Context: an optimization exercise on an open-source flow, tuned for small area and a short achievable clock period. The choices shown serve that exercise and are no tape-out recipe.
At most, simulation tests tie the RTL to the original design; equivalence was not proved.
Not every run is shown, and edits may drop behaviour that the tests do not exercise.
Only the layout flow was run in run 1; the RTL was not checked for function there.
Power is estimated from default activity; no workload was simulated.

`design.v`:
```
module alu_top(CLK, OP1, OP2, OPRN, OUT, ZERO);
	input CLK;
	input [31:0] OP1;
	input [31:0] OP2;
	input [5:0] OPRN;
	output [31:0] OUT;
	output ZERO;
	reg [31:0] op1_q, op2_q;
	reg [5:0] oprn_q;
	reg [31:0] out_q;
	reg zero_q;
	wire [31:0] alu_out;
	wire alu_zero;
	ALU alu_inst(alu_out, alu_zero, op1_q, op2_q, oprn_q);
	always @(posedge CLK) begin
		op1_q <= OP1;
		op2_q <= OP2;
		oprn_q <= OPRN;
		out_q <= alu_out;
		zero_q <= alu_zero;
	end
	assign OUT = out_q;
	assign ZERO = zero_q;
endmodule

`timescale 1ns/10ps
`timescale 1ns/10ps
module ALU(OUT, ZERO, OP1, OP2, OPRN);
	input [(32 -1):0] OP1;
	input [(32 -1):0] OP2;
	input [(6 -1):0] OPRN;
	output [(32 -1):0] OUT;
	output ZERO;
	wire [3:0] op = OPRN[3:0];
	wire is_shr = (op == 4'h5);
	wire is_and = (op == 4'h6);
	wire is_or  = (op == 4'h7);
	wire is_nor = (op == 4'h8);
	wire is_sh  = (op == 4'h4) | is_shr;
	wire is_log = is_and | is_or | is_nor;
	wire is_sub = (op == 4'h2) | (op == 4'ha) | (op == 4'hb) | (op == 4'he) | (op == 4'hf);
	wire is_ari = ~((op == 4'h3) | is_sh | is_log);
	wire m_rev = ~op[3] & op[2] & op[0];            
	wire m_sh  = ~op[3] & op[2];                    
	wire m_mul = ~op[3] & ~op[2] & op[1] & op[0];   
	wire m_ari = op[3] | (~op[2] & ~(op[1] & op[0]));   
	wire [31:0] arev;
	genvar gi;
	generate for (gi = 0; gi < 32; gi = gi + 1) begin : rev_a
		assign arev[gi] = OP1[31-gi];
	end endgenerate
	wire [31:0] x = m_rev ? arev : OP1;
	wire [32:0] yb = {OP2, 1'b0};
	wire sh_ok = ~|OP2[31:5];
	wire [15:0] one, two, neg;
	generate for (gi = 0; gi < 16; gi = gi + 1) begin : enc
		wire y0 = yb[2*gi], y1 = yb[2*gi+1], y2 = yb[2*gi+2];
		wire hit = (OP2[4:1] == gi);
		assign one[gi] = (m_sh & hit & ~OP2[0]) | (m_mul & (y0 ^ y1)) | (m_ari & (gi == 0));
		assign two[gi] = (m_sh & hit & OP2[0]) | (m_mul & ((y2 & ~y1 & ~y0) | (~y2 & y1 & y0)));
		assign neg[gi] = m_mul & y2;
	end endgenerate
	wire sub = op[1];   
	wire [31:0] by = {32{m_ari}} & (OP2 ^ {32{sub}});
	wire fci = m_ari & sub;
	wire pp0_0 = ((x[0] & one[0]) | (1'b0 & two[0])) ^ neg[0];
	wire pp0_1 = ((x[1] & one[0]) | (x[0] & two[0])) ^ neg[0];
	wire pp0_2 = ((x[2] & one[0]) | (x[1] & two[0])) ^ neg[0];
	wire pp0_3 = ((x[3] & one[0]) | (x[2] & two[0])) ^ neg[0];
	wire pp0_4 = ((x[4] & one[0]) | (x[3] & two[0])) ^ neg[0];
	wire pp0_5 = ((x[5] & one[0]) | (x[4] & two[0])) ^ neg[0];
	wire pp0_6 = ((x[6] & one[0]) | (x[5] & two[0])) ^ neg[0];
	wire pp0_7 = ((x[7] & one[0]) | (x[6] & two[0])) ^ neg[0];
	wire pp0_8 = ((x[8] & one[0]) | (x[7] & two[0])) ^ neg[0];
	wire pp0_9 = ((x[9] & one[0]) | (x[8] & two[0])) ^ neg[0];
	wire pp0_10 = ((x[10] & one[0]) | (x[9] & two[0])) ^ neg[0];
	wire pp0_11 = ((x[11] & one[0]) | (x[10] & two[0])) ^ neg[0];
	wire pp0_12 = ((x[12] & one[0]) | (x[11] & two[0])) ^ neg[0];
	wire pp0_13 = ((x[13] & one[0]) | (x[12] & two[0])) ^ neg[0];
	wire pp0_14 = ((x[14] & one[0]) | (x[13] & two[0])) ^ neg[0];
	wire pp0_15 = ((x[15] & one[0]) | (x[14] & two[0])) ^ neg[0];
	wire pp0_16 = ((x[16] & one[0]) | (x[15] & two[0])) ^ neg[0];
	wire pp0_17 = ((x[17] & one[0]) | (x[16] & two[0])) ^ neg[0];
	wire pp0_18 = ((x[18] & one[0]) | (x[17] & two[0])) ^ neg[0];
	wire pp0_19 = ((x[19] & one[0]) | (x[18] & two[0])) ^ neg[0];
	wire pp0_20 = ((x[20] & one[0]) | (x[19] & two[0])) ^ neg[0];
	wire pp0_21 = ((x[21] & one[0]) | (x[20] & two[0])) ^ neg[0];
	wire pp0_22 = ((x[22] & one[0]) | (x[21] & two[0])) ^ neg[0];
	wire pp0_23 = ((x[23] & one[0]) | (x[22] & two[0])) ^ neg[0];
	wire pp0_24 = ((x[24] & one[0]) | (x[23] & two[0])) ^ neg[0];
	wire pp0_25 = ((x[25] & one[0]) | (x[24] & two[0])) ^ neg[0];
	wire pp0_26 = ((x[26] & one[0]) | (x[25] & two[0])) ^ neg[0];
	wire pp0_27 = ((x[27] & one[0]) | (x[26] & two[0])) ^ neg[0];
	wire pp0_28 = ((x[28] & one[0]) | (x[27] & two[0])) ^ neg[0];
	wire pp0_29 = ((x[29] & one[0]) | (x[28] & two[0])) ^ neg[0];
	wire pp0_30 = ((x[30] & one[0]) | (x[29] & two[0])) ^ neg[0];
	wire pp0_31 = ((x[31] & one[0]) | (x[30] & two[0])) ^ neg[0];
	wire neg0b = neg[0] | by[0];
	wire pp1_0 = ((x[0] & one[1]) | (1'b0 & two[1]) | by[2]) ^ neg[1];
	wire pp1_1 = ((x[1] & one[1]) | (x[0] & two[1]) | by[3]) ^ neg[1];
	wire pp1_2 = ((x[2] & one[1]) | (x[1] & two[1]) | by[4]) ^ neg[1];
	wire pp1_3 = ((x[3] & one[1]) | (x[2] & two[1]) | by[5]) ^ neg[1];
	wire pp1_4 = ((x[4] & one[1]) | (x[3] & two[1]) | by[6]) ^ neg[1];
	wire pp1_5 = ((x[5] & one[1]) | (x[4] & two[1]) | by[7]) ^ neg[1];
	wire pp1_6 = ((x[6] & one[1]) | (x[5] & two[1]) | by[8]) ^ neg[1];
	wire pp1_7 = ((x[7] & one[1]) | (x[6] & two[1]) | by[9]) ^ neg[1];
	wire pp1_8 = ((x[8] & one[1]) | (x[7] & two[1]) | by[10]) ^ neg[1];
	wire pp1_9 = ((x[9] & one[1]) | (x[8] & two[1]) | by[11]) ^ neg[1];
	wire pp1_10 = ((x[10] & one[1]) | (x[9] & two[1]) | by[12]) ^ neg[1];
	wire pp1_11 = ((x[11] & one[1]) | (x[10] & two[1]) | by[13]) ^ neg[1];
	wire pp1_12 = ((x[12] & one[1]) | (x[11] & two[1]) | by[14]) ^ neg[1];
	wire pp1_13 = ((x[13] & one[1]) | (x[12] & two[1]) | by[15]) ^ neg[1];
	wire pp1_14 = ((x[14] & one[1]) | (x[13] & two[1]) | by[16]) ^ neg[1];
	wire pp1_15 = ((x[15] & one[1]) | (x[14] & two[1]) | by[17]) ^ neg[1];
	wire pp1_16 = ((x[16] & one[1]) | (x[15] & two[1]) | by[18]) ^ neg[1];
	wire pp1_17 = ((x[17] & one[1]) | (x[16] & two[1]) | by[19]) ^ neg[1];
	wire pp1_18 = ((x[18] & one[1]) | (x[17] & two[1]) | by[20]) ^ neg[1];
	wire pp1_19 = ((x[19] & one[1]) | (x[18] & two[1]) | by[21]) ^ neg[1];
	wire pp1_20 = ((x[20] & one[1]) | (x[19] & two[1]) | by[22]) ^ neg[1];
	wire pp1_21 = ((x[21] & one[1]) | (x[20] & two[1]) | by[23]) ^ neg[1];
	wire pp1_22 = ((x[22] & one[1]) | (x[21] & two[1]) | by[24]) ^ neg[1];
	wire pp1_23 = ((x[23] & one[1]) | (x[22] & two[1]) | by[25]) ^ neg[1];
	wire pp1_24 = ((x[24] & one[1]) | (x[23] & two[1]) | by[26]) ^ neg[1];
	wire pp1_25 = ((x[25] & one[1]) | (x[24] & two[1]) | by[27]) ^ neg[1];
	wire pp1_26 = ((x[26] & one[1]) | (x[25] & two[1]) | by[28]) ^ neg[1];
	wire pp1_27 = ((x[27] & one[1]) | (x[26] & two[1]) | by[29]) ^ neg[1];
	wire pp1_28 = ((x[28] & one[1]) | (x[27] & two[1]) | by[30]) ^ neg[1];
	wire pp1_29 = ((x[29] & one[1]) | (x[28] & two[1]) | by[31]) ^ neg[1];
	wire pp2_0 = ((x[0] & one[2]) | (1'b0 & two[2])) ^ neg[2];
	wire pp2_1 = ((x[1] & one[2]) | (x[0] & two[2])) ^ neg[2];
	wire pp2_2 = ((x[2] & one[2]) | (x[1] & two[2])) ^ neg[2];
	wire pp2_3 = ((x[3] & one[2]) | (x[2] & two[2])) ^ neg[2];
	wire pp2_4 = ((x[4] & one[2]) | (x[3] & two[2])) ^ neg[2];
	wire pp2_5 = ((x[5] & one[2]) | (x[4] & two[2])) ^ neg[2];
	wire pp2_6 = ((x[6] & one[2]) | (x[5] & two[2])) ^ neg[2];
	wire pp2_7 = ((x[7] & one[2]) | (x[6] & two[2])) ^ neg[2];
	wire pp2_8 = ((x[8] & one[2]) | (x[7] & two[2])) ^ neg[2];
	wire pp2_9 = ((x[9] & one[2]) | (x[8] & two[2])) ^ neg[2];
	wire pp2_10 = ((x[10] & one[2]) | (x[9] & two[2])) ^ neg[2];
	wire pp2_11 = ((x[11] & one[2]) | (x[10] & two[2])) ^ neg[2];
	wire pp2_12 = ((x[12] & one[2]) | (x[11] & two[2])) ^ neg[2];
	wire pp2_13 = ((x[13] & one[2]) | (x[12] & two[2])) ^ neg[2];
	wire pp2_14 = ((x[14] & one[2]) | (x[13] & two[2])) ^ neg[2];
	wire pp2_15 = ((x[15] & one[2]) | (x[14] & two[2])) ^ neg[2];
	wire pp2_16 = ((x[16] & one[2]) | (x[15] & two[2])) ^ neg[2];
	wire pp2_17 = ((x[17] & one[2]) | (x[16] & two[2])) ^ neg[2];
	wire pp2_18 = ((x[18] & one[2]) | (x[17] & two[2])) ^ neg[2];
	wire pp2_19 = ((x[19] & one[2]) | (x[18] & two[2])) ^ neg[2];
	wire pp2_20 = ((x[20] & one[2]) | (x[19] & two[2])) ^ neg[2];
	wire pp2_21 = ((x[21] & one[2]) | (x[20] & two[2])) ^ neg[2];
	wire pp2_22 = ((x[22] & one[2]) | (x[21] & two[2])) ^ neg[2];
	wire pp2_23 = ((x[23] & one[2]) | (x[22] & two[2])) ^ neg[2];
	wire pp2_24 = ((x[24] & one[2]) | (x[23] & two[2])) ^ neg[2];
	wire pp2_25 = ((x[25] & one[2]) | (x[24] & two[2])) ^ neg[2];
	wire pp2_26 = ((x[26] & one[2]) | (x[25] & two[2])) ^ neg[2];
	wire pp2_27 = ((x[27] & one[2]) | (x[26] & two[2])) ^ neg[2];
	wire pp3_0 = ((x[0] & one[3]) | (1'b0 & two[3])) ^ neg[3];
	wire pp3_1 = ((x[1] & one[3]) | (x[0] & two[3])) ^ neg[3];
	wire pp3_2 = ((x[2] & one[3]) | (x[1] & two[3])) ^ neg[3];
	wire pp3_3 = ((x[3] & one[3]) | (x[2] & two[3])) ^ neg[3];
	wire pp3_4 = ((x[4] & one[3]) | (x[3] & two[3])) ^ neg[3];
	wire pp3_5 = ((x[5] & one[3]) | (x[4] & two[3])) ^ neg[3];
	wire pp3_6 = ((x[6] & one[3]) | (x[5] & two[3])) ^ neg[3];
	wire pp3_7 = ((x[7] & one[3]) | (x[6] & two[3])) ^ neg[3];
	wire pp3_8 = ((x[8] & one[3]) | (x[7] & two[3])) ^ neg[3];
	wire pp3_9 = ((x[9] & one[3]) | (x[8] & two[3])) ^ neg[3];
	wire pp3_10 = ((x[10] & one[3]) | (x[9] & two[3])) ^ neg[3];
	wire pp3_11 = ((x[11] & one[3]) | (x[10] & two[3])) ^ neg[3];
	wire pp3_12 = ((x[12] & one[3]) | (x[11] & two[3])) ^ neg[3];
	wire pp3_13 = ((x[13] & one[3]) | (x[12] & two[3])) ^ neg[3];
	wire pp3_14 = ((x[14] & one[3]) | (x[13] & two[3])) ^ neg[3];
	wire pp3_15 = ((x[15] & one[3]) | (x[14] & two[3])) ^ neg[3];
	wire pp3_16 = ((x[16] & one[3]) | (x[15] & two[3])) ^ neg[3];
	wire pp3_17 = ((x[17] & one[3]) | (x[16] & two[3])) ^ neg[3];
	wire pp3_18 = ((x[18] & one[3]) | (x[17] & two[3])) ^ neg[3];
	wire pp3_19 = ((x[19] & one[3]) | (x[18] & two[3])) ^ neg[3];
	wire pp3_20 = ((x[20] & one[3]) | (x[19] & two[3])) ^ neg[3];
	wire pp3_21 = ((x[21] & one[3]) | (x[20] & two[3])) ^ neg[3];
	wire pp3_22 = ((x[22] & one[3]) | (x[21] & two[3])) ^ neg[3];
	wire pp3_23 = ((x[23] & one[3]) | (x[22] & two[3])) ^ neg[3];
	wire pp3_24 = ((x[24] & one[3]) | (x[23] & two[3])) ^ neg[3];
	wire pp3_25 = ((x[25] & one[3]) | (x[24] & two[3])) ^ neg[3];
	wire pp4_0 = ((x[0] & one[4]) | (1'b0 & two[4])) ^ neg[4];
	wire pp4_1 = ((x[1] & one[4]) | (x[0] & two[4])) ^ neg[4];
	wire pp4_2 = ((x[2] & one[4]) | (x[1] & two[4])) ^ neg[4];
	wire pp4_3 = ((x[3] & one[4]) | (x[2] & two[4])) ^ neg[4];
	wire pp4_4 = ((x[4] & one[4]) | (x[3] & two[4])) ^ neg[4];
	wire pp4_5 = ((x[5] & one[4]) | (x[4] & two[4])) ^ neg[4];
	wire pp4_6 = ((x[6] & one[4]) | (x[5] & two[4])) ^ neg[4];
	wire pp4_7 = ((x[7] & one[4]) | (x[6] & two[4])) ^ neg[4];
	wire pp4_8 = ((x[8] & one[4]) | (x[7] & two[4])) ^ neg[4];
	wire pp4_9 = ((x[9] & one[4]) | (x[8] & two[4])) ^ neg[4];
	wire pp4_10 = ((x[10] & one[4]) | (x[9] & two[4])) ^ neg[4];
	wire pp4_11 = ((x[11] & one[4]) | (x[10] & two[4])) ^ neg[4];
	wire pp4_12 = ((x[12] & one[4]) | (x[11] & two[4])) ^ neg[4];
	wire pp4_13 = ((x[13] & one[4]) | (x[12] & two[4])) ^ neg[4];
	wire pp4_14 = ((x[14] & one[4]) | (x[13] & two[4])) ^ neg[4];
	wire pp4_15 = ((x[15] & one[4]) | (x[14] & two[4])) ^ neg[4];
	wire pp4_16 = ((x[16] & one[4]) | (x[15] & two[4])) ^ neg[4];
	wire pp4_17 = ((x[17] & one[4]) | (x[16] & two[4])) ^ neg[4];
	wire pp4_18 = ((x[18] & one[4]) | (x[17] & two[4])) ^ neg[4];
	wire pp4_19 = ((x[19] & one[4]) | (x[18] & two[4])) ^ neg[4];
	wire pp4_20 = ((x[20] & one[4]) | (x[19] & two[4])) ^ neg[4];
	wire pp4_21 = ((x[21] & one[4]) | (x[20] & two[4])) ^ neg[4];
	wire pp4_22 = ((x[22] & one[4]) | (x[21] & two[4])) ^ neg[4];
	wire pp4_23 = ((x[23] & one[4]) | (x[22] & two[4])) ^ neg[4];
	wire pp5_0 = ((x[0] & one[5]) | (1'b0 & two[5])) ^ neg[5];
	wire pp5_1 = ((x[1] & one[5]) | (x[0] & two[5])) ^ neg[5];
	wire pp5_2 = ((x[2] & one[5]) | (x[1] & two[5])) ^ neg[5];
	wire pp5_3 = ((x[3] & one[5]) | (x[2] & two[5])) ^ neg[5];
	wire pp5_4 = ((x[4] & one[5]) | (x[3] & two[5])) ^ neg[5];
	wire pp5_5 = ((x[5] & one[5]) | (x[4] & two[5])) ^ neg[5];
	wire pp5_6 = ((x[6] & one[5]) | (x[5] & two[5])) ^ neg[5];
	wire pp5_7 = ((x[7] & one[5]) | (x[6] & two[5])) ^ neg[5];
	wire pp5_8 = ((x[8] & one[5]) | (x[7] & two[5])) ^ neg[5];
	wire pp5_9 = ((x[9] & one[5]) | (x[8] & two[5])) ^ neg[5];
	wire pp5_10 = ((x[10] & one[5]) | (x[9] & two[5])) ^ neg[5];
	wire pp5_11 = ((x[11] & one[5]) | (x[10] & two[5])) ^ neg[5];
	wire pp5_12 = ((x[12] & one[5]) | (x[11] & two[5])) ^ neg[5];
	wire pp5_13 = ((x[13] & one[5]) | (x[12] & two[5])) ^ neg[5];
	wire pp5_14 = ((x[14] & one[5]) | (x[13] & two[5])) ^ neg[5];
	wire pp5_15 = ((x[15] & one[5]) | (x[14] & two[5])) ^ neg[5];
	wire pp5_16 = ((x[16] & one[5]) | (x[15] & two[5])) ^ neg[5];
	wire pp5_17 = ((x[17] & one[5]) | (x[16] & two[5])) ^ neg[5];
	wire pp5_18 = ((x[18] & one[5]) | (x[17] & two[5])) ^ neg[5];
	wire pp5_19 = ((x[19] & one[5]) | (x[18] & two[5])) ^ neg[5];
	wire pp5_20 = ((x[20] & one[5]) | (x[19] & two[5])) ^ neg[5];
	wire pp5_21 = ((x[21] & one[5]) | (x[20] & two[5])) ^ neg[5];
	wire pp6_0 = ((x[0] & one[6]) | (1'b0 & two[6])) ^ neg[6];
	wire pp6_1 = ((x[1] & one[6]) | (x[0] & two[6])) ^ neg[6];
	wire pp6_2 = ((x[2] & one[6]) | (x[1] & two[6])) ^ neg[6];
	wire pp6_3 = ((x[3] & one[6]) | (x[2] & two[6])) ^ neg[6];
	wire pp6_4 = ((x[4] & one[6]) | (x[3] & two[6])) ^ neg[6];
	wire pp6_5 = ((x[5] & one[6]) | (x[4] & two[6])) ^ neg[6];
	wire pp6_6 = ((x[6] & one[6]) | (x[5] & two[6])) ^ neg[6];
	wire pp6_7 = ((x[7] & one[6]) | (x[6] & two[6])) ^ neg[6];
	wire pp6_8 = ((x[8] & one[6]) | (x[7] & two[6])) ^ neg[6];
	wire pp6_9 = ((x[9] & one[6]) | (x[8] & two[6])) ^ neg[6];
	wire pp6_10 = ((x[10] & one[6]) | (x[9] & two[6])) ^ neg[6];
	wire pp6_11 = ((x[11] & one[6]) | (x[10] & two[6])) ^ neg[6];
	wire pp6_12 = ((x[12] & one[6]) | (x[11] & two[6])) ^ neg[6];
	wire pp6_13 = ((x[13] & one[6]) | (x[12] & two[6])) ^ neg[6];
	wire pp6_14 = ((x[14] & one[6]) | (x[13] & two[6])) ^ neg[6];
	wire pp6_15 = ((x[15] & one[6]) | (x[14] & two[6])) ^ neg[6];
	wire pp6_16 = ((x[16] & one[6]) | (x[15] & two[6])) ^ neg[6];
	wire pp6_17 = ((x[17] & one[6]) | (x[16] & two[6])) ^ neg[6];
	wire pp6_18 = ((x[18] & one[6]) | (x[17] & two[6])) ^ neg[6];
	wire pp6_19 = ((x[19] & one[6]) | (x[18] & two[6])) ^ neg[6];
	wire pp7_0 = ((x[0] & one[7]) | (1'b0 & two[7])) ^ neg[7];
	wire pp7_1 = ((x[1] & one[7]) | (x[0] & two[7])) ^ neg[7];
	wire pp7_2 = ((x[2] & one[7]) | (x[1] & two[7])) ^ neg[7];
	wire pp7_3 = ((x[3] & one[7]) | (x[2] & two[7])) ^ neg[7];
	wire pp7_4 = ((x[4] & one[7]) | (x[3] & two[7])) ^ neg[7];
	wire pp7_5 = ((x[5] & one[7]) | (x[4] & two[7])) ^ neg[7];
	wire pp7_6 = ((x[6] & one[7]) | (x[5] & two[7])) ^ neg[7];
	wire pp7_7 = ((x[7] & one[7]) | (x[6] & two[7])) ^ neg[7];
	wire pp7_8 = ((x[8] & one[7]) | (x[7] & two[7])) ^ neg[7];
	wire pp7_9 = ((x[9] & one[7]) | (x[8] & two[7])) ^ neg[7];
	wire pp7_10 = ((x[10] & one[7]) | (x[9] & two[7])) ^ neg[7];
	wire pp7_11 = ((x[11] & one[7]) | (x[10] & two[7])) ^ neg[7];
	wire pp7_12 = ((x[12] & one[7]) | (x[11] & two[7])) ^ neg[7];
	wire pp7_13 = ((x[13] & one[7]) | (x[12] & two[7])) ^ neg[7];
	wire pp7_14 = ((x[14] & one[7]) | (x[13] & two[7])) ^ neg[7];
	wire pp7_15 = ((x[15] & one[7]) | (x[14] & two[7])) ^ neg[7];
	wire pp7_16 = ((x[16] & one[7]) | (x[15] & two[7])) ^ neg[7];
	wire pp7_17 = ((x[17] & one[7]) | (x[16] & two[7])) ^ neg[7];
	wire pp8_0 = ((x[0] & one[8]) | (1'b0 & two[8])) ^ neg[8];
	wire pp8_1 = ((x[1] & one[8]) | (x[0] & two[8])) ^ neg[8];
	wire pp8_2 = ((x[2] & one[8]) | (x[1] & two[8])) ^ neg[8];
	wire pp8_3 = ((x[3] & one[8]) | (x[2] & two[8])) ^ neg[8];
	wire pp8_4 = ((x[4] & one[8]) | (x[3] & two[8])) ^ neg[8];
	wire pp8_5 = ((x[5] & one[8]) | (x[4] & two[8])) ^ neg[8];
	wire pp8_6 = ((x[6] & one[8]) | (x[5] & two[8])) ^ neg[8];
	wire pp8_7 = ((x[7] & one[8]) | (x[6] & two[8])) ^ neg[8];
	wire pp8_8 = ((x[8] & one[8]) | (x[7] & two[8])) ^ neg[8];
	wire pp8_9 = ((x[9] & one[8]) | (x[8] & two[8])) ^ neg[8];
	wire pp8_10 = ((x[10] & one[8]) | (x[9] & two[8])) ^ neg[8];
	wire pp8_11 = ((x[11] & one[8]) | (x[10] & two[8])) ^ neg[8];
	wire pp8_12 = ((x[12] & one[8]) | (x[11] & two[8])) ^ neg[8];
	wire pp8_13 = ((x[13] & one[8]) | (x[12] & two[8])) ^ neg[8];
	wire pp8_14 = ((x[14] & one[8]) | (x[13] & two[8])) ^ neg[8];
	wire pp8_15 = ((x[15] & one[8]) | (x[14] & two[8])) ^ neg[8];
	wire pp9_0 = ((x[0] & one[9]) | (1'b0 & two[9])) ^ neg[9];
	wire pp9_1 = ((x[1] & one[9]) | (x[0] & two[9])) ^ neg[9];
	wire pp9_2 = ((x[2] & one[9]) | (x[1] & two[9])) ^ neg[9];
	wire pp9_3 = ((x[3] & one[9]) | (x[2] & two[9])) ^ neg[9];
	wire pp9_4 = ((x[4] & one[9]) | (x[3] & two[9])) ^ neg[9];
	wire pp9_5 = ((x[5] & one[9]) | (x[4] & two[9])) ^ neg[9];
	wire pp9_6 = ((x[6] & one[9]) | (x[5] & two[9])) ^ neg[9];
	wire pp9_7 = ((x[7] & one[9]) | (x[6] & two[9])) ^ neg[9];
	wire pp9_8 = ((x[8] & one[9]) | (x[7] & two[9])) ^ neg[9];
	wire pp9_9 = ((x[9] & one[9]) | (x[8] & two[9])) ^ neg[9];
	wire pp9_10 = ((x[10] & one[9]) | (x[9] & two[9])) ^ neg[9];
	wire pp9_11 = ((x[11] & one[9]) | (x[10] & two[9])) ^ neg[9];
	wire pp9_12 = ((x[12] & one[9]) | (x[11] & two[9])) ^ neg[9];
	wire pp9_13 = ((x[13] & one[9]) | (x[12] & two[9])) ^ neg[9];
	wire pp10_0 = ((x[0] & one[10]) | (1'b0 & two[10])) ^ neg[10];
	wire pp10_1 = ((x[1] & one[10]) | (x[0] & two[10])) ^ neg[10];
	wire pp10_2 = ((x[2] & one[10]) | (x[1] & two[10])) ^ neg[10];
	wire pp10_3 = ((x[3] & one[10]) | (x[2] & two[10])) ^ neg[10];
	wire pp10_4 = ((x[4] & one[10]) | (x[3] & two[10])) ^ neg[10];
	wire pp10_5 = ((x[5] & one[10]) | (x[4] & two[10])) ^ neg[10];
	wire pp10_6 = ((x[6] & one[10]) | (x[5] & two[10])) ^ neg[10];
	wire pp10_7 = ((x[7] & one[10]) | (x[6] & two[10])) ^ neg[10];
	wire pp10_8 = ((x[8] & one[10]) | (x[7] & two[10])) ^ neg[10];
	wire pp10_9 = ((x[9] & one[10]) | (x[8] & two[10])) ^ neg[10];
	wire pp10_10 = ((x[10] & one[10]) | (x[9] & two[10])) ^ neg[10];
	wire pp10_11 = ((x[11] & one[10]) | (x[10] & two[10])) ^ neg[10];
	wire pp11_0 = ((x[0] & one[11]) | (1'b0 & two[11])) ^ neg[11];
	wire pp11_1 = ((x[1] & one[11]) | (x[0] & two[11])) ^ neg[11];
	wire pp11_2 = ((x[2] & one[11]) | (x[1] & two[11])) ^ neg[11];
	wire pp11_3 = ((x[3] & one[11]) | (x[2] & two[11])) ^ neg[11];
	wire pp11_4 = ((x[4] & one[11]) | (x[3] & two[11])) ^ neg[11];
	wire pp11_5 = ((x[5] & one[11]) | (x[4] & two[11])) ^ neg[11];
	wire pp11_6 = ((x[6] & one[11]) | (x[5] & two[11])) ^ neg[11];
	wire pp11_7 = ((x[7] & one[11]) | (x[6] & two[11])) ^ neg[11];
	wire pp11_8 = ((x[8] & one[11]) | (x[7] & two[11])) ^ neg[11];
	wire pp11_9 = ((x[9] & one[11]) | (x[8] & two[11])) ^ neg[11];
	wire pp12_0 = ((x[0] & one[12]) | (1'b0 & two[12])) ^ neg[12];
	wire pp12_1 = ((x[1] & one[12]) | (x[0] & two[12])) ^ neg[12];
	wire pp12_2 = ((x[2] & one[12]) | (x[1] & two[12])) ^ neg[12];
	wire pp12_3 = ((x[3] & one[12]) | (x[2] & two[12])) ^ neg[12];
	wire pp12_4 = ((x[4] & one[12]) | (x[3] & two[12])) ^ neg[12];
	wire pp12_5 = ((x[5] & one[12]) | (x[4] & two[12])) ^ neg[12];
	wire pp12_6 = ((x[6] & one[12]) | (x[5] & two[12])) ^ neg[12];
	wire pp12_7 = ((x[7] & one[12]) | (x[6] & two[12])) ^ neg[12];
	wire pp13_0 = ((x[0] & one[13]) | (1'b0 & two[13])) ^ neg[13];
	wire pp13_1 = ((x[1] & one[13]) | (x[0] & two[13])) ^ neg[13];
	wire pp13_2 = ((x[2] & one[13]) | (x[1] & two[13])) ^ neg[13];
	wire pp13_3 = ((x[3] & one[13]) | (x[2] & two[13])) ^ neg[13];
	wire pp13_4 = ((x[4] & one[13]) | (x[3] & two[13])) ^ neg[13];
	wire pp13_5 = ((x[5] & one[13]) | (x[4] & two[13])) ^ neg[13];
	wire pp14_0 = ((x[0] & one[14]) | (1'b0 & two[14])) ^ neg[14];
	wire pp14_1 = ((x[1] & one[14]) | (x[0] & two[14])) ^ neg[14];
	wire pp14_2 = ((x[2] & one[14]) | (x[1] & two[14])) ^ neg[14];
	wire pp14_3 = ((x[3] & one[14]) | (x[2] & two[14])) ^ neg[14];
	wire pp15_0 = ((x[0] & one[15]) | (1'b0 & two[15])) ^ neg[15];
	wire pp15_1 = ((x[1] & one[15]) | (x[0] & two[15])) ^ neg[15];
	wire s0, c0;
	fa u_fa0(s0, c0, neg[1], pp0_2, pp1_0);
	wire hs0, hc0;
	ha u_ha0(hs0, hc0, pp0_3, pp1_1);
	wire s1, c1;
	fa u_fa1(s1, c1, neg[2], pp0_4, pp1_2);
	wire s2, c2;
	fa u_fa2(s2, c2, pp2_0, hc0, s1);
	wire s3, c3;
	fa u_fa3(s3, c3, pp0_5, pp1_3, pp2_1);
	wire hs1, hc1;
	ha u_ha1(hs1, hc1, c1, s3);
	wire s4, c4;
	fa u_fa4(s4, c4, neg[3], pp0_6, pp1_4);
	wire s5, c5;
	fa u_fa5(s5, c5, pp2_2, pp3_0, c3);
	wire s6, c6;
	fa u_fa6(s6, c6, s4, hc1, s5);
	wire s7, c7;
	fa u_fa7(s7, c7, pp0_7, pp1_5, pp2_3);
	wire s8, c8;
	fa u_fa8(s8, c8, pp3_1, c4, s7);
	wire hs2, hc2;
	ha u_ha2(hs2, hc2, c5, s8);
	wire s9, c9;
	fa u_fa9(s9, c9, neg[4], pp0_8, pp1_6);
	wire s10, c10;
	fa u_fa10(s10, c10, pp2_4, pp3_2, pp4_0);
	wire s11, c11;
	fa u_fa11(s11, c11, c7, s9, s10);
	wire hs3, hc3;
	ha u_ha3(hs3, hc3, c8, s11);
	wire s12, c12;
	fa u_fa12(s12, c12, pp0_9, pp1_7, pp2_5);
	wire s13, c13;
	fa u_fa13(s13, c13, pp3_3, pp4_1, c9);
	wire s14, c14;
	fa u_fa14(s14, c14, c10, s12, s13);
	wire s15, c15;
	fa u_fa15(s15, c15, c11, hc3, s14);
	wire s16, c16;
	fa u_fa16(s16, c16, neg[5], pp0_10, pp1_8);
	wire s17, c17;
	fa u_fa17(s17, c17, pp2_6, pp3_4, pp4_2);
	wire s18, c18;
	fa u_fa18(s18, c18, pp5_0, c12, s16);
	wire s19, c19;
	fa u_fa19(s19, c19, s17, c13, s18);
	wire hs4, hc4;
	ha u_ha4(hs4, hc4, c14, s19);
	wire s20, c20;
	fa u_fa20(s20, c20, pp0_11, pp1_9, pp2_7);
	wire s21, c21;
	fa u_fa21(s21, c21, pp3_5, pp4_3, pp5_1);
	wire s22, c22;
	fa u_fa22(s22, c22, c16, c17, s20);
	wire s23, c23;
	fa u_fa23(s23, c23, s21, c18, s22);
	wire hs5, hc5;
	ha u_ha5(hs5, hc5, c19, s23);
	wire s24, c24;
	fa u_fa24(s24, c24, neg[6], pp0_12, pp1_10);
	wire s25, c25;
	fa u_fa25(s25, c25, pp2_8, pp3_6, pp4_4);
	wire s26, c26;
	fa u_fa26(s26, c26, pp5_2, pp6_0, c20);
	wire s27, c27;
	fa u_fa27(s27, c27, c21, s24, s25);
	wire s28, c28;
	fa u_fa28(s28, c28, s26, c22, s27);
	wire hs6, hc6;
	ha u_ha6(hs6, hc6, c23, s28);
	wire s29, c29;
	fa u_fa29(s29, c29, pp0_13, pp1_11, pp2_9);
	wire s30, c30;
	fa u_fa30(s30, c30, pp3_7, pp4_5, pp5_3);
	wire s31, c31;
	fa u_fa31(s31, c31, pp6_1, c24, c25);
	wire s32, c32;
	fa u_fa32(s32, c32, s29, s30, c26);
	wire s33, c33;
	fa u_fa33(s33, c33, s31, c27, s32);
	wire s34, c34;
	fa u_fa34(s34, c34, c28, hc6, s33);
	wire s35, c35;
	fa u_fa35(s35, c35, neg[7], pp0_14, pp1_12);
	wire s36, c36;
	fa u_fa36(s36, c36, pp2_10, pp3_8, pp4_6);
	wire s37, c37;
	fa u_fa37(s37, c37, pp5_4, pp6_2, pp7_0);
	wire s38, c38;
	fa u_fa38(s38, c38, c29, c30, s35);
	wire s39, c39;
	fa u_fa39(s39, c39, s36, s37, c31);
	wire s40, c40;
	fa u_fa40(s40, c40, s38, c32, s39);
	wire hs7, hc7;
	ha u_ha7(hs7, hc7, c33, s40);
	wire s41, c41;
	fa u_fa41(s41, c41, pp0_15, pp1_13, pp2_11);
	wire s42, c42;
	fa u_fa42(s42, c42, pp3_9, pp4_7, pp5_5);
	wire s43, c43;
	fa u_fa43(s43, c43, pp6_3, pp7_1, c35);
	wire s44, c44;
	fa u_fa44(s44, c44, c36, c37, s41);
	wire s45, c45;
	fa u_fa45(s45, c45, s42, s43, c38);
	wire s46, c46;
	fa u_fa46(s46, c46, s44, c39, s45);
	wire s47, c47;
	fa u_fa47(s47, c47, c40, s46, hc7);
	wire s48, c48;
	fa u_fa48(s48, c48, neg[8], pp0_16, pp1_14);
	wire s49, c49;
	fa u_fa49(s49, c49, pp2_12, pp3_10, pp4_8);
	wire s50, c50;
	fa u_fa50(s50, c50, pp5_6, pp6_4, pp7_2);
	wire s51, c51;
	fa u_fa51(s51, c51, pp8_0, c41, c42);
	wire s52, c52;
	fa u_fa52(s52, c52, s48, s49, s50);
	wire s53, c53;
	fa u_fa53(s53, c53, c43, s51, c44);
	wire s54, c54;
	fa u_fa54(s54, c54, s52, c45, s53);
	wire hs8, hc8;
	ha u_ha8(hs8, hc8, c46, s54);
	wire s55, c55;
	fa u_fa55(s55, c55, pp0_17, pp1_15, pp2_13);
	wire s56, c56;
	fa u_fa56(s56, c56, pp3_11, pp4_9, pp5_7);
	wire s57, c57;
	fa u_fa57(s57, c57, pp6_5, pp7_3, pp8_1);
	wire s58, c58;
	fa u_fa58(s58, c58, c48, c49, c50);
	wire s59, c59;
	fa u_fa59(s59, c59, s55, s56, s57);
	wire s60, c60;
	fa u_fa60(s60, c60, c51, s58, c52);
	wire s61, c61;
	fa u_fa61(s61, c61, s59, c53, s60);
	wire hs9, hc9;
	ha u_ha9(hs9, hc9, c54, s61);
	wire s62, c62;
	fa u_fa62(s62, c62, neg[9], pp0_18, pp1_16);
	wire s63, c63;
	fa u_fa63(s63, c63, pp2_14, pp3_12, pp4_10);
	wire s64, c64;
	fa u_fa64(s64, c64, pp5_8, pp6_6, pp7_4);
	wire s65, c65;
	fa u_fa65(s65, c65, pp8_2, pp9_0, c55);
	wire s66, c66;
	fa u_fa66(s66, c66, c56, c57, s62);
	wire s67, c67;
	fa u_fa67(s67, c67, s63, s64, c58);
	wire s68, c68;
	fa u_fa68(s68, c68, s65, c59, s66);
	wire s69, c69;
	fa u_fa69(s69, c69, c60, s67, s68);
	wire s70, c70;
	fa u_fa70(s70, c70, c61, s69, hc9);
	wire s71, c71;
	fa u_fa71(s71, c71, pp0_19, pp1_17, pp2_15);
	wire s72, c72;
	fa u_fa72(s72, c72, pp3_13, pp4_11, pp5_9);
	wire s73, c73;
	fa u_fa73(s73, c73, pp6_7, pp7_5, pp8_3);
	wire s74, c74;
	fa u_fa74(s74, c74, pp9_1, c62, c63);
	wire s75, c75;
	fa u_fa75(s75, c75, c64, s71, s72);
	wire s76, c76;
	fa u_fa76(s76, c76, s73, c65, s74);
	wire s77, c77;
	fa u_fa77(s77, c77, c66, s75, c67);
	wire s78, c78;
	fa u_fa78(s78, c78, c68, s76, s77);
	wire hs10, hc10;
	ha u_ha10(hs10, hc10, c69, s78);
	wire s79, c79;
	fa u_fa79(s79, c79, neg[10], pp0_20, pp1_18);
	wire s80, c80;
	fa u_fa80(s80, c80, pp2_16, pp3_14, pp4_12);
	wire s81, c81;
	fa u_fa81(s81, c81, pp5_10, pp6_8, pp7_6);
	wire s82, c82;
	fa u_fa82(s82, c82, pp8_4, pp9_2, pp10_0);
	wire s83, c83;
	fa u_fa83(s83, c83, c71, c72, c73);
	wire s84, c84;
	fa u_fa84(s84, c84, s79, s80, s81);
	wire s85, c85;
	fa u_fa85(s85, c85, s82, c74, s83);
	wire s86, c86;
	fa u_fa86(s86, c86, c75, s84, c76);
	wire s87, c87;
	fa u_fa87(s87, c87, s85, c77, s86);
	wire s88, c88;
	fa u_fa88(s88, c88, c78, s87, hc10);
	wire s89, c89;
	fa u_fa89(s89, c89, pp0_21, pp1_19, pp2_17);
	wire s90, c90;
	fa u_fa90(s90, c90, pp3_15, pp4_13, pp5_11);
	wire s91, c91;
	fa u_fa91(s91, c91, pp6_9, pp7_7, pp8_5);
	wire s92, c92;
	fa u_fa92(s92, c92, pp9_3, pp10_1, c79);
	wire s93, c93;
	fa u_fa93(s93, c93, c80, c81, c82);
	wire s94, c94;
	fa u_fa94(s94, c94, s89, s90, s91);
	wire s95, c95;
	fa u_fa95(s95, c95, c83, s92, s93);
	wire s96, c96;
	fa u_fa96(s96, c96, c84, s94, c85);
	wire s97, c97;
	fa u_fa97(s97, c97, s95, c86, s96);
	wire hs11, hc11;
	ha u_ha11(hs11, hc11, c87, s97);
	wire s98, c98;
	fa u_fa98(s98, c98, neg[11], pp0_22, pp1_20);
	wire s99, c99;
	fa u_fa99(s99, c99, pp2_18, pp3_16, pp4_14);
	wire s100, c100;
	fa u_fa100(s100, c100, pp5_12, pp6_10, pp7_8);
	wire s101, c101;
	fa u_fa101(s101, c101, pp8_6, pp9_4, pp10_2);
	wire s102, c102;
	fa u_fa102(s102, c102, pp11_0, c89, c90);
	wire s103, c103;
	fa u_fa103(s103, c103, c91, s98, s99);
	wire s104, c104;
	fa u_fa104(s104, c104, s100, s101, c92);
	wire s105, c105;
	fa u_fa105(s105, c105, c93, s102, c94);
	wire s106, c106;
	fa u_fa106(s106, c106, s103, c95, s104);
	wire s107, c107;
	fa u_fa107(s107, c107, s105, c96, s106);
	wire hs12, hc12;
	ha u_ha12(hs12, hc12, c97, s107);
	wire s108, c108;
	fa u_fa108(s108, c108, pp0_23, pp1_21, pp2_19);
	wire s109, c109;
	fa u_fa109(s109, c109, pp3_17, pp4_15, pp5_13);
	wire s110, c110;
	fa u_fa110(s110, c110, pp6_11, pp7_9, pp8_7);
	wire s111, c111;
	fa u_fa111(s111, c111, pp9_5, pp10_3, pp11_1);
	wire s112, c112;
	fa u_fa112(s112, c112, c98, c99, c100);
	wire s113, c113;
	fa u_fa113(s113, c113, c101, s108, s109);
	wire s114, c114;
	fa u_fa114(s114, c114, s110, s111, c102);
	wire s115, c115;
	fa u_fa115(s115, c115, s112, c103, s113);
	wire s116, c116;
	fa u_fa116(s116, c116, c104, c105, s114);
	wire s117, c117;
	fa u_fa117(s117, c117, s115, c106, s116);
	wire hs13, hc13;
	ha u_ha13(hs13, hc13, c107, s117);
	wire s118, c118;
	fa u_fa118(s118, c118, neg[12], pp0_24, pp1_22);
	wire s119, c119;
	fa u_fa119(s119, c119, pp2_20, pp3_18, pp4_16);
	wire s120, c120;
	fa u_fa120(s120, c120, pp5_14, pp6_12, pp7_10);
	wire s121, c121;
	fa u_fa121(s121, c121, pp8_8, pp9_6, pp10_4);
	wire s122, c122;
	fa u_fa122(s122, c122, pp11_2, pp12_0, c108);
	wire s123, c123;
	fa u_fa123(s123, c123, c109, c110, c111);
	wire s124, c124;
	fa u_fa124(s124, c124, s118, s119, s120);
	wire s125, c125;
	fa u_fa125(s125, c125, s121, c112, s122);
	wire s126, c126;
	fa u_fa126(s126, c126, s123, c113, s124);
	wire s127, c127;
	fa u_fa127(s127, c127, c114, c115, s125);
	wire s128, c128;
	fa u_fa128(s128, c128, s126, c116, s127);
	wire s129, c129;
	fa u_fa129(s129, c129, c117, s128, hc13);
	wire s130, c130;
	fa u_fa130(s130, c130, pp0_25, pp1_23, pp2_21);
	wire s131, c131;
	fa u_fa131(s131, c131, pp3_19, pp4_17, pp5_15);
	wire s132, c132;
	fa u_fa132(s132, c132, pp6_13, pp7_11, pp8_9);
	wire s133, c133;
	fa u_fa133(s133, c133, pp9_7, pp10_5, pp11_3);
	wire s134, c134;
	fa u_fa134(s134, c134, pp12_1, c118, c119);
	wire s135, c135;
	fa u_fa135(s135, c135, c120, c121, s130);
	wire s136, c136;
	fa u_fa136(s136, c136, s131, s132, s133);
	wire s137, c137;
	fa u_fa137(s137, c137, c122, c123, s134);
	wire s138, c138;
	fa u_fa138(s138, c138, c124, s135, s136);
	wire s139, c139;
	fa u_fa139(s139, c139, c125, c126, s137);
	wire s140, c140;
	fa u_fa140(s140, c140, s138, c127, s139);
	wire hs14, hc14;
	ha u_ha14(hs14, hc14, c128, s140);
	wire s141, c141;
	fa u_fa141(s141, c141, neg[13], pp0_26, pp1_24);
	wire s142, c142;
	fa u_fa142(s142, c142, pp2_22, pp3_20, pp4_18);
	wire s143, c143;
	fa u_fa143(s143, c143, pp5_16, pp6_14, pp7_12);
	wire s144, c144;
	fa u_fa144(s144, c144, pp8_10, pp9_8, pp10_6);
	wire s145, c145;
	fa u_fa145(s145, c145, pp11_4, pp12_2, pp13_0);
	wire s146, c146;
	fa u_fa146(s146, c146, c130, c131, c132);
	wire s147, c147;
	fa u_fa147(s147, c147, c133, s141, s142);
	wire s148, c148;
	fa u_fa148(s148, c148, s143, s144, s145);
	wire s149, c149;
	fa u_fa149(s149, c149, c134, s146, c135);
	wire s150, c150;
	fa u_fa150(s150, c150, c136, s147, s148);
	wire s151, c151;
	fa u_fa151(s151, c151, c137, c138, s149);
	wire s152, c152;
	fa u_fa152(s152, c152, s150, c139, s151);
	wire s153, c153;
	fa u_fa153(s153, c153, c140, s152, hc14);
	wire s154, c154;
	fa u_fa154(s154, c154, pp0_27, pp1_25, pp2_23);
	wire s155, c155;
	fa u_fa155(s155, c155, pp3_21, pp4_19, pp5_17);
	wire s156, c156;
	fa u_fa156(s156, c156, pp6_15, pp7_13, pp8_11);
	wire s157, c157;
	fa u_fa157(s157, c157, pp9_9, pp10_7, pp11_5);
	wire s158, c158;
	fa u_fa158(s158, c158, pp12_3, pp13_1, c141);
	wire s159, c159;
	fa u_fa159(s159, c159, c142, c143, c144);
	wire s160, c160;
	fa u_fa160(s160, c160, c145, s154, s155);
	wire s161, c161;
	fa u_fa161(s161, c161, s156, s157, c146);
	wire s162, c162;
	fa u_fa162(s162, c162, s158, s159, c147);
	wire s163, c163;
	fa u_fa163(s163, c163, c148, s160, c149);
	wire s164, c164;
	fa u_fa164(s164, c164, s161, c150, s162);
	wire s165, c165;
	fa u_fa165(s165, c165, c151, s163, s164);
	wire hs15, hc15;
	ha u_ha15(hs15, hc15, c152, s165);
	wire s166, c166;
	fa u_fa166(s166, c166, neg[14], pp0_28, pp1_26);
	wire s167, c167;
	fa u_fa167(s167, c167, pp2_24, pp3_22, pp4_20);
	wire s168, c168;
	fa u_fa168(s168, c168, pp5_18, pp6_16, pp7_14);
	wire s169, c169;
	fa u_fa169(s169, c169, pp8_12, pp9_10, pp10_8);
	wire s170, c170;
	fa u_fa170(s170, c170, pp11_6, pp12_4, pp13_2);
	wire s171, c171;
	fa u_fa171(s171, c171, pp14_0, c154, c155);
	wire s172, c172;
	fa u_fa172(s172, c172, c156, c157, s166);
	wire s173, c173;
	fa u_fa173(s173, c173, s167, s168, s169);
	wire s174, c174;
	fa u_fa174(s174, c174, s170, c158, c159);
	wire s175, c175;
	fa u_fa175(s175, c175, s171, c160, s172);
	wire s176, c176;
	fa u_fa176(s176, c176, s173, c161, c162);
	wire s177, c177;
	fa u_fa177(s177, c177, s174, s175, c163);
	wire s178, c178;
	fa u_fa178(s178, c178, c164, s176, s177);
	wire s179, c179;
	fa u_fa179(s179, c179, c165, hc15, s178);
	wire s180, c180;
	fa u_fa180(s180, c180, pp0_29, pp1_27, pp2_25);
	wire s181, c181;
	fa u_fa181(s181, c181, pp3_23, pp4_21, pp5_19);
	wire s182, c182;
	fa u_fa182(s182, c182, pp6_17, pp7_15, pp8_13);
	wire s183, c183;
	fa u_fa183(s183, c183, pp9_11, pp10_9, pp11_7);
	wire s184, c184;
	fa u_fa184(s184, c184, pp12_5, pp13_3, pp14_1);
	wire s185, c185;
	fa u_fa185(s185, c185, c166, c167, c168);
	wire s186, c186;
	fa u_fa186(s186, c186, c169, c170, s180);
	wire s187, c187;
	fa u_fa187(s187, c187, s181, s182, s183);
	wire s188, c188;
	fa u_fa188(s188, c188, s184, c171, s185);
	wire s189, c189;
	fa u_fa189(s189, c189, c172, c173, s186);
	wire s190, c190;
	fa u_fa190(s190, c190, s187, c174, c175);
	wire s191, c191;
	fa u_fa191(s191, c191, s188, s189, c176);
	wire s192, c192;
	fa u_fa192(s192, c192, s190, c177, s191);
	wire hs16, hc16;
	ha u_ha16(hs16, hc16, c178, s192);
	wire s193, c193;
	fa u_fa193(s193, c193, neg[15], pp0_30, pp1_28);
	wire s194, c194;
	fa u_fa194(s194, c194, pp2_26, pp3_24, pp4_22);
	wire s195, c195;
	fa u_fa195(s195, c195, pp5_20, pp6_18, pp7_16);
	wire s196, c196;
	fa u_fa196(s196, c196, pp8_14, pp9_12, pp10_10);
	wire s197, c197;
	fa u_fa197(s197, c197, pp11_8, pp12_6, pp13_4);
	wire s198, c198;
	fa u_fa198(s198, c198, pp14_2, pp15_0, c180);
	wire s199, c199;
	fa u_fa199(s199, c199, c181, c182, c183);
	wire s200, c200;
	fa u_fa200(s200, c200, c184, s193, s194);
	wire s201, c201;
	fa u_fa201(s201, c201, s195, s196, s197);
	wire s202, c202;
	fa u_fa202(s202, c202, c185, s198, s199);
	wire s203, c203;
	fa u_fa203(s203, c203, c186, c187, s200);
	wire s204, c204;
	fa u_fa204(s204, c204, s201, c188, c189);
	wire s205, c205;
	fa u_fa205(s205, c205, s202, s203, c190);
	wire s206, c206;
	fa u_fa206(s206, c206, s204, c191, s205);
	wire s207, c207;
	fa u_fa207(s207, c207, c192, s206, hc16);
	wire s208, c208;
	fa u_fa208(s208, c208, pp0_31, pp1_29, pp2_27);
	wire s209, c209;
	fa u_fa209(s209, c209, pp3_25, pp4_23, pp5_21);
	wire s210, c210;
	fa u_fa210(s210, c210, pp6_19, pp7_17, pp8_15);
	wire s211, c211;
	fa u_fa211(s211, c211, pp9_13, pp10_11, pp11_9);
	wire s212, c212;
	fa u_fa212(s212, c212, pp12_7, pp13_5, pp14_3);
	wire s213, c213;
	fa u_fa213(s213, c213, pp15_1, c193, c194);
	wire s214, c214;
	fa u_fa214(s214, c214, c195, c196, c197);
	wire s215, c215;
	fa u_fa215(s215, c215, s208, s209, s210);
	wire s216, c216;
	fa u_fa216(s216, c216, s211, s212, c198);
	wire s217, c217;
	fa u_fa217(s217, c217, c199, s213, s214);
	wire s218, c218;
	fa u_fa218(s218, c218, c200, c201, s215);
	wire s219, c219;
	fa u_fa219(s219, c219, c202, s216, c203);
	wire s220, c220;
	fa u_fa220(s220, c220, s217, s218, c204);
	wire s221, c221;
	fa u_fa221(s221, c221, s219, c205, s220);
	wire hs17, hc17;
	ha u_ha17(hs17, hc17, c206, s221);
	wire [31:0] ms = {c207, s207, c179, s179, c153, s153, c129, s129, hc12, hc11, c88, s88, c70, s70, hc8, c47, s47, c34, s34, hc5, hc4, c15, s15, hc2, c6, s6, c2, s2, c0, s0, pp0_1, pp0_0};
	wire [19:0] mcn = {hs17, hs16, hs15, hs14, hs13, hs12, hs11, hs10, hs9, hs8, hs7, hs6, hs5, hs4, hs3, hs2, hs1, hs0, by[1], neg0b};
	wire [31:0] mc = {hs17, 1'b0, hs16, 1'b0, hs15, 1'b0, hs14, 1'b0, hs13, hs12, hs11, 1'b0, hs10, 1'b0, hs9, hs8, 1'b0, hs7, 1'b0, hs6, hs5, hs4, 1'b0, hs3, hs2, 1'b0, hs1, 1'b0, hs0, 1'b0, by[1], neg0b};
	wire [31:0] lg = ({32{is_and}} & (OP1 & OP2)) | ({32{is_or}} & (OP1 | OP2)) | ({32{is_nor}} & ~(OP1 | OP2));
	wire sh_zero = is_sh & ~sh_ok;   
	wire sel_s = ~is_shr & ~is_log & ~sh_zero;
	wire sel_r = is_shr & sh_ok;
	wire zfix = is_log ? ~|lg : sh_zero;   
	wire zuse = ~is_log;                  
	alu_fin u_fin(OUT, ZERO, ms, mcn, fci, sel_s, sel_r, lg, zfix, zuse);
endmodule
module alu_fin(OUT, ZERO, ms, mcn, fci, sel_s, sel_r, lg, zfix, zuse);
	output [31:0] OUT;
	output ZERO;
	input [31:0] ms, lg;
	input [19:0] mcn;
	wire [31:0] mc = {mcn[19], 1'b0, mcn[18], 1'b0, mcn[17], 1'b0, mcn[16], 1'b0, mcn[15], mcn[14], mcn[13], 1'b0, mcn[12], 1'b0, mcn[11], mcn[10], 1'b0, mcn[9], 1'b0, mcn[8], mcn[7], mcn[6], 1'b0, mcn[5], mcn[4], 1'b0, mcn[3], 1'b0, mcn[2], 1'b0, mcn[1], mcn[0]};
	input fci, sel_s, sel_r, zfix, zuse;
	wire [31:0] fx = ms;
	wire [31:0] fy = mc;
	wire [31:0] pg_p = fx ^ fy;
	wire [31:0] pg_g = fx & fy;
	wire [31:0] sum;
	alu_add u_add(sum, pg_p, {pg_g[31], pg_g[29], pg_g[27], pg_g[25], pg_g[23], pg_g[22], pg_g[21], pg_g[19], pg_g[17], pg_g[16], pg_g[14], pg_g[12], pg_g[11], pg_g[10], pg_g[8], pg_g[7], pg_g[5], pg_g[3], pg_g[1], pg_g[0]}, fci);
	wire [31:0] srev;
	genvar gi;
	generate for (gi = 0; gi < 32; gi = gi + 1) begin : rev_s
		assign srev[gi] = sum[31-gi];
	end endgenerate
	assign OUT = ({32{sel_s}} & sum) | ({32{sel_r}} & srev) | lg;
	wire zs;
	alu_zd u_zd(zs, pg_p, pg_p | pg_g, fci);
	assign ZERO = zfix | (zuse & zs);
endmodule
module alu_zd(zs, p, t, fci);
	output zs;
	input [31:0] p, t;
	input fci;
	wire [31:0] zq = {t[30:0], 1'b0} | {32{fci}};
	wire [31:0] e = ~(p ^ zq);   
	wire z0_0;
	z_nand2 u_z0_0(z0_0, e[0], e[1]);
	wire z0_1;
	z_nand2 u_z0_1(z0_1, e[2], e[3]);
	wire z0_2;
	z_nand2 u_z0_2(z0_2, e[4], e[5]);
	wire z0_3;
	z_nand2 u_z0_3(z0_3, e[6], e[7]);
	wire z0_4;
	z_nand2 u_z0_4(z0_4, e[8], e[9]);
	wire z0_5;
	z_nand2 u_z0_5(z0_5, e[10], e[11]);
	wire z0_6;
	z_nand2 u_z0_6(z0_6, e[12], e[13]);
	wire z0_7;
	z_nand2 u_z0_7(z0_7, e[14], e[15]);
	wire z0_8;
	z_nand2 u_z0_8(z0_8, e[16], e[17]);
	wire z0_9;
	z_nand2 u_z0_9(z0_9, e[18], e[19]);
	wire z0_10;
	z_nand2 u_z0_10(z0_10, e[20], e[21]);
	wire z0_11;
	z_nand2 u_z0_11(z0_11, e[22], e[23]);
	wire z0_12;
	z_nand2 u_z0_12(z0_12, e[24], e[25]);
	wire z0_13;
	z_nand2 u_z0_13(z0_13, e[26], e[27]);
	wire z0_14;
	z_nand2 u_z0_14(z0_14, e[28], e[29]);
	wire z0_15;
	z_nand2 u_z0_15(z0_15, e[30], e[31]);
	wire z1_0;
	z_nor2 u_z1_0(z1_0, z0_0, z0_1);
	wire z1_1;
	z_nor2 u_z1_1(z1_1, z0_2, z0_3);
	wire z1_2;
	z_nor2 u_z1_2(z1_2, z0_4, z0_5);
	wire z1_3;
	z_nor2 u_z1_3(z1_3, z0_6, z0_7);
	wire z1_4;
	z_nor2 u_z1_4(z1_4, z0_8, z0_9);
	wire z1_5;
	z_nor2 u_z1_5(z1_5, z0_10, z0_11);
	wire z1_6;
	z_nor2 u_z1_6(z1_6, z0_12, z0_13);
	wire z1_7;
	z_nor2 u_z1_7(z1_7, z0_14, z0_15);
	wire z2_0;
	z_nand2 u_z2_0(z2_0, z1_0, z1_1);
	wire z2_1;
	z_nand2 u_z2_1(z2_1, z1_2, z1_3);
	wire z2_2;
	z_nand2 u_z2_2(z2_2, z1_4, z1_5);
	wire z2_3;
	z_nand2 u_z2_3(z2_3, z1_6, z1_7);
	wire z3_0;
	z_nor2 u_z3_0(z3_0, z2_0, z2_1);
	wire z3_1;
	z_nor2 u_z3_1(z3_1, z2_2, z2_3);
	wire z4_0;
	z_nand2 u_z4_0(z4_0, z3_0, z3_1);
	assign zs = ~z4_0;
endmodule
module alu_add(sum, pg_p, gn, fci);
	output [31:0] sum;
	input [31:0] pg_p;
	input [19:0] gn;
	input fci;
	wire [31:0] pg_g = {gn[19], 1'b0, gn[18], 1'b0, gn[17], 1'b0, gn[16], 1'b0, gn[15], gn[14], gn[13], 1'b0, gn[12], 1'b0, gn[11], gn[10], 1'b0, gn[9], 1'b0, gn[8], gn[7], gn[6], 1'b0, gn[5], gn[4], 1'b0, gn[3], 1'b0, gn[2], 1'b0, gn[1], gn[0]};
	wire G0_0 = pg_g[0] | (pg_p[0] & fci);
	wire G1_0 = pg_g[1] | (pg_p[1] & G0_0);
	wire G3_2 = pg_g[3] | (pg_p[3] & pg_g[2]);
	wire P3_2 = pg_p[3] & pg_p[2];
	wire G5_4 = pg_g[5] | (pg_p[5] & pg_g[4]);
	wire P5_4 = pg_p[5] & pg_p[4];
	wire G7_6 = pg_g[7] | (pg_p[7] & pg_g[6]);
	wire P7_6 = pg_p[7] & pg_p[6];
	wire G9_8 = pg_g[9] | (pg_p[9] & pg_g[8]);
	wire P9_8 = pg_p[9] & pg_p[8];
	wire G11_10 = pg_g[11] | (pg_p[11] & pg_g[10]);
	wire P11_10 = pg_p[11] & pg_p[10];
	wire G13_12 = pg_g[13] | (pg_p[13] & pg_g[12]);
	wire P13_12 = pg_p[13] & pg_p[12];
	wire G15_14 = pg_g[15] | (pg_p[15] & pg_g[14]);
	wire P15_14 = pg_p[15] & pg_p[14];
	wire G17_16 = pg_g[17] | (pg_p[17] & pg_g[16]);
	wire P17_16 = pg_p[17] & pg_p[16];
	wire G19_18 = pg_g[19] | (pg_p[19] & pg_g[18]);
	wire P19_18 = pg_p[19] & pg_p[18];
	wire G21_20 = pg_g[21] | (pg_p[21] & pg_g[20]);
	wire P21_20 = pg_p[21] & pg_p[20];
	wire G23_22 = pg_g[23] | (pg_p[23] & pg_g[22]);
	wire P23_22 = pg_p[23] & pg_p[22];
	wire G25_24 = pg_g[25] | (pg_p[25] & pg_g[24]);
	wire P25_24 = pg_p[25] & pg_p[24];
	wire G27_26 = pg_g[27] | (pg_p[27] & pg_g[26]);
	wire P27_26 = pg_p[27] & pg_p[26];
	wire G29_28 = pg_g[29] | (pg_p[29] & pg_g[28]);
	wire P29_28 = pg_p[29] & pg_p[28];
	wire G31_30 = pg_g[31] | (pg_p[31] & pg_g[30]);
	wire P31_30 = pg_p[31] & pg_p[30];
	wire G2_0 = pg_g[2] | (pg_p[2] & G1_0);
	wire G3_0 = G3_2 | (P3_2 & G1_0);
	wire G6_4 = pg_g[6] | (pg_p[6] & G5_4);
	wire P6_4 = pg_p[6] & P5_4;
	wire G7_4 = G7_6 | (P7_6 & G5_4);
	wire P7_4 = P7_6 & P5_4;
	wire G10_8 = pg_g[10] | (pg_p[10] & G9_8);
	wire P10_8 = pg_p[10] & P9_8;
	wire G11_8 = G11_10 | (P11_10 & G9_8);
	wire P11_8 = P11_10 & P9_8;
	wire G14_12 = pg_g[14] | (pg_p[14] & G13_12);
	wire P14_12 = pg_p[14] & P13_12;
	wire G15_12 = G15_14 | (P15_14 & G13_12);
	wire P15_12 = P15_14 & P13_12;
	wire G18_16 = pg_g[18] | (pg_p[18] & G17_16);
	wire P18_16 = pg_p[18] & P17_16;
	wire G19_16 = G19_18 | (P19_18 & G17_16);
	wire P19_16 = P19_18 & P17_16;
	wire G22_20 = pg_g[22] | (pg_p[22] & G21_20);
	wire P22_20 = pg_p[22] & P21_20;
	wire G23_20 = G23_22 | (P23_22 & G21_20);
	wire P23_20 = P23_22 & P21_20;
	wire G26_24 = pg_g[26] | (pg_p[26] & G25_24);
	wire P26_24 = pg_p[26] & P25_24;
	wire G27_24 = G27_26 | (P27_26 & G25_24);
	wire P27_24 = P27_26 & P25_24;
	wire G30_28 = pg_g[30] | (pg_p[30] & G29_28);
	wire P30_28 = pg_p[30] & P29_28;
	wire G31_28 = G31_30 | (P31_30 & G29_28);
	wire P31_28 = P31_30 & P29_28;
	wire G4_0 = pg_g[4] | (pg_p[4] & G3_0);
	wire G5_0 = G5_4 | (P5_4 & G3_0);
	wire G6_0 = G6_4 | (P6_4 & G3_0);
	wire G7_0 = G7_4 | (P7_4 & G3_0);
	wire G12_8 = pg_g[12] | (pg_p[12] & G11_8);
	wire P12_8 = pg_p[12] & P11_8;
	wire G13_8 = G13_12 | (P13_12 & G11_8);
	wire P13_8 = P13_12 & P11_8;
	wire G14_8 = G14_12 | (P14_12 & G11_8);
	wire P14_8 = P14_12 & P11_8;
	wire G15_8 = G15_12 | (P15_12 & G11_8);
	wire P15_8 = P15_12 & P11_8;
	wire G20_16 = pg_g[20] | (pg_p[20] & G19_16);
	wire P20_16 = pg_p[20] & P19_16;
	wire G21_16 = G21_20 | (P21_20 & G19_16);
	wire P21_16 = P21_20 & P19_16;
	wire G22_16 = G22_20 | (P22_20 & G19_16);
	wire P22_16 = P22_20 & P19_16;
	wire G23_16 = G23_20 | (P23_20 & G19_16);
	wire P23_16 = P23_20 & P19_16;
	wire G28_24 = pg_g[28] | (pg_p[28] & G27_24);
	wire P28_24 = pg_p[28] & P27_24;
	wire G29_24 = G29_28 | (P29_28 & G27_24);
	wire P29_24 = P29_28 & P27_24;
	wire G30_24 = G30_28 | (P30_28 & G27_24);
	wire P30_24 = P30_28 & P27_24;
	wire G31_24 = G31_28 | (P31_28 & G27_24);
	wire P31_24 = P31_28 & P27_24;
	wire G8_0 = pg_g[8] | (pg_p[8] & G7_0);
	wire G9_0 = G9_8 | (P9_8 & G7_0);
	wire G10_0 = G10_8 | (P10_8 & G7_0);
	wire G11_0 = G11_8 | (P11_8 & G7_0);
	wire G12_0 = G12_8 | (P12_8 & G7_0);
	wire G13_0 = G13_8 | (P13_8 & G7_0);
	wire G14_0 = G14_8 | (P14_8 & G7_0);
	wire G15_0 = G15_8 | (P15_8 & G7_0);
	wire G24_16 = pg_g[24] | (pg_p[24] & G23_16);
	wire P24_16 = pg_p[24] & P23_16;
	wire G25_16 = G25_24 | (P25_24 & G23_16);
	wire P25_16 = P25_24 & P23_16;
	wire G26_16 = G26_24 | (P26_24 & G23_16);
	wire P26_16 = P26_24 & P23_16;
	wire G27_16 = G27_24 | (P27_24 & G23_16);
	wire P27_16 = P27_24 & P23_16;
	wire G28_16 = G28_24 | (P28_24 & G23_16);
	wire P28_16 = P28_24 & P23_16;
	wire G29_16 = G29_24 | (P29_24 & G23_16);
	wire P29_16 = P29_24 & P23_16;
	wire G30_16 = G30_24 | (P30_24 & G23_16);
	wire P30_16 = P30_24 & P23_16;
	wire G31_16 = G31_24 | (P31_24 & G23_16);
	wire P31_16 = P31_24 & P23_16;
	wire G16_0 = pg_g[16] | (pg_p[16] & G15_0);
	wire G17_0 = G17_16 | (P17_16 & G15_0);
	wire G18_0 = G18_16 | (P18_16 & G15_0);
	wire G19_0 = G19_16 | (P19_16 & G15_0);
	wire G20_0 = G20_16 | (P20_16 & G15_0);
	wire G21_0 = G21_16 | (P21_16 & G15_0);
	wire G22_0 = G22_16 | (P22_16 & G15_0);
	wire G23_0 = G23_16 | (P23_16 & G15_0);
	wire G24_0 = G24_16 | (P24_16 & G15_0);
	wire G25_0 = G25_16 | (P25_16 & G15_0);
	wire G26_0 = G26_16 | (P26_16 & G15_0);
	wire G27_0 = G27_16 | (P27_16 & G15_0);
	wire G28_0 = G28_16 | (P28_16 & G15_0);
	wire G29_0 = G29_16 | (P29_16 & G15_0);
	wire G30_0 = G30_16 | (P30_16 & G15_0);
	wire G31_0 = G31_16 | (P31_16 & G15_0);
	wire [31:0] cy = {G30_0, G29_0, G28_0, G27_0, G26_0, G25_0, G24_0, G23_0, G22_0, G21_0, G20_0, G19_0, G18_0, G17_0, G16_0, G15_0, G14_0, G13_0, G12_0, G11_0, G10_0, G9_0, G8_0, G7_0, G6_0, G5_0, G4_0, G3_0, G2_0, G1_0, G0_0, fci};
	assign sum = pg_p ^ cy;
endmodule
module z_nand2(y, a, b);
	output y;
	input a, b;
	assign y = ~(a & b);
endmodule
module z_nor2(y, a, b);
	output y;
	input a, b;
	assign y = ~(a | b);
endmodule
module ha(s, co, a, b);
	input a, b;
	output s, co;
	assign s = a ^ b;
	assign co = a & b;
endmodule
module fa(s, co, a, b, c);
	input a, b, c;
	output s, co;
	assign s = a ^ b ^ c;
	assign co = (a & b) | (a & c) | (b & c);
endmodule
```
`constraint.sdc`:
```
create_clock -name core_clock -period 29.5 [get_ports {CLK}]
set_input_delay 5.9000 -clock core_clock [delete_from_list [all_inputs] [get_ports {CLK}]]
set_output_delay 5.9000 -clock core_clock [all_outputs]
set_load 0.01 [all_outputs]
```
`config.mk`:
```
export PLATFORM = sky130hd
export DESIGN_NAME = alu_top
export DESIGN_NICKNAME = alu_top
export VERILOG_FILES = /design/flow/design.v
export SDC_FILE = /design/flow/constraint.sdc
export NUM_CORES = 4
export LEC_CHECK = 0
export CAP_MARGIN = 20
export CORE_MARGIN = 2
export CORE_UTILIZATION = 40
export SLEW_MARGIN = 20
export SYNTH_HIERARCHICAL = 1
export SYNTH_MINIMUM_KEEP_SIZE = 0
```
`standard.sh`:
```
#!/bin/bash
# synth_recipe.tcl (not shown) runs the flow's synth.tcl, then flattens the netlist and writes it again
# the make line also repeats each setting of config.mk as NAME=value (left out here)
make -C /OpenROAD-flow-scripts/flow DESIGN_CONFIG=/design/flow/config.mk WORK_HOME=/design/flow/orfs CLKGATE_MAP_FILE= SYNTH_SCRIPT=/design/flow/synth_recipe.tcl "${@:-finish}"
```
`flow/run.sh`:
```
#!/bin/bash
set -euo pipefail
bash standard.sh "BUFFER_PORTS_ARGS=-buffer_cell sky130_fd_sc_hd__buf_1" SETUP_SLACK_MARGIN=22 finish > standard_flow.log 2>&1
```
Fig. 1: run 1, sequential cells grouped by signal name
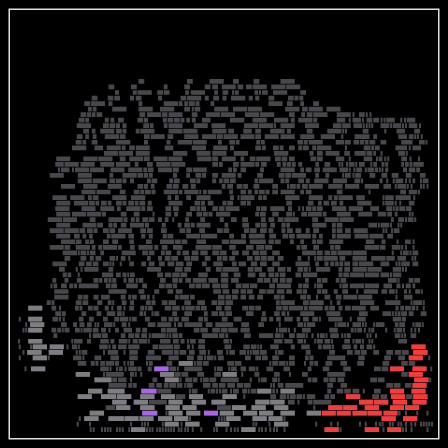
[red] out_q | sequential cells: 32 | where: south-east
[purple] oprn_q | sequential cells: 4
not colored: 65
Seq area share: 10.9%
fin util: 44.3%
FF/Latch Area: 2030 um^2

Fig. 2: run 1, local utilization
21 x 21 tiles, from dark purple (low) to yellow (high), 0 to 100% covered.
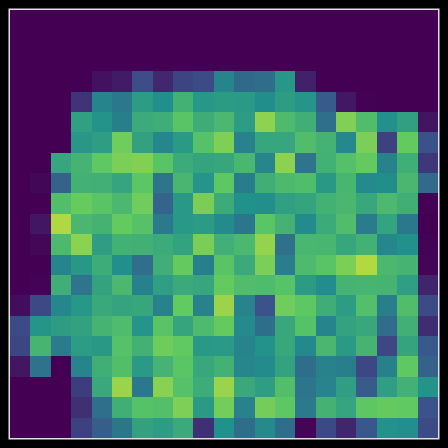
emptiest ninth of the die: north-west
fullest tile: 88%
tiles over 75% full: 8.4%
mean over tiles: 41%
nearly empty tiles: 26%
Core Region: 42000 um^2
Starting Density: 40.6%

==> reports/metrics.csv, run 1 <==
metric,value,unit
status,finished clean,
highest_layer,met4,
hold_violations,0,
cp.required,29.73,ns
clock-sinks,101,
hold_start,op1_q[1],
vias_per_cell,6.23,
skew,0.0161,ns
postLayoutCellArea,18600,um^2
reg2reg_slack,22.26,ns
max_freq,138,MHz
syn2layout_area_growth,9.16,%
worst_pin_slew,1.12,ns
place_hpwl,44200,um
gr-total-overflow,0,
path_cells,"inv_1, ha_2, nor2b_2, a22o_1, buf_4, a222oi_1, xnor2_1, fa_1, fa_1, fa_1, fa_1, fa_1, ha_1, fa_1, inv_1, ha_1, a31oi_4, nand2b_1, nor2_1, a311o_1, nor2_1, xnor2_1, a221o_1",
leakage,7.72,nW
fillCellCount,4003,
cp.depth,23,
reg2reg_depth,23,
yosysWarnings,7,
die_area,44400,um^2
grtUsageMet1,35.2,%
drcViolationCount,0,
relSlewSlack,24.5,%
rows,75,
globalplace.congestion,0.968,
postCtsSetupBuffers,0,
cts_tree,built,
avgSynthCellArea,9.53,um^2
hp-class,reg2reg,
root_buffer,clkbuf_16,
ioPinCount,104,
arrival,7.47,ns
path_max_fanout,28,
mostFrequentLayoutCells,"291 x xnor2_1, 230 x o22ai_1, 222 x fa_1, 106 x inv_1, 104 x nor2_1",
syn_inst,1791,
layout_commonest_cell,xnor2_1,
grt_antenna_before_repair,0,
clock_path_buffers,2,
grt_pass1_wl,90200,um
m1WireLength,23700,um
min_period,7.24,ns
grt_usage,27.1,%
Fig. 3: run 1, pin map
Bar = 50 um. Pins as bars across the die edge, other pins in gray.
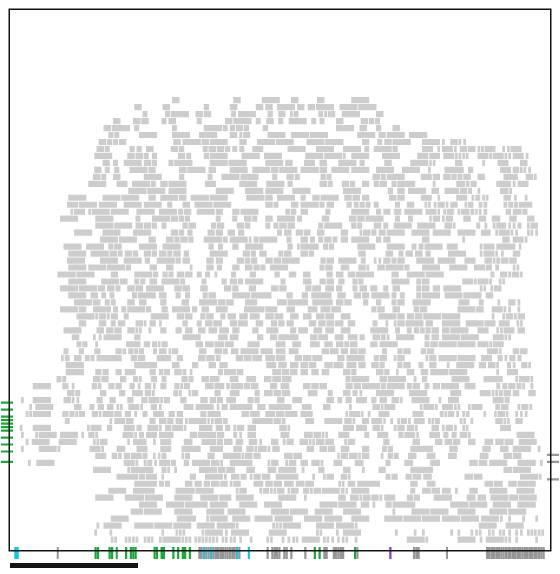
[purple] ZERO | pins: 1 | direction: output | edge: south
[cyan] OPRN | pins: 6 | direction: input | edge: south
[green] OP2 | pins: 32 | direction: input | edge: 21 south, 11 west
all pins by edge: 90 south, 11 west, 3 east
Die H: 211 um
PortBufs: 101

run 1: per-stage QoR:
stage / utilization [%] / power [mW]
finish: 44.3 / 1.42
global route: 44.3 / 1.53
CTS: 43.6 / 1.41
detailed placement: 42.7 / 1.29
global placement: 42.7 / 1.26
floorplan: - / 0.935
run 1: state kept, by name, summed over array words and instances, names as in the netlist:
register and flops:
op1_q 32, op2_q 32, oprn_q 4, out_q 32
zero_q 1
run 1: layout make-up:
| type | count | area [um^2] | area share (%) |
|---|---|---|---|
| multi-input combinational | 1432 | 14200 | 76.3 |
| sequential | 101 | 2030 | 10.9 |
| timing repair buffer | 170 | 1010 | 5.44 |
| tap | 539 | 674 | 3.62 |
| inverter | 108 | 405 | 2.18 |
| clock buffer | 12 | 256 | 1.38 |
| clock inverter | 4 | 32.5 | 0.175 |
run 1: power breakdown:
group / internal, mW / total [mW] / switching (mW) / leakage (nW)
sequential: 0.167 / 0.189 / 0.0225 / 0.852
clock: 0.0622 / 0.114 / 0.0517 / 0.135
combinational: 0.439 / 1.12 / 0.678 / 6.73
Fig. 4: run 1, the clock network
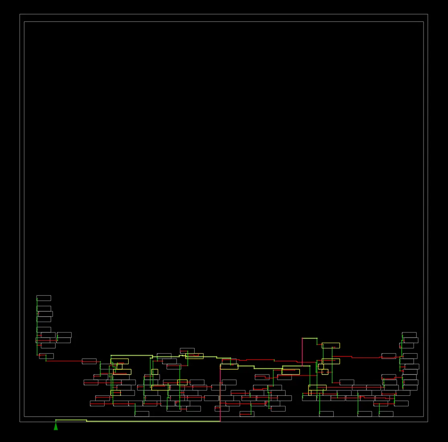

==> run 1 -> run 2 <==
--- a/design.v
+++ b/design.v
@@ -61,7 +61,8 @@
 		assign neg[gi] = m_mul & y2;
 	end endgenerate
 	wire sub = op[1];   
-	wire [31:0] by = {32{m_ari}} & (OP2 ^ {32{sub}});
+	wire [31:0] by = {{30{m_ari}} & OP2[31:2], {2{m_ari}} & (OP2[1:0] ^ {2{sub}})};
+	wire neg1s = neg[1] | (m_ari & sub);
 	wire fci = m_ari & sub;
 	wire pp0_0 = ((x[0] & one[0]) | (1'b0 & two[0])) ^ neg[0];
 	wire pp0_1 = ((x[1] & one[0]) | (x[0] & two[0])) ^ neg[0];
@@ -96,36 +97,36 @@
 	wire pp0_30 = ((x[30] & one[0]) | (x[29] & two[0])) ^ neg[0];
 	wire pp0_31 = ((x[31] & one[0]) | (x[30] & two[0])) ^ neg[0];
 	wire neg0b = neg[0] | by[0];
-	wire pp1_0 = ((x[0] & one[1]) | (1'b0 & two[1]) | by[2]) ^ neg[1];
-	wire pp1_1 = ((x[1] & one[1]) | (x[0] & two[1]) | by[3]) ^ neg[1];
-	wire pp1_2 = ((x[2] & one[1]) | (x[1] & two[1]) | by[4]) ^ neg[1];
-	wire pp1_3 = ((x[3] & one[1]) | (x[2] & two[1]) | by[5]) ^ neg[1];
-	wire pp1_4 = ((x[4] & one[1]) | (x[3] & two[1]) | by[6]) ^ neg[1];
-	wire pp1_5 = ((x[5] & one[1]) | (x[4] & two[1]) | by[7]) ^ neg[1];
-	wire pp1_6 = ((x[6] & one[1]) | (x[5] & two[1]) | by[8]) ^ neg[1];
-	wire pp1_7 = ((x[7] & one[1]) | (x[6] & two[1]) | by[9]) ^ neg[1];
-	wire pp1_8 = ((x[8] & one[1]) | (x[7] & two[1]) | by[10]) ^ neg[1];
-	wire pp1_9 = ((x[9] & one[1]) | (x[8] & two[1]) | by[11]) ^ neg[1];
-	wire pp1_10 = ((x[10] & one[1]) | (x[9] & two[1]) | by[12]) ^ neg[1];
-	wire pp1_11 = ((x[11] & one[1]) | (x[10] & two[1]) | by[13]) ^ neg[1];
-	wire pp1_12 = ((x[12] & one[1]) | (x[11] & two[1]) | by[14]) ^ neg[1];
-	wire pp1_13 = ((x[13] & one[1]) | (x[12] & two[1]) | by[15]) ^ neg[1];
-	wire pp1_14 = ((x[14] & one[1]) | (x[13] & two[1]) | by[16]) ^ neg[1];
-	wire pp1_15 = ((x[15] & one[1]) | (x[14] & two[1]) | by[17]) ^ neg[1];
-	wire pp1_16 = ((x[16] & one[1]) | (x[15] & two[1]) | by[18]) ^ neg[1];
-	wire pp1_17 = ((x[17] & one[1]) | (x[16] & two[1]) | by[19]) ^ neg[1];
-	wire pp1_18 = ((x[18] & one[1]) | (x[17] & two[1]) | by[20]) ^ neg[1];
-	wire pp1_19 = ((x[19] & one[1]) | (x[18] & two[1]) | by[21]) ^ neg[1];
-	wire pp1_20 = ((x[20] & one[1]) | (x[19] & two[1]) | by[22]) ^ neg[1];
-	wire pp1_21 = ((x[21] & one[1]) | (x[20] & two[1]) | by[23]) ^ neg[1];
-	wire pp1_22 = ((x[22] & one[1]) | (x[21] & two[1]) | by[24]) ^ neg[1];
-	wire pp1_23 = ((x[23] & one[1]) | (x[22] & two[1]) | by[25]) ^ neg[1];
-	wire pp1_24 = ((x[24] & one[1]) | (x[23] & two[1]) | by[26]) ^ neg[1];
-	wire pp1_25 = ((x[25] & one[1]) | (x[24] & two[1]) | by[27]) ^ neg[1];
-	wire pp1_26 = ((x[26] & one[1]) | (x[25] & two[1]) | by[28]) ^ neg[1];
-	wire pp1_27 = ((x[27] & one[1]) | (x[26] & two[1]) | by[29]) ^ neg[1];
-	wire pp1_28 = ((x[28] & one[1]) | (x[27] & two[1]) | by[30]) ^ neg[1];
-	wire pp1_29 = ((x[29] & one[1]) | (x[28] & two[1]) | by[31]) ^ neg[1];
+	wire pp1_0 = ((x[0] & one[1]) | (1'b0 & two[1]) | by[2]) ^ neg1s;
+	wire pp1_1 = ((x[1] & one[1]) | (x[0] & two[1]) | by[3]) ^ neg1s;
+	wire pp1_2 = ((x[2] & one[1]) | (x[1] & two[1]) | by[4]) ^ neg1s;
+	wire pp1_3 = ((x[3] & one[1]) | (x[2] & two[1]) | by[5]) ^ neg1s;
+	wire pp1_4 = ((x[4] & one[1]) | (x[3] & two[1]) | by[6]) ^ neg1s;
+	wire pp1_5 = ((x[5] & one[1]) | (x[4] & two[1]) | by[7]) ^ neg1s;
+	wire pp1_6 = ((x[6] & one[1]) | (x[5] & two[1]) | by[8]) ^ neg1s;
+	wire pp1_7 = ((x[7] & one[1]) | (x[6] & two[1]) | by[9]) ^ neg1s;
+	wire pp1_8 = ((x[8] & one[1]) | (x[7] & two[1]) | by[10]) ^ neg1s;
+	wire pp1_9 = ((x[9] & one[1]) | (x[8] & two[1]) | by[11]) ^ neg1s;
+	wire pp1_10 = ((x[10] & one[1]) | (x[9] & two[1]) | by[12]) ^ neg1s;
+	wire pp1_11 = ((x[11] & one[1]) | (x[10] & two[1]) | by[13]) ^ neg1s;
+	wire pp1_12 = ((x[12] & one[1]) | (x[11] & two[1]) | by[14]) ^ neg1s;
+	wire pp1_13 = ((x[13] & one[1]) | (x[12] & two[1]) | by[15]) ^ neg1s;
+	wire pp1_14 = ((x[14] & one[1]) | (x[13] & two[1]) | by[16]) ^ neg1s;
+	wire pp1_15 = ((x[15] & one[1]) | (x[14] & two[1]) | by[17]) ^ neg1s;
+	wire pp1_16 = ((x[16] & one[1]) | (x[15] & two[1]) | by[18]) ^ neg1s;
+	wire pp1_17 = ((x[17] & one[1]) | (x[16] & two[1]) | by[19]) ^ neg1s;
+	wire pp1_18 = ((x[18] & one[1]) | (x[17] & two[1]) | by[20]) ^ neg1s;
+	wire pp1_19 = ((x[19] & one[1]) | (x[18] & two[1]) | by[21]) ^ neg1s;
+	wire pp1_20 = ((x[20] & one[1]) | (x[19] & two[1]) | by[22]) ^ neg1s;
+	wire pp1_21 = ((x[21] & one[1]) | (x[20] & two[1]) | by[23]) ^ neg1s;
+	wire pp1_22 = ((x[22] & one[1]) | (x[21] & two[1]) | by[24]) ^ neg1s;
+	wire pp1_23 = ((x[23] & one[1]) | (x[22] & two[1]) | by[25]) ^ neg1s;
+	wire pp1_24 = ((x[24] & one[1]) | (x[23] & two[1]) | by[26]) ^ neg1s;
+	wire pp1_25 = ((x[25] & one[1]) | (x[24] & two[1]) | by[27]) ^ neg1s;
+	wire pp1_26 = ((x[26] & one[1]) | (x[25] & two[1]) | by[28]) ^ neg1s;
+	wire pp1_27 = ((x[27] & one[1]) | (x[26] & two[1]) | by[29]) ^ neg1s;
+	wire pp1_28 = ((x[28] & one[1]) | (x[27] & two[1]) | by[30]) ^ neg1s;
+	wire pp1_29 = ((x[29] & one[1]) | (x[28] & two[1]) | by[31]) ^ neg1s;
 	wire pp2_0 = ((x[0] & one[2]) | (1'b0 & two[2])) ^ neg[2];
 	wire pp2_1 = ((x[1] & one[2]) | (x[0] & two[2])) ^ neg[2];
 	wire pp2_2 = ((x[2] & one[2]) | (x[1] & two[2])) ^ neg[2];
@@ -838,94 +839,6 @@
 	wire [31:0] fy = mc;
 	wire [31:0] pg_p = fx ^ fy;
 	wire [31:0] pg_g = fx & fy;
-	wire [31:0] sum;
-	alu_add u_add(sum, pg_p, {pg_g[31], pg_g[29], pg_g[27], pg_g[25], pg_g[23], pg_g[22], pg_g[21], pg_g[19], pg_g[17], pg_g[16], pg_g[14], pg_g[12], pg_g[11], pg_g[10], pg_g[8], pg_g[7], pg_g[5], pg_g[3], pg_g[1], pg_g[0]}, fci);
-	wire [31:0] srev;
-	genvar gi;
-	generate for (gi = 0; gi < 32; gi = gi + 1) begin : rev_s
-		assign srev[gi] = sum[31-gi];
-	end endgenerate
-	assign OUT = ({32{sel_s}} & sum) | ({32{sel_r}} & srev) | lg;
-	wire zs;
-	alu_zd u_zd(zs, pg_p, pg_p | pg_g, fci);
-	assign ZERO = zfix | (zuse & zs);
-endmodule
-module alu_zd(zs, p, t, fci);
-	output zs;
-	input [31:0] p, t;
-	input fci;
-	wire [31:0] zq = {t[30:0], 1'b0} | {32{fci}};
-	wire [31:0] e = ~(p ^ zq);   
-	wire z0_0;
-	z_nand2 u_z0_0(z0_0, e[0], e[1]);
-	wire z0_1;
-	z_nand2 u_z0_1(z0_1, e[2], e[3]);
-	wire z0_2;
-	z_nand2 u_z0_2(z0_2, e[4], e[5]);
-	wire z0_3;
-	z_nand2 u_z0_3(z0_3, e[6], e[7]);
-	wire z0_4;
-	z_nand2 u_z0_4(z0_4, e[8], e[9]);
-	wire z0_5;
-	z_nand2 u_z0_5(z0_5, e[10], e[11]);
-	wire z0_6;
-	z_nand2 u_z0_6(z0_6, e[12], e[13]);
-	wire z0_7;
-	z_nand2 u_z0_7(z0_7, e[14], e[15]);
-	wire z0_8;
-	z_nand2 u_z0_8(z0_8, e[16], e[17]);
-	wire z0_9;
-	z_nand2 u_z0_9(z0_9, e[18], e[19]);
-	wire z0_10;
-	z_nand2 u_z0_10(z0_10, e[20], e[21]);
-	wire z0_11;
-	z_nand2 u_z0_11(z0_11, e[22], e[23]);
-	wire z0_12;
-	z_nand2 u_z0_12(z0_12, e[24], e[25]);
-	wire z0_13;
-	z_nand2 u_z0_13(z0_13, e[26], e[27]);
-	wire z0_14;
-	z_nand2 u_z0_14(z0_14, e[28], e[29]);
-	wire z0_15;
-	z_nand2 u_z0_15(z0_15, e[30], e[31]);
-	wire z1_0;
-	z_nor2 u_z1_0(z1_0, z0_0, z0_1);
-	wire z1_1;
-	z_nor2 u_z1_1(z1_1, z0_2, z0_3);
-	wire z1_2;
-	z_nor2 u_z1_2(z1_2, z0_4, z0_5);
-	wire z1_3;
-	z_nor2 u_z1_3(z1_3, z0_6, z0_7);
-	wire z1_4;
-	z_nor2 u_z1_4(z1_4, z0_8, z0_9);
-	wire z1_5;
-	z_nor2 u_z1_5(z1_5, z0_10, z0_11);
-	wire z1_6;
-	z_nor2 u_z1_6(z1_6, z0_12, z0_13);
-	wire z1_7;
-	z_nor2 u_z1_7(z1_7, z0_14, z0_15);
-	wire z2_0;
-	z_nand2 u_z2_0(z2_0, z1_0, z1_1);
-	wire z2_1;
-	z_nand2 u_z2_1(z2_1, z1_2, z1_3);
-	wire z2_2;
-	z_nand2 u_z2_2(z2_2, z1_4, z1_5);
-	wire z2_3;
-	z_nand2 u_z2_3(z2_3, z1_6, z1_7);
-	wire z3_0;
-	z_nor2 u_z3_0(z3_0, z2_0, z2_1);
-	wire z3_1;
-	z_nor2 u_z3_1(z3_1, z2_2, z2_3);
-	wire z4_0;
-	z_nand2 u_z4_0(z4_0, z3_0, z3_1);
-	assign zs = ~z4_0;
-endmodule
-module alu_add(sum, pg_p, gn, fci);
-	output [31:0] sum;
-	input [31:0] pg_p;
-	input [19:0] gn;
-	input fci;
-	wire [31:0] pg_g = {gn[19], 1'b0, gn[18], 1'b0, gn[17], 1'b0, gn[16], 1'b0, gn[15], gn[14], gn[13], 1'b0, gn[12], 1'b0, gn[11], gn[10], 1'b0, gn[9], 1'b0, gn[8], gn[7], gn[6], 1'b0, gn[5], gn[4], 1'b0, gn[3], 1'b0, gn[2], 1'b0, gn[1], gn[0]};
 	wire G0_0 = pg_g[0] | (pg_p[0] & fci);
 	wire G1_0 = pg_g[1] | (pg_p[1] & G0_0);
 	wire G3_2 = pg_g[3] | (pg_p[3] & pg_g[2]);
@@ -1057,7 +970,86 @@
 	wire G30_0 = G30_16 | (P30_16 & G15_0);
 	wire G31_0 = G31_16 | (P31_16 & G15_0);
 	wire [31:0] cy = {G30_0, G29_0, G28_0, G27_0, G26_0, G25_0, G24_0, G23_0, G22_0, G21_0, G20_0, G19_0, G18_0, G17_0, G16_0, G15_0, G14_0, G13_0, G12_0, G11_0, G10_0, G9_0, G8_0, G7_0, G6_0, G5_0, G4_0, G3_0, G2_0, G1_0, G0_0, fci};
-	assign sum = pg_p ^ cy;
+	wire [31:0] sum = pg_p ^ cy;
+	wire [31:0] srev;
+	genvar gi;
+	generate for (gi = 0; gi < 32; gi = gi + 1) begin : rev_s
+		assign srev[gi] = sum[31-gi];
+	end endgenerate
+	assign OUT = ({32{sel_s}} & sum) | ({32{sel_r}} & srev) | lg;
+	wire zs;
+	alu_zd u_zd(zs, pg_p, pg_p | pg_g, fci);
+	assign ZERO = zfix | (zuse & zs);
+endmodule
+module alu_zd(zs, p, t, fci);
+	output zs;
+	input [31:0] p, t;
+	input fci;
+	wire [31:0] zq = {t[30:0], 1'b0} | {32{fci}};
+	wire [31:0] e = ~(p ^ zq);   
+	wire z0_0;
+	z_nand2 u_z0_0(z0_0, e[0], e[1]);
+	wire z0_1;
+	z_nand2 u_z0_1(z0_1, e[2], e[3]);
+	wire z0_2;
+	z_nand2 u_z0_2(z0_2, e[4], e[5]);
+	wire z0_3;
+	z_nand2 u_z0_3(z0_3, e[6], e[7]);
+	wire z0_4;
+	z_nand2 u_z0_4(z0_4, e[8], e[9]);
+	wire z0_5;
+	z_nand2 u_z0_5(z0_5, e[10], e[11]);
+	wire z0_6;
+	z_nand2 u_z0_6(z0_6, e[12], e[13]);
+	wire z0_7;
+	z_nand2 u_z0_7(z0_7, e[14], e[15]);
+	wire z0_8;
+	z_nand2 u_z0_8(z0_8, e[16], e[17]);
+	wire z0_9;
+	z_nand2 u_z0_9(z0_9, e[18], e[19]);
+	wire z0_10;
+	z_nand2 u_z0_10(z0_10, e[20], e[21]);
+	wire z0_11;
+	z_nand2 u_z0_11(z0_11, e[22], e[23]);
+	wire z0_12;
+	z_nand2 u_z0_12(z0_12, e[24], e[25]);
+	wire z0_13;
+	z_nand2 u_z0_13(z0_13, e[26], e[27]);
+	wire z0_14;
+	z_nand2 u_z0_14(z0_14, e[28], e[29]);
+	wire z0_15;
+	z_nand2 u_z0_15(z0_15, e[30], e[31]);
+	wire z1_0;
+	z_nor2 u_z1_0(z1_0, z0_0, z0_1);
+	wire z1_1;
+	z_nor2 u_z1_1(z1_1, z0_2, z0_3);
+	wire z1_2;
+	z_nor2 u_z1_2(z1_2, z0_4, z0_5);
+	wire z1_3;
+	z_nor2 u_z1_3(z1_3, z0_6, z0_7);
+	wire z1_4;
+	z_nor2 u_z1_4(z1_4, z0_8, z0_9);
+	wire z1_5;
+	z_nor2 u_z1_5(z1_5, z0_10, z0_11);
+	wire z1_6;
+	z_nor2 u_z1_6(z1_6, z0_12, z0_13);
+	wire z1_7;
+	z_nor2 u_z1_7(z1_7, z0_14, z0_15);
+	wire z2_0;
+	z_nand2 u_z2_0(z2_0, z1_0, z1_1);
+	wire z2_1;
+	z_nand2 u_z2_1(z2_1, z1_2, z1_3);
+	wire z2_2;
+	z_nand2 u_z2_2(z2_2, z1_4, z1_5);
+	wire z2_3;
+	z_nand2 u_z2_3(z2_3, z1_6, z1_7);
+	wire z3_0;
+	z_nor2 u_z3_0(z3_0, z2_0, z2_1);
+	wire z3_1;
+	z_nor2 u_z3_1(z3_1, z2_2, z2_3);
+	wire z4_0;
+	z_nand2 u_z4_0(z4_0, z3_0, z3_1);
+	assign zs = ~z4_0;
 endmodule
 module z_nand2(y, a, b);
 	output y;
==> flow/run.sh (replaced) <==
#!/bin/bash
set -euo pipefail
bash standard.sh "BUFFER_PORTS_ARGS=-buffer_cell sky130_fd_sc_hd__buf_1" SETUP_SLACK_MARGIN=22.5 finish > standard_flow.log 2>&1
--- a/config.mk
+++ b/config.mk
@@ -8,6 +8,7 @@
 export CAP_MARGIN = 20
 export CORE_MARGIN = 2
 export CORE_UTILIZATION = 40
+export CTS_BUF_LIST = sky130_fd_sc_hd__clkbuf_8
 export SLEW_MARGIN = 20
 export SYNTH_HIERARCHICAL = 1
 export SYNTH_MINIMUM_KEEP_SIZE = 0
Fig. 5: run 2, the clock network
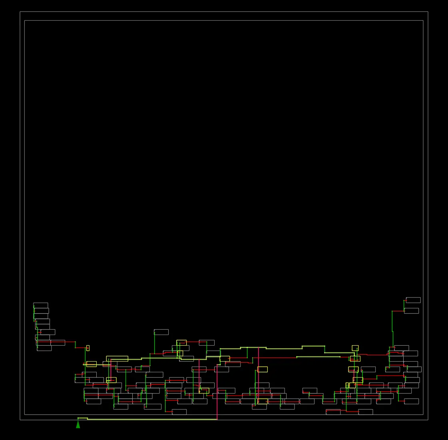
Clock Buffer Count: 10
FF+latch count: 101
clk_skew: 0.0234 ns

Fig. 6: run 2, pin map
Bar = 50 um. Pins as bars across the die edge, other pins in gray.
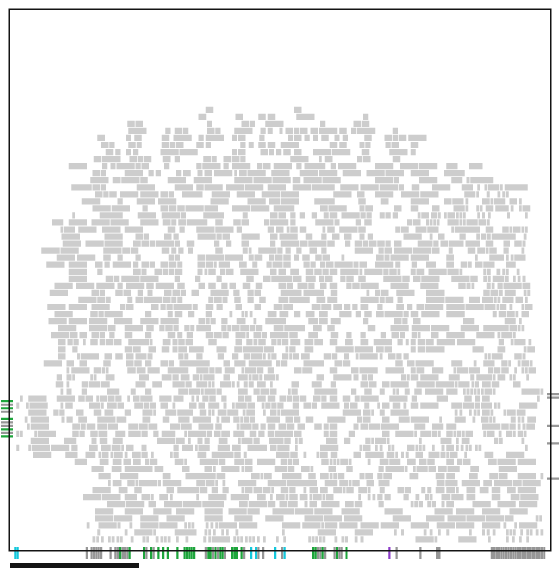
[purple] ZERO | pins: 1 | direction: output | edge: south
[cyan] OPRN | pins: 6 | direction: input | edge: south
[green] OP2 | pins: 32 | direction: input | edge: 27 south, 5 west
all pins by edge: 89 south, 10 west, 5 east
Die X: 209 um
Die H: 209 um

==> run 2 against run 1 <==
Sequential share of layout area is essentially flat. Final area grew 0.37%. Largest cell class unchanged. Critical path type unchanged. Sequential cell count is the same. Via count grew 1.2%. Count of clock-buffer cells in the layout shrank 2.
==> reports/metrics.csv, run 2 <==
metric,value,unit,change
status,finished clean,,
port_buffers,101,,unchanged
root_buffer,clkbuf_8,,
hp-class,reg2reg,,
num-nonclk-buffers,194,,+14%
nMultiInputCombCells,1403,,-2.0%
cts_tree,built,,
mostFrequentLayoutCells,"289 x xnor2_1, 226 x o22ai_1, 217 x fa_1, 112 x inv_1",,
path_max_fanout,12,,-57%
yosysWarnings,7,,unchanged
postLayoutCellArea,18700,um^2,+0.37%
hold_start,op2_q[4],,
utilization,45.6,%,+1.3 points
path_cells,"and4bb_4, buf_12, nand2_2, buf_12, buf_4, mux2_2, o22ai_1, xnor2_1, fa_1, fa_1, fa_1, fa_1, fa_1, ha_4, fa_2, inv_1, ha_2, a21o_1, a31oi_2, a21oi_4, a22o_1, a21oi_2, xnor2_2, a221o_1",,
relSlewSlack,30.4,%,+6.0 points
hold_violations,0,,unchanged
initial_core_util,40.8,%,+0.19 points
drcViolationCount,0,,unchanged
buffer_area_share,6.67,%,+1.2 points
clock-sinks,101,,unchanged
place_hpwl,43000,um,-2.6%
fillCellCount,3873,,-3.2%
worst_pin_slew,1.04,ns,-0.0817 ns
multi_input_area_share,75.6,%,-0.75 points
vias_per_cell,6.33,,+1.6%
cp.required,29.77,ns,+0.04 ns
syn_inst,1762,,-1.6%
max_freq,145,MHz,+4.8%
clock_path_buffers,2,,unchanged
multi_input_area,14100,um^2,-0.62%
leakage,7.62,nW,-1.2%
arrival,7.18,ns,-0.29 ns
finalPower,1.49,mW,+4.9%
n_tap_cell,532,,-1.3%
die_area,43500,um^2,-1.9%
grt_antenna_before_repair,0,,unchanged
gr-total-overflow,0,,unchanged
Fig. 7: run 2, sequential cells grouped by signal name
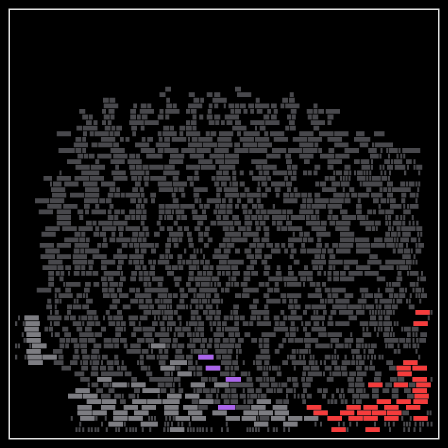
[red] out_q | sequential cells: 32 | where: south-east
[purple] oprn_q | sequential cells: 4 | where: south
not colored: 65
seq pwr: 188 uW
Seq area share: 10.9%
FF/Latch Area: 2040 um^2

[run 2: cell count changes in the layout (fill, tap and decap cells not counted), moves of 5 or more]
| cell | before | now |
|---|---|---|
| buf_4 | 57 | 79 |
| clkbuf_8 | 2 | 10 |
| fa_1 | 222 | 217 |
| xor2_1 | 65 | 36 |
| fa_2 | 0 | 9 |
| ha_1 | 83 | 70 |
| inv_1 | 106 | 112 |
| nand2_1 | 60 | 66 |
| a21oi_1 | 8 | 13 |
| clkbuf_16 | 12 | 2 |
| a221o_1 | 31 | 26 |
[run 2: repair_timing]
action	4_1_cts	5_1_grt
setup buffers	13	17
pin swaps	5	12
resized for setup	53	48
gates cloned	7	4
endpoints found under the setup margin	33	19
[run 2: where the power goes]
part           switching, mW  leakage, nW  internal, mW
registers             0.0202        0.853         0.167
clock network         0.0498        0.105        0.0414
logic                  0.712         6.66         0.498
[run 2: per-layer routing]
layer	GRT usage [%]	share of wire [%]
met3	8.57	13
met5	0.890	0.079
met2	42.6	44
met4	10.8	4.5
met1	36.5	39
Fig. 8: run 2, local utilization
21 x 21 tiles, from dark purple (low) to yellow (high), 0 to 100% covered.
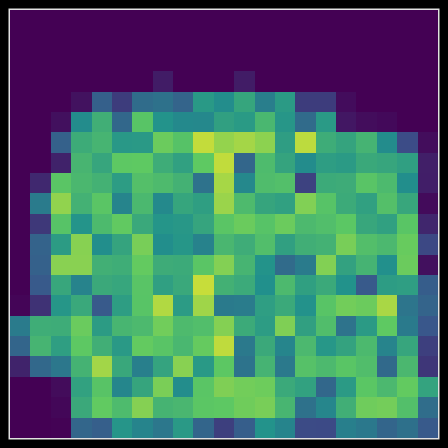

==> run 2 -> run 3 <==
--- a/config.mk
+++ b/config.mk
@@ -9,6 +9,7 @@
 export CORE_MARGIN = 2
 export CORE_UTILIZATION = 40
 export CTS_BUF_LIST = sky130_fd_sc_hd__clkbuf_8
+export PLACE_DENSITY = 0.75
 export SLEW_MARGIN = 20
 export SYNTH_HIERARCHICAL = 1
 export SYNTH_MINIMUM_KEEP_SIZE = 0
Fig. 9: run 3, local utilization
21 x 21 tiles, from dark purple (low) to yellow (high), 0 to 100% covered.
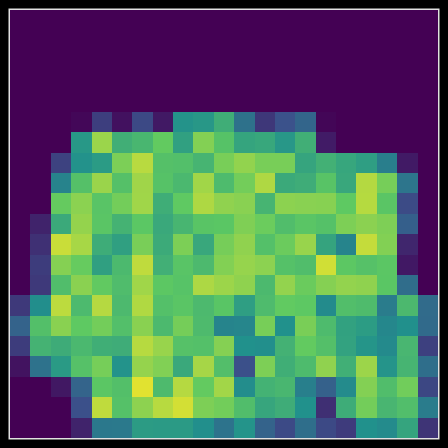
fullest tile: 96%
nearly empty tiles: 34%
emptiest ninth of the die: north-east
tiles over 75% full: 22%
Starting Density: 40.8%
fin util: 45.8%

Fig. 10: run 3, logic cells by family
Bar = 50 um.
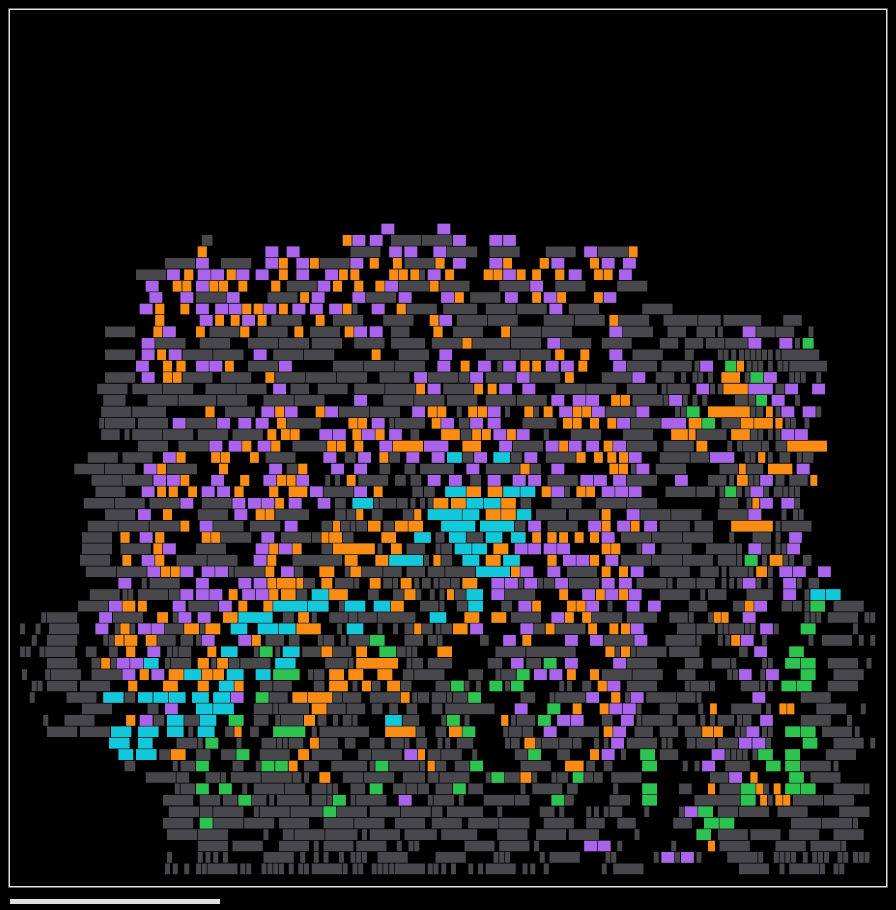
[purple] xor and xnor cells | cells: 327 | most used: xnor2_1
[orange] aoi and oai cells | cells: 348 | most used: o22ai_1
[green] non-inverting ao/oa cells | cells: 72 | most used: a22o_1
[cyan] mux cells | cells: 65 | most used: mux2_2
Cell Count, Final, Fillers Out: 2349
commonest non-fill, non-tap cell in the layout: xnor2_1

Fig. 11: run 3, pin map
Bar = 50 um. Pins as bars across the die edge, other pins in gray.
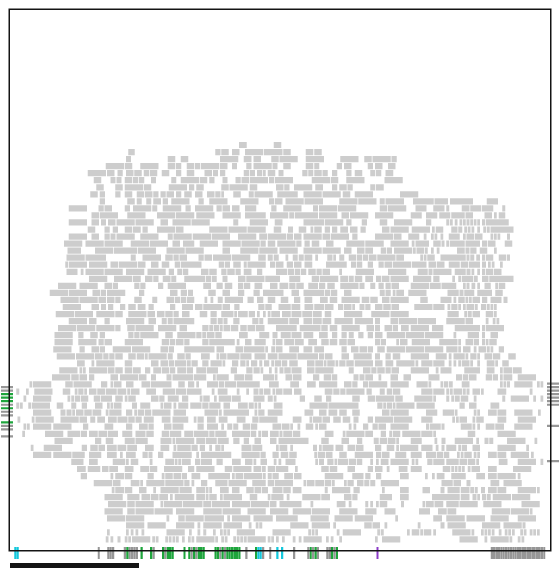
[green] OP2 | pins: 32 | direction: input | edge: 27 south, 5 west
[purple] ZERO | pins: 1 | direction: output | edge: south
[cyan] OPRN | pins: 6 | direction: input | edge: south

==> run 3 against run 2 <==
Die area is the same. Combinational power is essentially flat. Worst setup slack gained 0.021 ns. Area after synthesis is the same. Sequential cell count is the same. Synthesized cell count is the same. Count of clock-buffer cells in the layout shrank 1. Worst hold slack lost 0.026 ns. Utilization grew 0.23 points. Via count grew 1.4%. Register-to-register slack gained 0.02 ns.
==> reports/metrics.csv, run 3 <==
metric,value,unit,change
status,finished clean,,
worst_pin_slew,1.15,ns,+0.109 ns
clock-sinks,101,,unchanged
ant_nets,0,,
antenna-diode-count,0,,
path_max_fanout,31,,+19
fillCellCount,3803,,-1.8%
finalPower,1.51,mW,+1.4%
hp-class,reg2reg,,
ioPinCount,104,,
crit_path_end,zero_q,,
relSlewSlack,23.2,%,-7.3 points
setup_tns,0,ns,
max_freq,145,MHz,+0.31%
leakage,7.64,nW,+0.17%
gr-total-overflow,0,,unchanged
cp_common_cell,fa_1,,
skew,0.0211,ns,-0.00232 ns
avgSynthCellArea,9.50,um^2,
mostFrequentLayoutCells,"287 x xnor2_1, 223 x o22ai_1, 215 x fa_1, 110 x inv_1",,
pre_cts_slack,20.89,ns,
yosysWarnings,7,,unchanged
root_buffer,clkbuf_8,,
die_y,209,um,unchanged
postLayoutCellArea,18800,um^2,+0.52%
arrival,7.21,ns,+0.03 ns
grt_pass1_wl,90200,um,
multi_input_area,14200,um^2,+0.51%
vias_per_cell,6.44,,+1.7%
first_iter_violations,2490,,
layout_setup_ws,22.62,ns,
place_hpwl,42100,um,-2.1%
synth_area,16700,um^2,
drcViolationCount,0,,unchanged
syn_inst,1762,,unchanged
clock_path_buffers,2,,unchanged
crit_start,oprn_q[0],,
hold_violations,0,,unchanged
reg2reg_slack,22.62,ns,
core,41000,um^2,
grt_max_degree,36,,
cp.required,29.82,ns,+0.05 ns
seq_area,2040,um^2,-0.25%
globalplace.congestion,0.988,,
grt_antenna_before_repair,1,,+1
die_w,209,um,unchanged
die_area,43500,um^2,unchanged
postCtsResizedCells,65,,+23%
cts_tree,built,,
postCtsSetupBuffers,12,,-1
port_buffers,101,,unchanged
cp_slowest_cell,fa_1,,
[run 3: changes by cell type in the layout (fill, tap and decap cells not counted), sizes merged]
cell	delta
a22o	+1
mux2i	-1
a32o	+1
clkbuf	+1
buf	-11
mux2	-2
clkinv	+1
bufbuf	+1
or2	+1
[run 3: report_power, final]
part	internal (mW)	switching [mW]	leakage (nW)
logic	0.510	0.720	6.68
registers	0.167	0.0196	0.853
clock network	0.0412	0.0520	0.105
[run 3: worst min path at each step]
stage | cells after the start | start | endpoint
after global routing | 3 | oprn_q[1] | zero_q
after detailed placement | 3 | op1_q[13] | out_q[13]
final | 3 | oprn_q[1] | zero_q
after floorplan | 4 | op1_q[6] | out_q[6]
after CTS | 3 | oprn_q[1] | zero_q
after global placement | 3 | op1_q[15] | out_q[15]
[run 3: final cells by class]
class	instances	area share, %
clock buffers	9	0.659
clock inverters	7	0.486
inverters	111	2.22
multi-input cells	1403	75.6
flip-flops and latches	101	10.8
well taps	532	3.54
repair buffers	186	6.71
[run 3: metal layers]
layer  share of wire [%]  up-vias  track usage [%]
met1                  37     7338             34.8
li1                    -     6281                -
met3                  14      264             8.50
met5                   0        -                0
met4                 5.1        0             11.6
met2                  44     1248             41.7
Fig. 12: run 3, sequential cells grouped by signal name
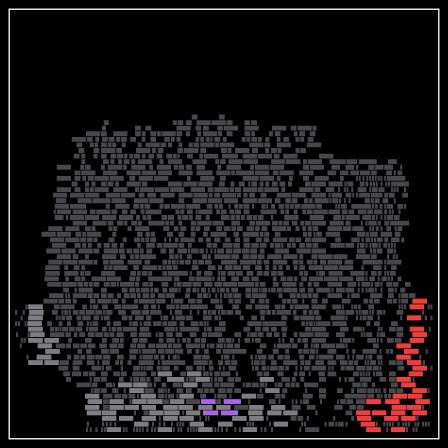

==> run 3 -> run 4 <==
==> config.mk (replaced) <==
export PLATFORM = sky130hd
export DESIGN_NAME = alu_top
export DESIGN_NICKNAME = alu_top
export VERILOG_FILES = /design/flow/design.v
export SDC_FILE = /design/flow/constraint.sdc
export NUM_CORES = 4
export LEC_CHECK = 0
export CAP_MARGIN = 0
export CORE_MARGIN = 2
export CORE_UTILIZATION = 40
export CTS_BUF_LIST = sky130_fd_sc_hd__clkbuf_8
export SLEW_MARGIN = 0
export SYNTH_HIERARCHICAL = 1
export SYNTH_MINIMUM_KEEP_SIZE = 0
Fig. 13: run 4, sequential cells grouped by signal name
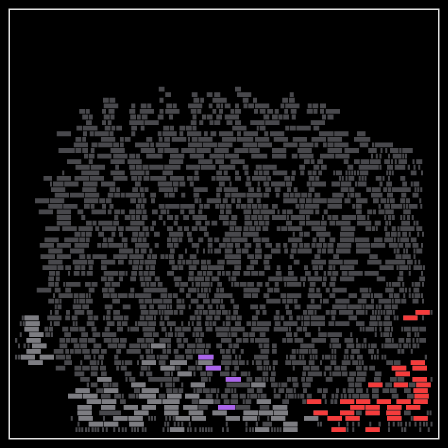
[purple] oprn_q | sequential cells: 4 | where: south
[red] out_q | sequential cells: 32 | where: south-east
not colored: 65
fin util: 45.3%
FF/Latch Area: 2040 um^2
Seq area share: 11.0%

Fig. 14: run 4, logic cells by family
Bar = 50 um.
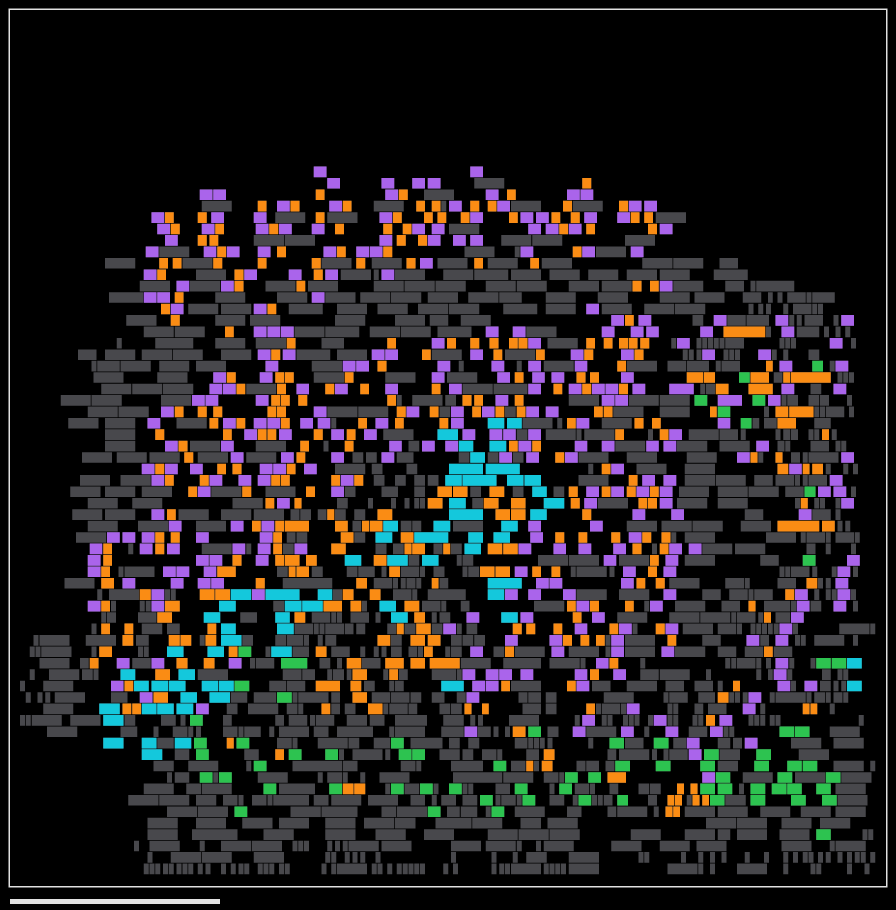
[purple] xor and xnor cells | cells: 327 | most used: xnor2_1
[green] non-inverting ao/oa cells | cells: 70 | most used: a22o_1
[orange] aoi and oai cells | cells: 348 | most used: o22ai_1
[cyan] mux cells | cells: 68 | most used: mux2_2
Cell Count, Final, Fillers Out: 2347
multi-input logic portion of the cell area: 75.7%

==> run 4 against run 3 <==
Sequential share of layout area rose by 0.16 points. Final cell count hardly changed. Worst hold slack gained 0.044 ns. Critical endpoint is now out_q[0]. Synthesized cell count unchanged. Non-clock buffer count is 2 lower. Still clean on timing, DRC and antenna. Via count decreased by 1.1%. Count of clock-buffer cells in the layout up 1. First-iteration DRC count shrank 4.6%. Sequential cell count unchanged. Critical path depth down 4. Critical path type unchanged. Largest power group unchanged. Largest cell class unchanged.
==> reports/metrics.csv, run 4 <==
metric,value,unit,change
max_freq,145,MHz,-0.45%
cp_slowest_cell,fa_1,,
power.density,80.0,nW/um^2,
hold_violations,0,,unchanged
p_int,710,uW,-1.1%
yosysWarnings,7,,unchanged
skew,0.0229,ns,+0.00174 ns
min_to,out_q[4],,
globalplace.congestion,0.997,,+0.86%
wl_met3,7880,um,-6.0%
path_max_fanout,18,,-42%
highest_layer,met4,,
p_sw,776,uW,-2.0%
maxPowerGroup,combinational cells,,
leakage,7.59,nW,-0.66%
ioPinCount,104,,unchanged
seq_cell_power,188,uW,about the same
syn_inst,1762,,unchanged
grt_max_degree,36,,unchanged
power_frac_seq,12.6,%,+0.2 points
status,finished clean,,
ant_nets,0,,unchanged
cp.required,29.77,ns,-0.05 ns
pwr-share-comb,81.2,%,-0.2 points
p_clk_share,6.1,%,about the same
gr-total-overflow,0,,unchanged
pg_clk,91.3,uW,-2%
die_y,209,um,unchanged
arrival,7.19,ns,-0.02 ns
cp_common_cell,fa_1,,
root_buffer,clkbuf_8,,
relSlewSlack,28.6,%,+5.4 points
vias_per_cell,6.37,,-1.1%
comb_power,1.21,mW,about the same
port_buffers,101,,unchanged
avgSynthCellArea,9.50,um^2,unchanged
grt_pass1_wl,91600,um,+1.6%
initial_core_util,40.8,%,unchanged
clock-sinks,101,,unchanged
grt_antenna_before_repair,0,,-1
synth_area,16700,um^2,unchanged
die_area,43500,um^2,unchanged
cts_tree,built,,
postLayoutCellArea,18600,um^2,-1.2%
drcViolationCount,0,,unchanged
worst_pin_slew,1.05,ns,-0.0995 ns
crit_start,oprn_q[0],,
clock_path_buffers,2,,unchanged
rows,74,,
mostFrequentLayoutCells,"289 x xnor2_1, 227 x o22ai_1, 217 x fa_1, 112 x inv_1",,
hold_start,op2_q[4],,
layout_setup_ws,22.58,ns,-0.0309 ns
fillCellCount,3912,,+2.9%
reg2reg_slack,22.58,ns,-0.03 ns
pre_cts_slack,20.92,ns,+0.0268 ns
Fig. 15: run 4, local utilization
21 x 21 tiles, from dark purple (low) to yellow (high), 0 to 100% covered.
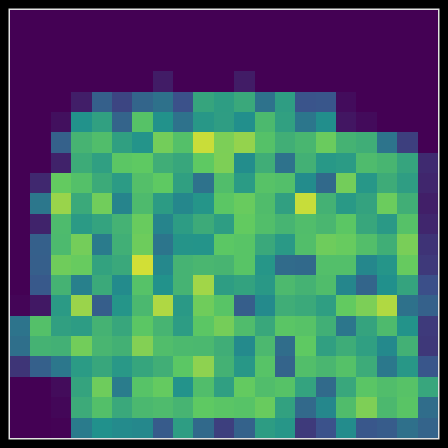
tiles over 75% full: 9.3%
nearly empty tiles: 26%
fullest tile: 93%
mean over tiles: 41%
emptiest ninth of the die: north-east
Core Region: 41000 um^2

run 4: stage by stage:
step / power, mW / hold WS [ns]
2_1_floorplan: 0.940 / 0.651
3_3_place_gp: 1.27 / 0.846
3_5_place_dp: 1.29 / 0.865
4_1_cts: 1.43 / 0.884
5_1_grt: 1.60 / 0.945
6_report: 1.49 / 0.922
run 4: worst max path at each step:
stage	end	slack [ns]
final	out_q[0]	22.58
after floorplan	out_q[0]	22.77
after detailed placement	out_q[30]	20.92
after CTS	out_q[0]	22.50
after global placement	out_q[1]	20.99
after global routing	out_q[0]	22.46
run 4: cell type report:
type                       instances  area, um^2  share of cell area, %
timing repair buffer             184        1190                   6.39
clock inverter                     6        62.6                  0.337
tap                              532         666                   3.58
inverter                         111         417                   2.24
multi-input combinational       1403       14100                   75.7
sequential                       101        2040                   11.0
clock buffer                      10         138                  0.741
run 4: per-layer routing:
layer	global-route usage, %	vias up
met5	0	-
met4	9.90	0
met3	8.41	231
met2	42.7	1046
met1	37.1	7386
li1	-	6295
run 4: what timing repair did:
item	in CTS	in global routing
buffers inserted	11	10
gates resized for setup	55	44
pin swaps	6	14
setup endpoints to repair	33	20
gates cloned	7	4
Fig. 16: run 4, pin map
Bar = 50 um. Pins as bars across the die edge, other pins in gray.
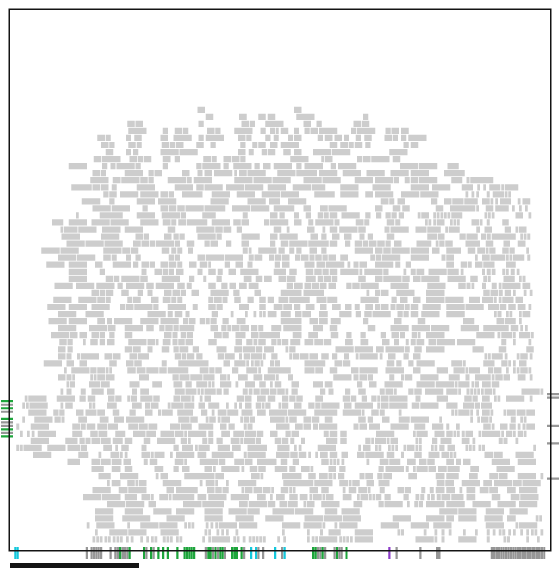

==> run 4 -> run 5 <==
==> flow/run.sh (replaced) <==
#!/bin/bash
set -euo pipefail
bash standard.sh "BUFFER_PORTS_ARGS=-buffer_cell sky130_fd_sc_hd__buf_1" SETUP_SLACK_MARGIN=22.7 finish > standard_flow.log 2>&1
--- a/config.mk
+++ b/config.mk
@@ -5,10 +5,10 @@
 export SDC_FILE = /design/flow/constraint.sdc
 export NUM_CORES = 4
 export LEC_CHECK = 0
-export CAP_MARGIN = 0
+export CAP_MARGIN = 20
 export CORE_MARGIN = 2
 export CORE_UTILIZATION = 40
 export CTS_BUF_LIST = sky130_fd_sc_hd__clkbuf_8
-export SLEW_MARGIN = 0
+export SLEW_MARGIN = 20
 export SYNTH_HIERARCHICAL = 1
 export SYNTH_MINIMUM_KEEP_SIZE = 0
Fig. 17: run 5, pin map
Bar = 50 um. Pins as bars across the die edge, other pins in gray.
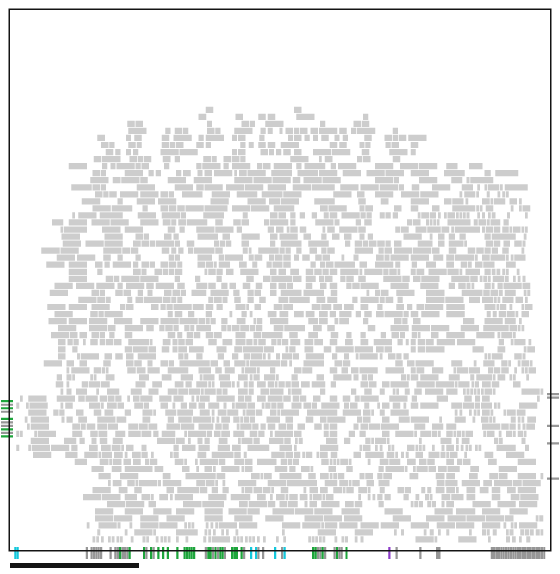
[cyan] OPRN | pins: 6 | direction: input | edge: south
[green] OP2 | pins: 32 | direction: input | edge: 27 south, 5 west
[purple] ZERO | pins: 1 | direction: output | edge: south
all pins by edge: 89 south, 10 west, 5 east

Fig. 18: run 5, sequential cells grouped by signal name
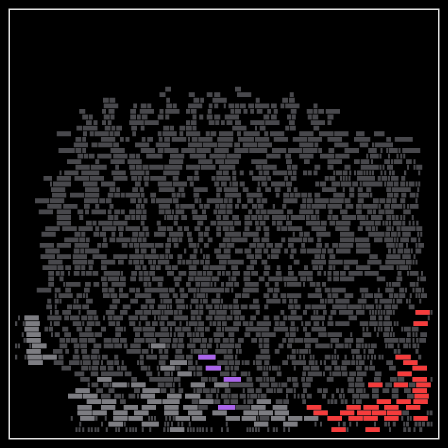
[red] out_q | sequential cells: 32 | where: south-east
[purple] oprn_q | sequential cells: 4 | where: south
not colored: 65
FF/Latch Area: 2050 um^2
fin util: 46.8%
Seq area share: 10.7%

==> run 5 against run 4 <==
Area after synthesis is the same. Critical path depth shrank 22. Total power grew 7.1%. Clock skew grew 0.0012 ns. Highest routed layer is now met5.
==> reports/metrics.csv, run 5 <==
metric,value,unit,change
status,finished clean,,
comb_power,1.31,mW,+8%
layout_setup_ws,22.71,ns,+0.127 ns
relSlewSlack,37.9,%,+9.2 points
initial_core_util,40.8,%,unchanged
top_usage_layer,met2,,
yosysWarnings,7,,unchanged
hold_start,oprn_q[1],,
synth_area,16700,um^2,unchanged
ant_nets,0,,unchanged
grt_antenna_before_repair,0,,unchanged
power.density,83.0,nW/um^2,+3.8%
multi_input_area,14300,um^2,+1.9%
drcViolationCount,0,,unchanged
postLayoutCellArea,19200,um^2,+3.3%
die_y,209,um,unchanged
mostFrequentLayoutCells,"286 x xnor2_1, 222 x o22ai_1, 205 x fa_1, 111 x inv_1, 101 x nor2_1",,
worst_pin_slew,0.924,ns,-0.126 ns
maxPowerGroup,combinational cells,,
vias_per_cell,6.35,,-0.30%
path_max_fanout,1,,-17
gr-total-overflow,0,,unchanged
cp.required,23.60,ns,-6.17 ns
highest_layer,met5,,
pre_cts_slack,20.94,ns,+0.0145 ns
finalPower,1.59,mW,+7.1%
grt_use_met2,43.7,%,+1.1 points
pg_clk,91.4,uW,about the same
power_frac_seq,11.8,%,-0.8 points
clock-sinks,101,,unchanged
syn_inst,1762,,unchanged
wl_met3,8290,um,+5.2%
die_area,43500,um^2,unchanged
grtUsageMet3,8.83,%,+0.42 points
rows,74,,unchanged
grt_pass1_wl,92900,um,+1.3%
min_to,zero_q,,
skew,0.0241,ns,+0.00123 ns
pwr-share-comb,82.5,%,+1.3 points
p_int,775,uW,+9.1%
globalplace.congestion,0.997,,unchanged
avgSynthCellArea,9.50,um^2,unchanged
max_freq,147,MHz,+1.9%
cp_slowest_cell,dfxtp_1,,
clock_path_buffers,2,,unchanged
Fig. 19: run 5, local utilization
21 x 21 tiles, from dark purple (low) to yellow (high), 0 to 100% covered.
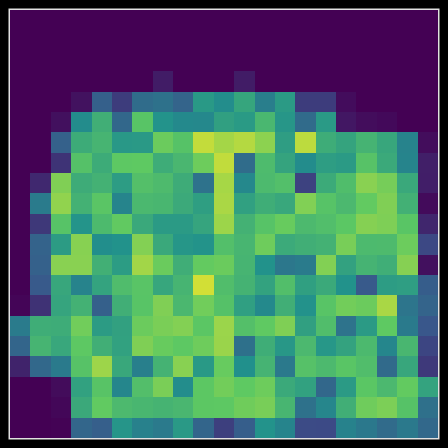
mean over tiles: 43%
tiles over 75% full: 14%
nearly empty tiles: 25%
fullest tile: 93%

-- run 5: stage by stage --
step,utilization (%),instances
2_1_floorplan,-,1762
3_3_place_gp,43.0,2299
3_5_place_dp,43.0,2300
4_1_cts,45.2,2346
5_1_grt,46.8,2374
6_report,46.8,2374
-- run 5: worst max-delay path by stage --
stage	start	endpoint	slack, ns	cells past startpoint
floorplan	op2_q[3]	out_q[0]	22.77	24
global placement	oprn_q[2]	out_q[1]	20.99	20
detailed placement	oprn_q[2]	out_q[30]	20.94	20
CTS	out_q[17]	OUT[17]	22.70	1
global route	op2_q[4]	out_q[0]	22.62	22
finish	out_q[19]	OUT[19]	22.71	1
-- run 5: cell type report --
type	instances	area share (%)
clock inverters	6	0.326
flip-flops and latches	101	10.7
inverters	111	2.17
well taps	532	3.47
clock buffers	10	0.717
multi-input cells	1404	74.7
repair buffers	210	7.89
-- run 5: repair_timing --
| item | 4_1_cts | 5_1_grt |
|---|---|---|
| pin swaps | 15 | 42 |
| setup buffers | 20 | 24 |
| cloned | 10 | 4 |
| endpoints found under the setup margin | 35 | 40 |
| gates resized for setup | 83 | 102 |
Fig. 20: run 5, the clock network
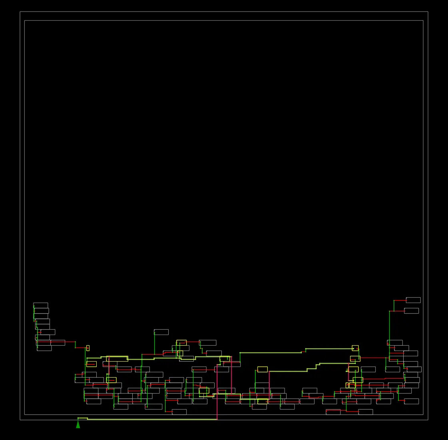

==> run 5 -> run 6 <==
==> flow/run.sh (replaced) <==
#!/bin/bash
set -euo pipefail
bash standard.sh "BUFFER_PORTS_ARGS=-buffer_cell sky130_fd_sc_hd__buf_1" SETUP_SLACK_MARGIN=22.5 REMOVE_ABC_BUFFERS=1 finish > standard_flow.log 2>&1
Fig. 21: run 6, the clock network
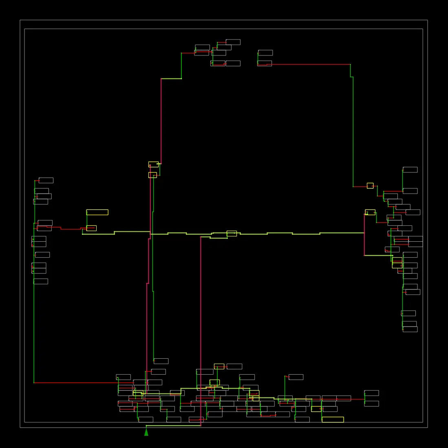
clk_skew: 0.0303 ns
Clk power: 110 uW

Fig. 22: run 6, sequential cells grouped by signal name
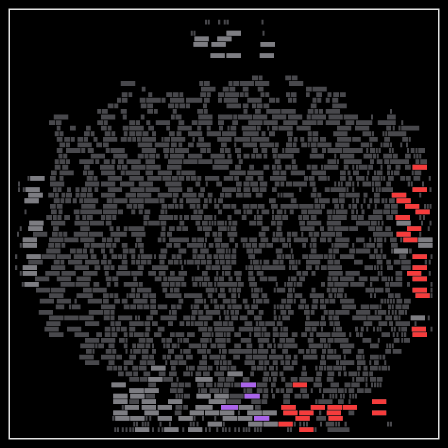
[red] out_q | sequential cells: 32
[purple] oprn_q | sequential cells: 4 | where: south
not colored: 65
Seq area share: 10.8%
seq pwr: 187 uW
FF/Latch Area: 2040 um^2
fin util: 46.2%

Fig. 23: run 6, local utilization
21 x 21 tiles, from dark purple (low) to yellow (high), 0 to 100% covered.
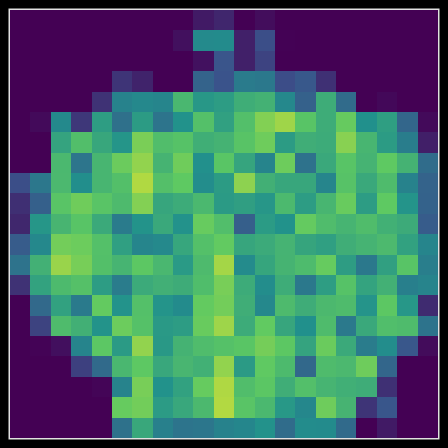
mean over tiles: 42%
tiles over 75% full: 10%
nearly empty tiles: 24%
fullest tile: 88%
emptiest ninth of the die: north-west

==> run 6 against run 5 <==
Total power decreased by 6.4%. Register-to-register slack lost 0.13 ns. Wire length decreased by 1.7%. Final cell count is 0.29% lower. Worst hold slack lost 0.056 ns. Critical path type is now reg2reg. Utilization is 0.62 points lower. Synthesized cell count stayed put. First-iteration DRC count fell by 12%. Via count fell by 0.91%. Combinational power is 9% lower. Non-clock buffer count down 5. Sequential share of layout area rose by 0.085 points.
==> reports/metrics.csv, run 6 <==
metric,value,unit,change
status,finished clean,,
wl_met3,6970,um,-16%
grt_antenna_before_repair,0,,unchanged
cp_slowest_cell,fa_1,,
gr-total-overflow,0,,unchanged
vias_per_cell,6.31,,-0.62%
power_frac_seq,12.5,%,+0.7 points
die_area,43500,um^2,unchanged
ant_nets,0,,unchanged
p_int,729,uW,-5.9%
rows,74,,unchanged
max_freq,146,MHz,-1.1%
avgSynthCellArea,9.50,um^2,unchanged
hold_start,op1_q[1],,
synth_area,16700,um^2,unchanged
clock_path_buffers,2,,unchanged
globalplace.congestion,0.934,,-6.2%
clock-sinks,101,,unchanged
placed_cells,2303,,+0.13%
pwr-share-comb,80.1,%,-2.4 points
die_y,209,um,unchanged
grt_pass1_wl,92300,um,-0.55%
power.density,78.7,nW/um^2,-5.1%
multi_input_area,14200,um^2,-0.85%
highest_layer,met4,,
layout.cells.non_filler,2367,,-0.29%
top_usage_layer,met2,,
initial_core_util,40.8,%,unchanged
-- run 6: what timing repair did --
action	4_1_cts	5_1_grt
resized for setup	69	55
pin swaps	9	21
gates cloned	6	2
setup buffers	17	23
endpoints found under the setup margin	33	17
hold buffers	0	0
-- run 6: power groups by stage --
stage	Sequential (mW)	Clock, mW	Combinational (mW)
3_3_place_gp	0.188	0	1.04
3_5_place_dp	0.189	0	1.05
2_1_floorplan	0.194	0	0.740
6_report	0.187	0.110	1.19
5_1_grt	0.189	0.119	1.29
4_1_cts	0.186	0.115	1.10
-- run 6: worst min-delay path, stage by stage, from the launching register on --
cell     delay [ns]
dfxtp_1        0.37
nor2_1         0.10
a22o_1         0.21
a221o_1        0.13
-- run 6: cell type report --
class / count / area share, %
clock buffer: 11 / 0.799
inverter: 111 / 2.20
timing repair buffer: 205 / 7.14
sequential: 101 / 10.8
tap: 532 / 3.52
clock inverter: 5 / 0.469
multi-input combinational: 1402 / 75.1
-- run 6: final timing paths --
check / cells after the start / to
min reg2reg: 3 / out_q[1]
max: 24 / zero_q
max reg2reg: 24 / zero_q
min: 3 / out_q[1]

## Gallery

Logic cells by family.
Bar = 50 um.
picture 1
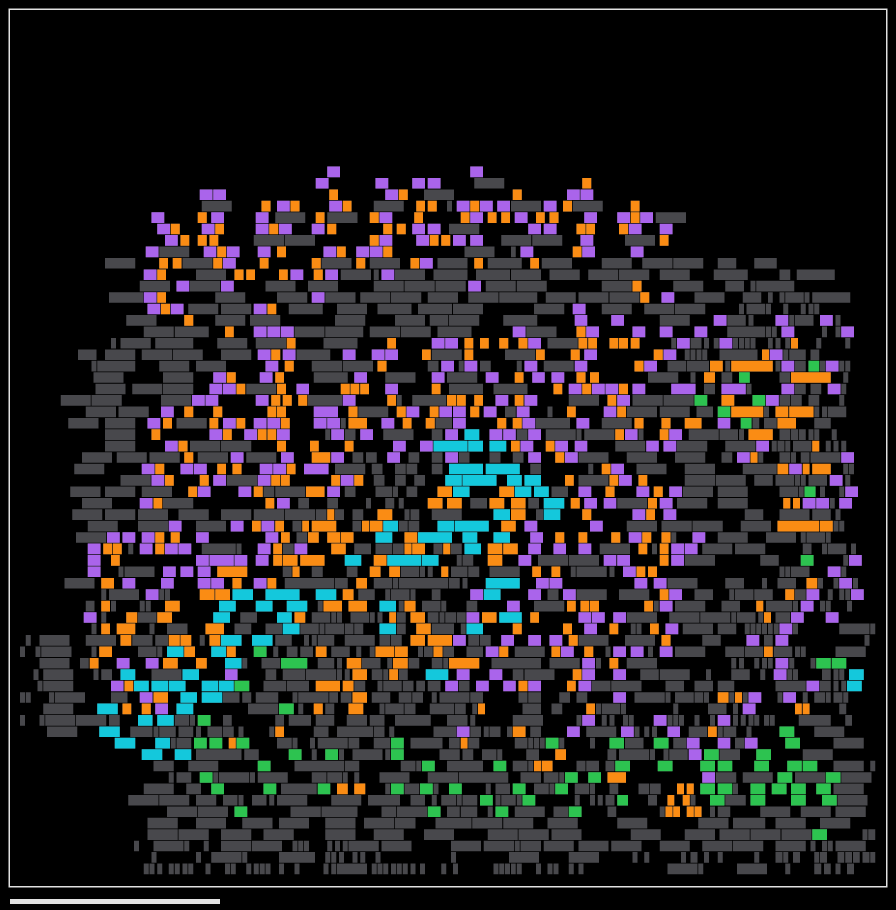
picture 2
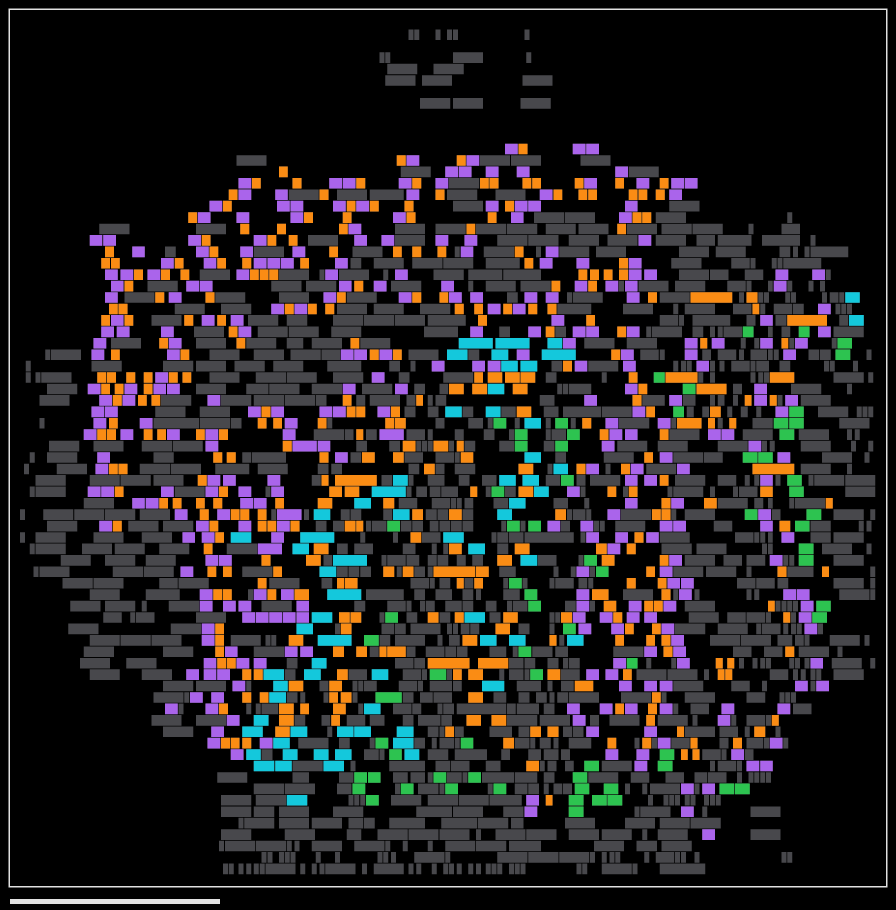
picture 3
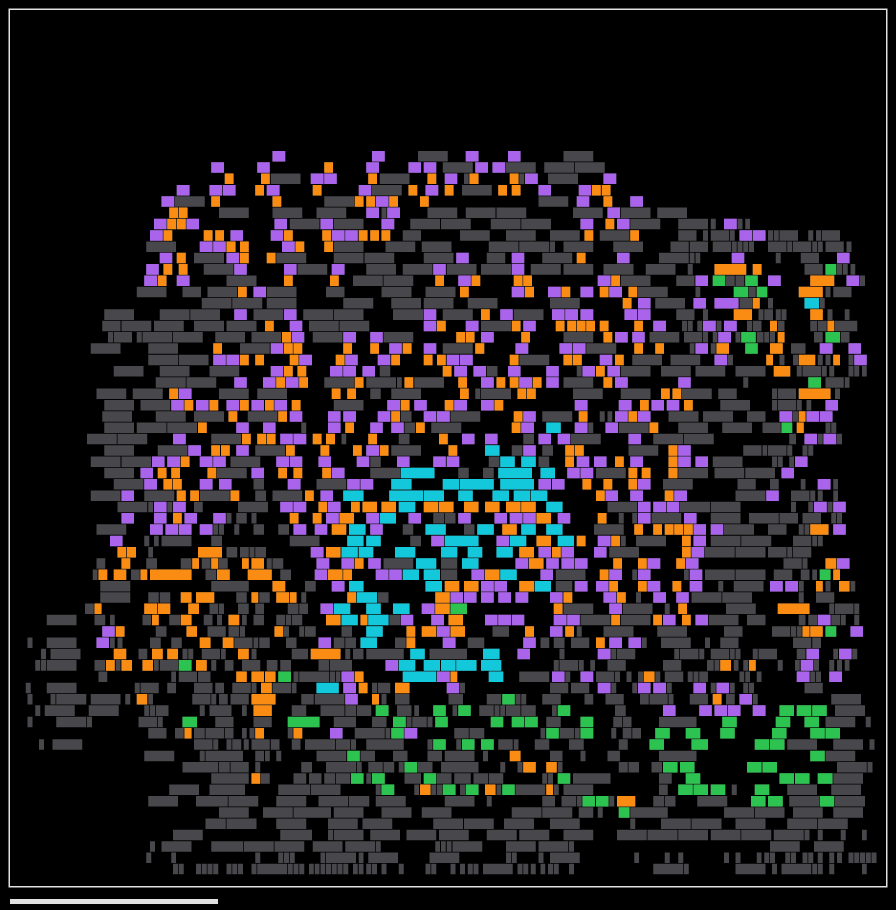
For run 5, see picture 1.
For run 6, see picture 2.
For run 1, see picture 3.

Key to picture 3:
[green] non-inverting ao/oa cells | cells: 79 | most used: a22o_1
[cyan] mux cells | cells: 64 | most used: mux2_2 | where: center
[orange] aoi and oai cells | cells: 341 | most used: o22ai_1
[purple] xor and xnor cells | cells: 357 | most used: xnor2_1

[separate check: timing with driven ports]
In the flow no input, the clock included, has a driving cell. The finished layouts below were timed again as built, in two steps.
Step 1 (the two cells are an assumption about what drives the block):
set clk [get_ports {CLK}]
set_driving_cell -lib_cell sky130_fd_sc_hd__clkbuf_16 $clk
set_driving_cell -lib_cell sky130_fd_sc_hd__buf_2 [delete_from_list [all_inputs] $clk]
Step 2 adds t to the input delays and takes it off the output delays; t is the mean of the earliest and latest rising clock arrival at the registers after step 1. Input paths then give back, and output paths get back, about the clock's delay inside the block.
Three values: ideal, step 1, step 2; two values: the first two.
| run | shift t [ns] | slack for setup (ns) | worst setup path at the end |
|---|---|---|---|
| run 1 | 0.377 | 22.260 / 22.260 / 22.260 | register to register |
| run 2 | 0.422 | 22.594 / 22.594 / 22.594 | register to register |
| run 3 | 0.409 | 22.615 / 22.615 / 22.615 | register to register |
| run 4 | 0.415 | 22.585 / 22.585 / 22.585 | register to register |
| run 5 | 0.421 | 22.712 / 22.681 / 22.765 | register to register |
| run 6 | 0.488 | 22.633 / 22.619 / 22.633 | register to register |
After both steps every run listed still meets setup and hold.
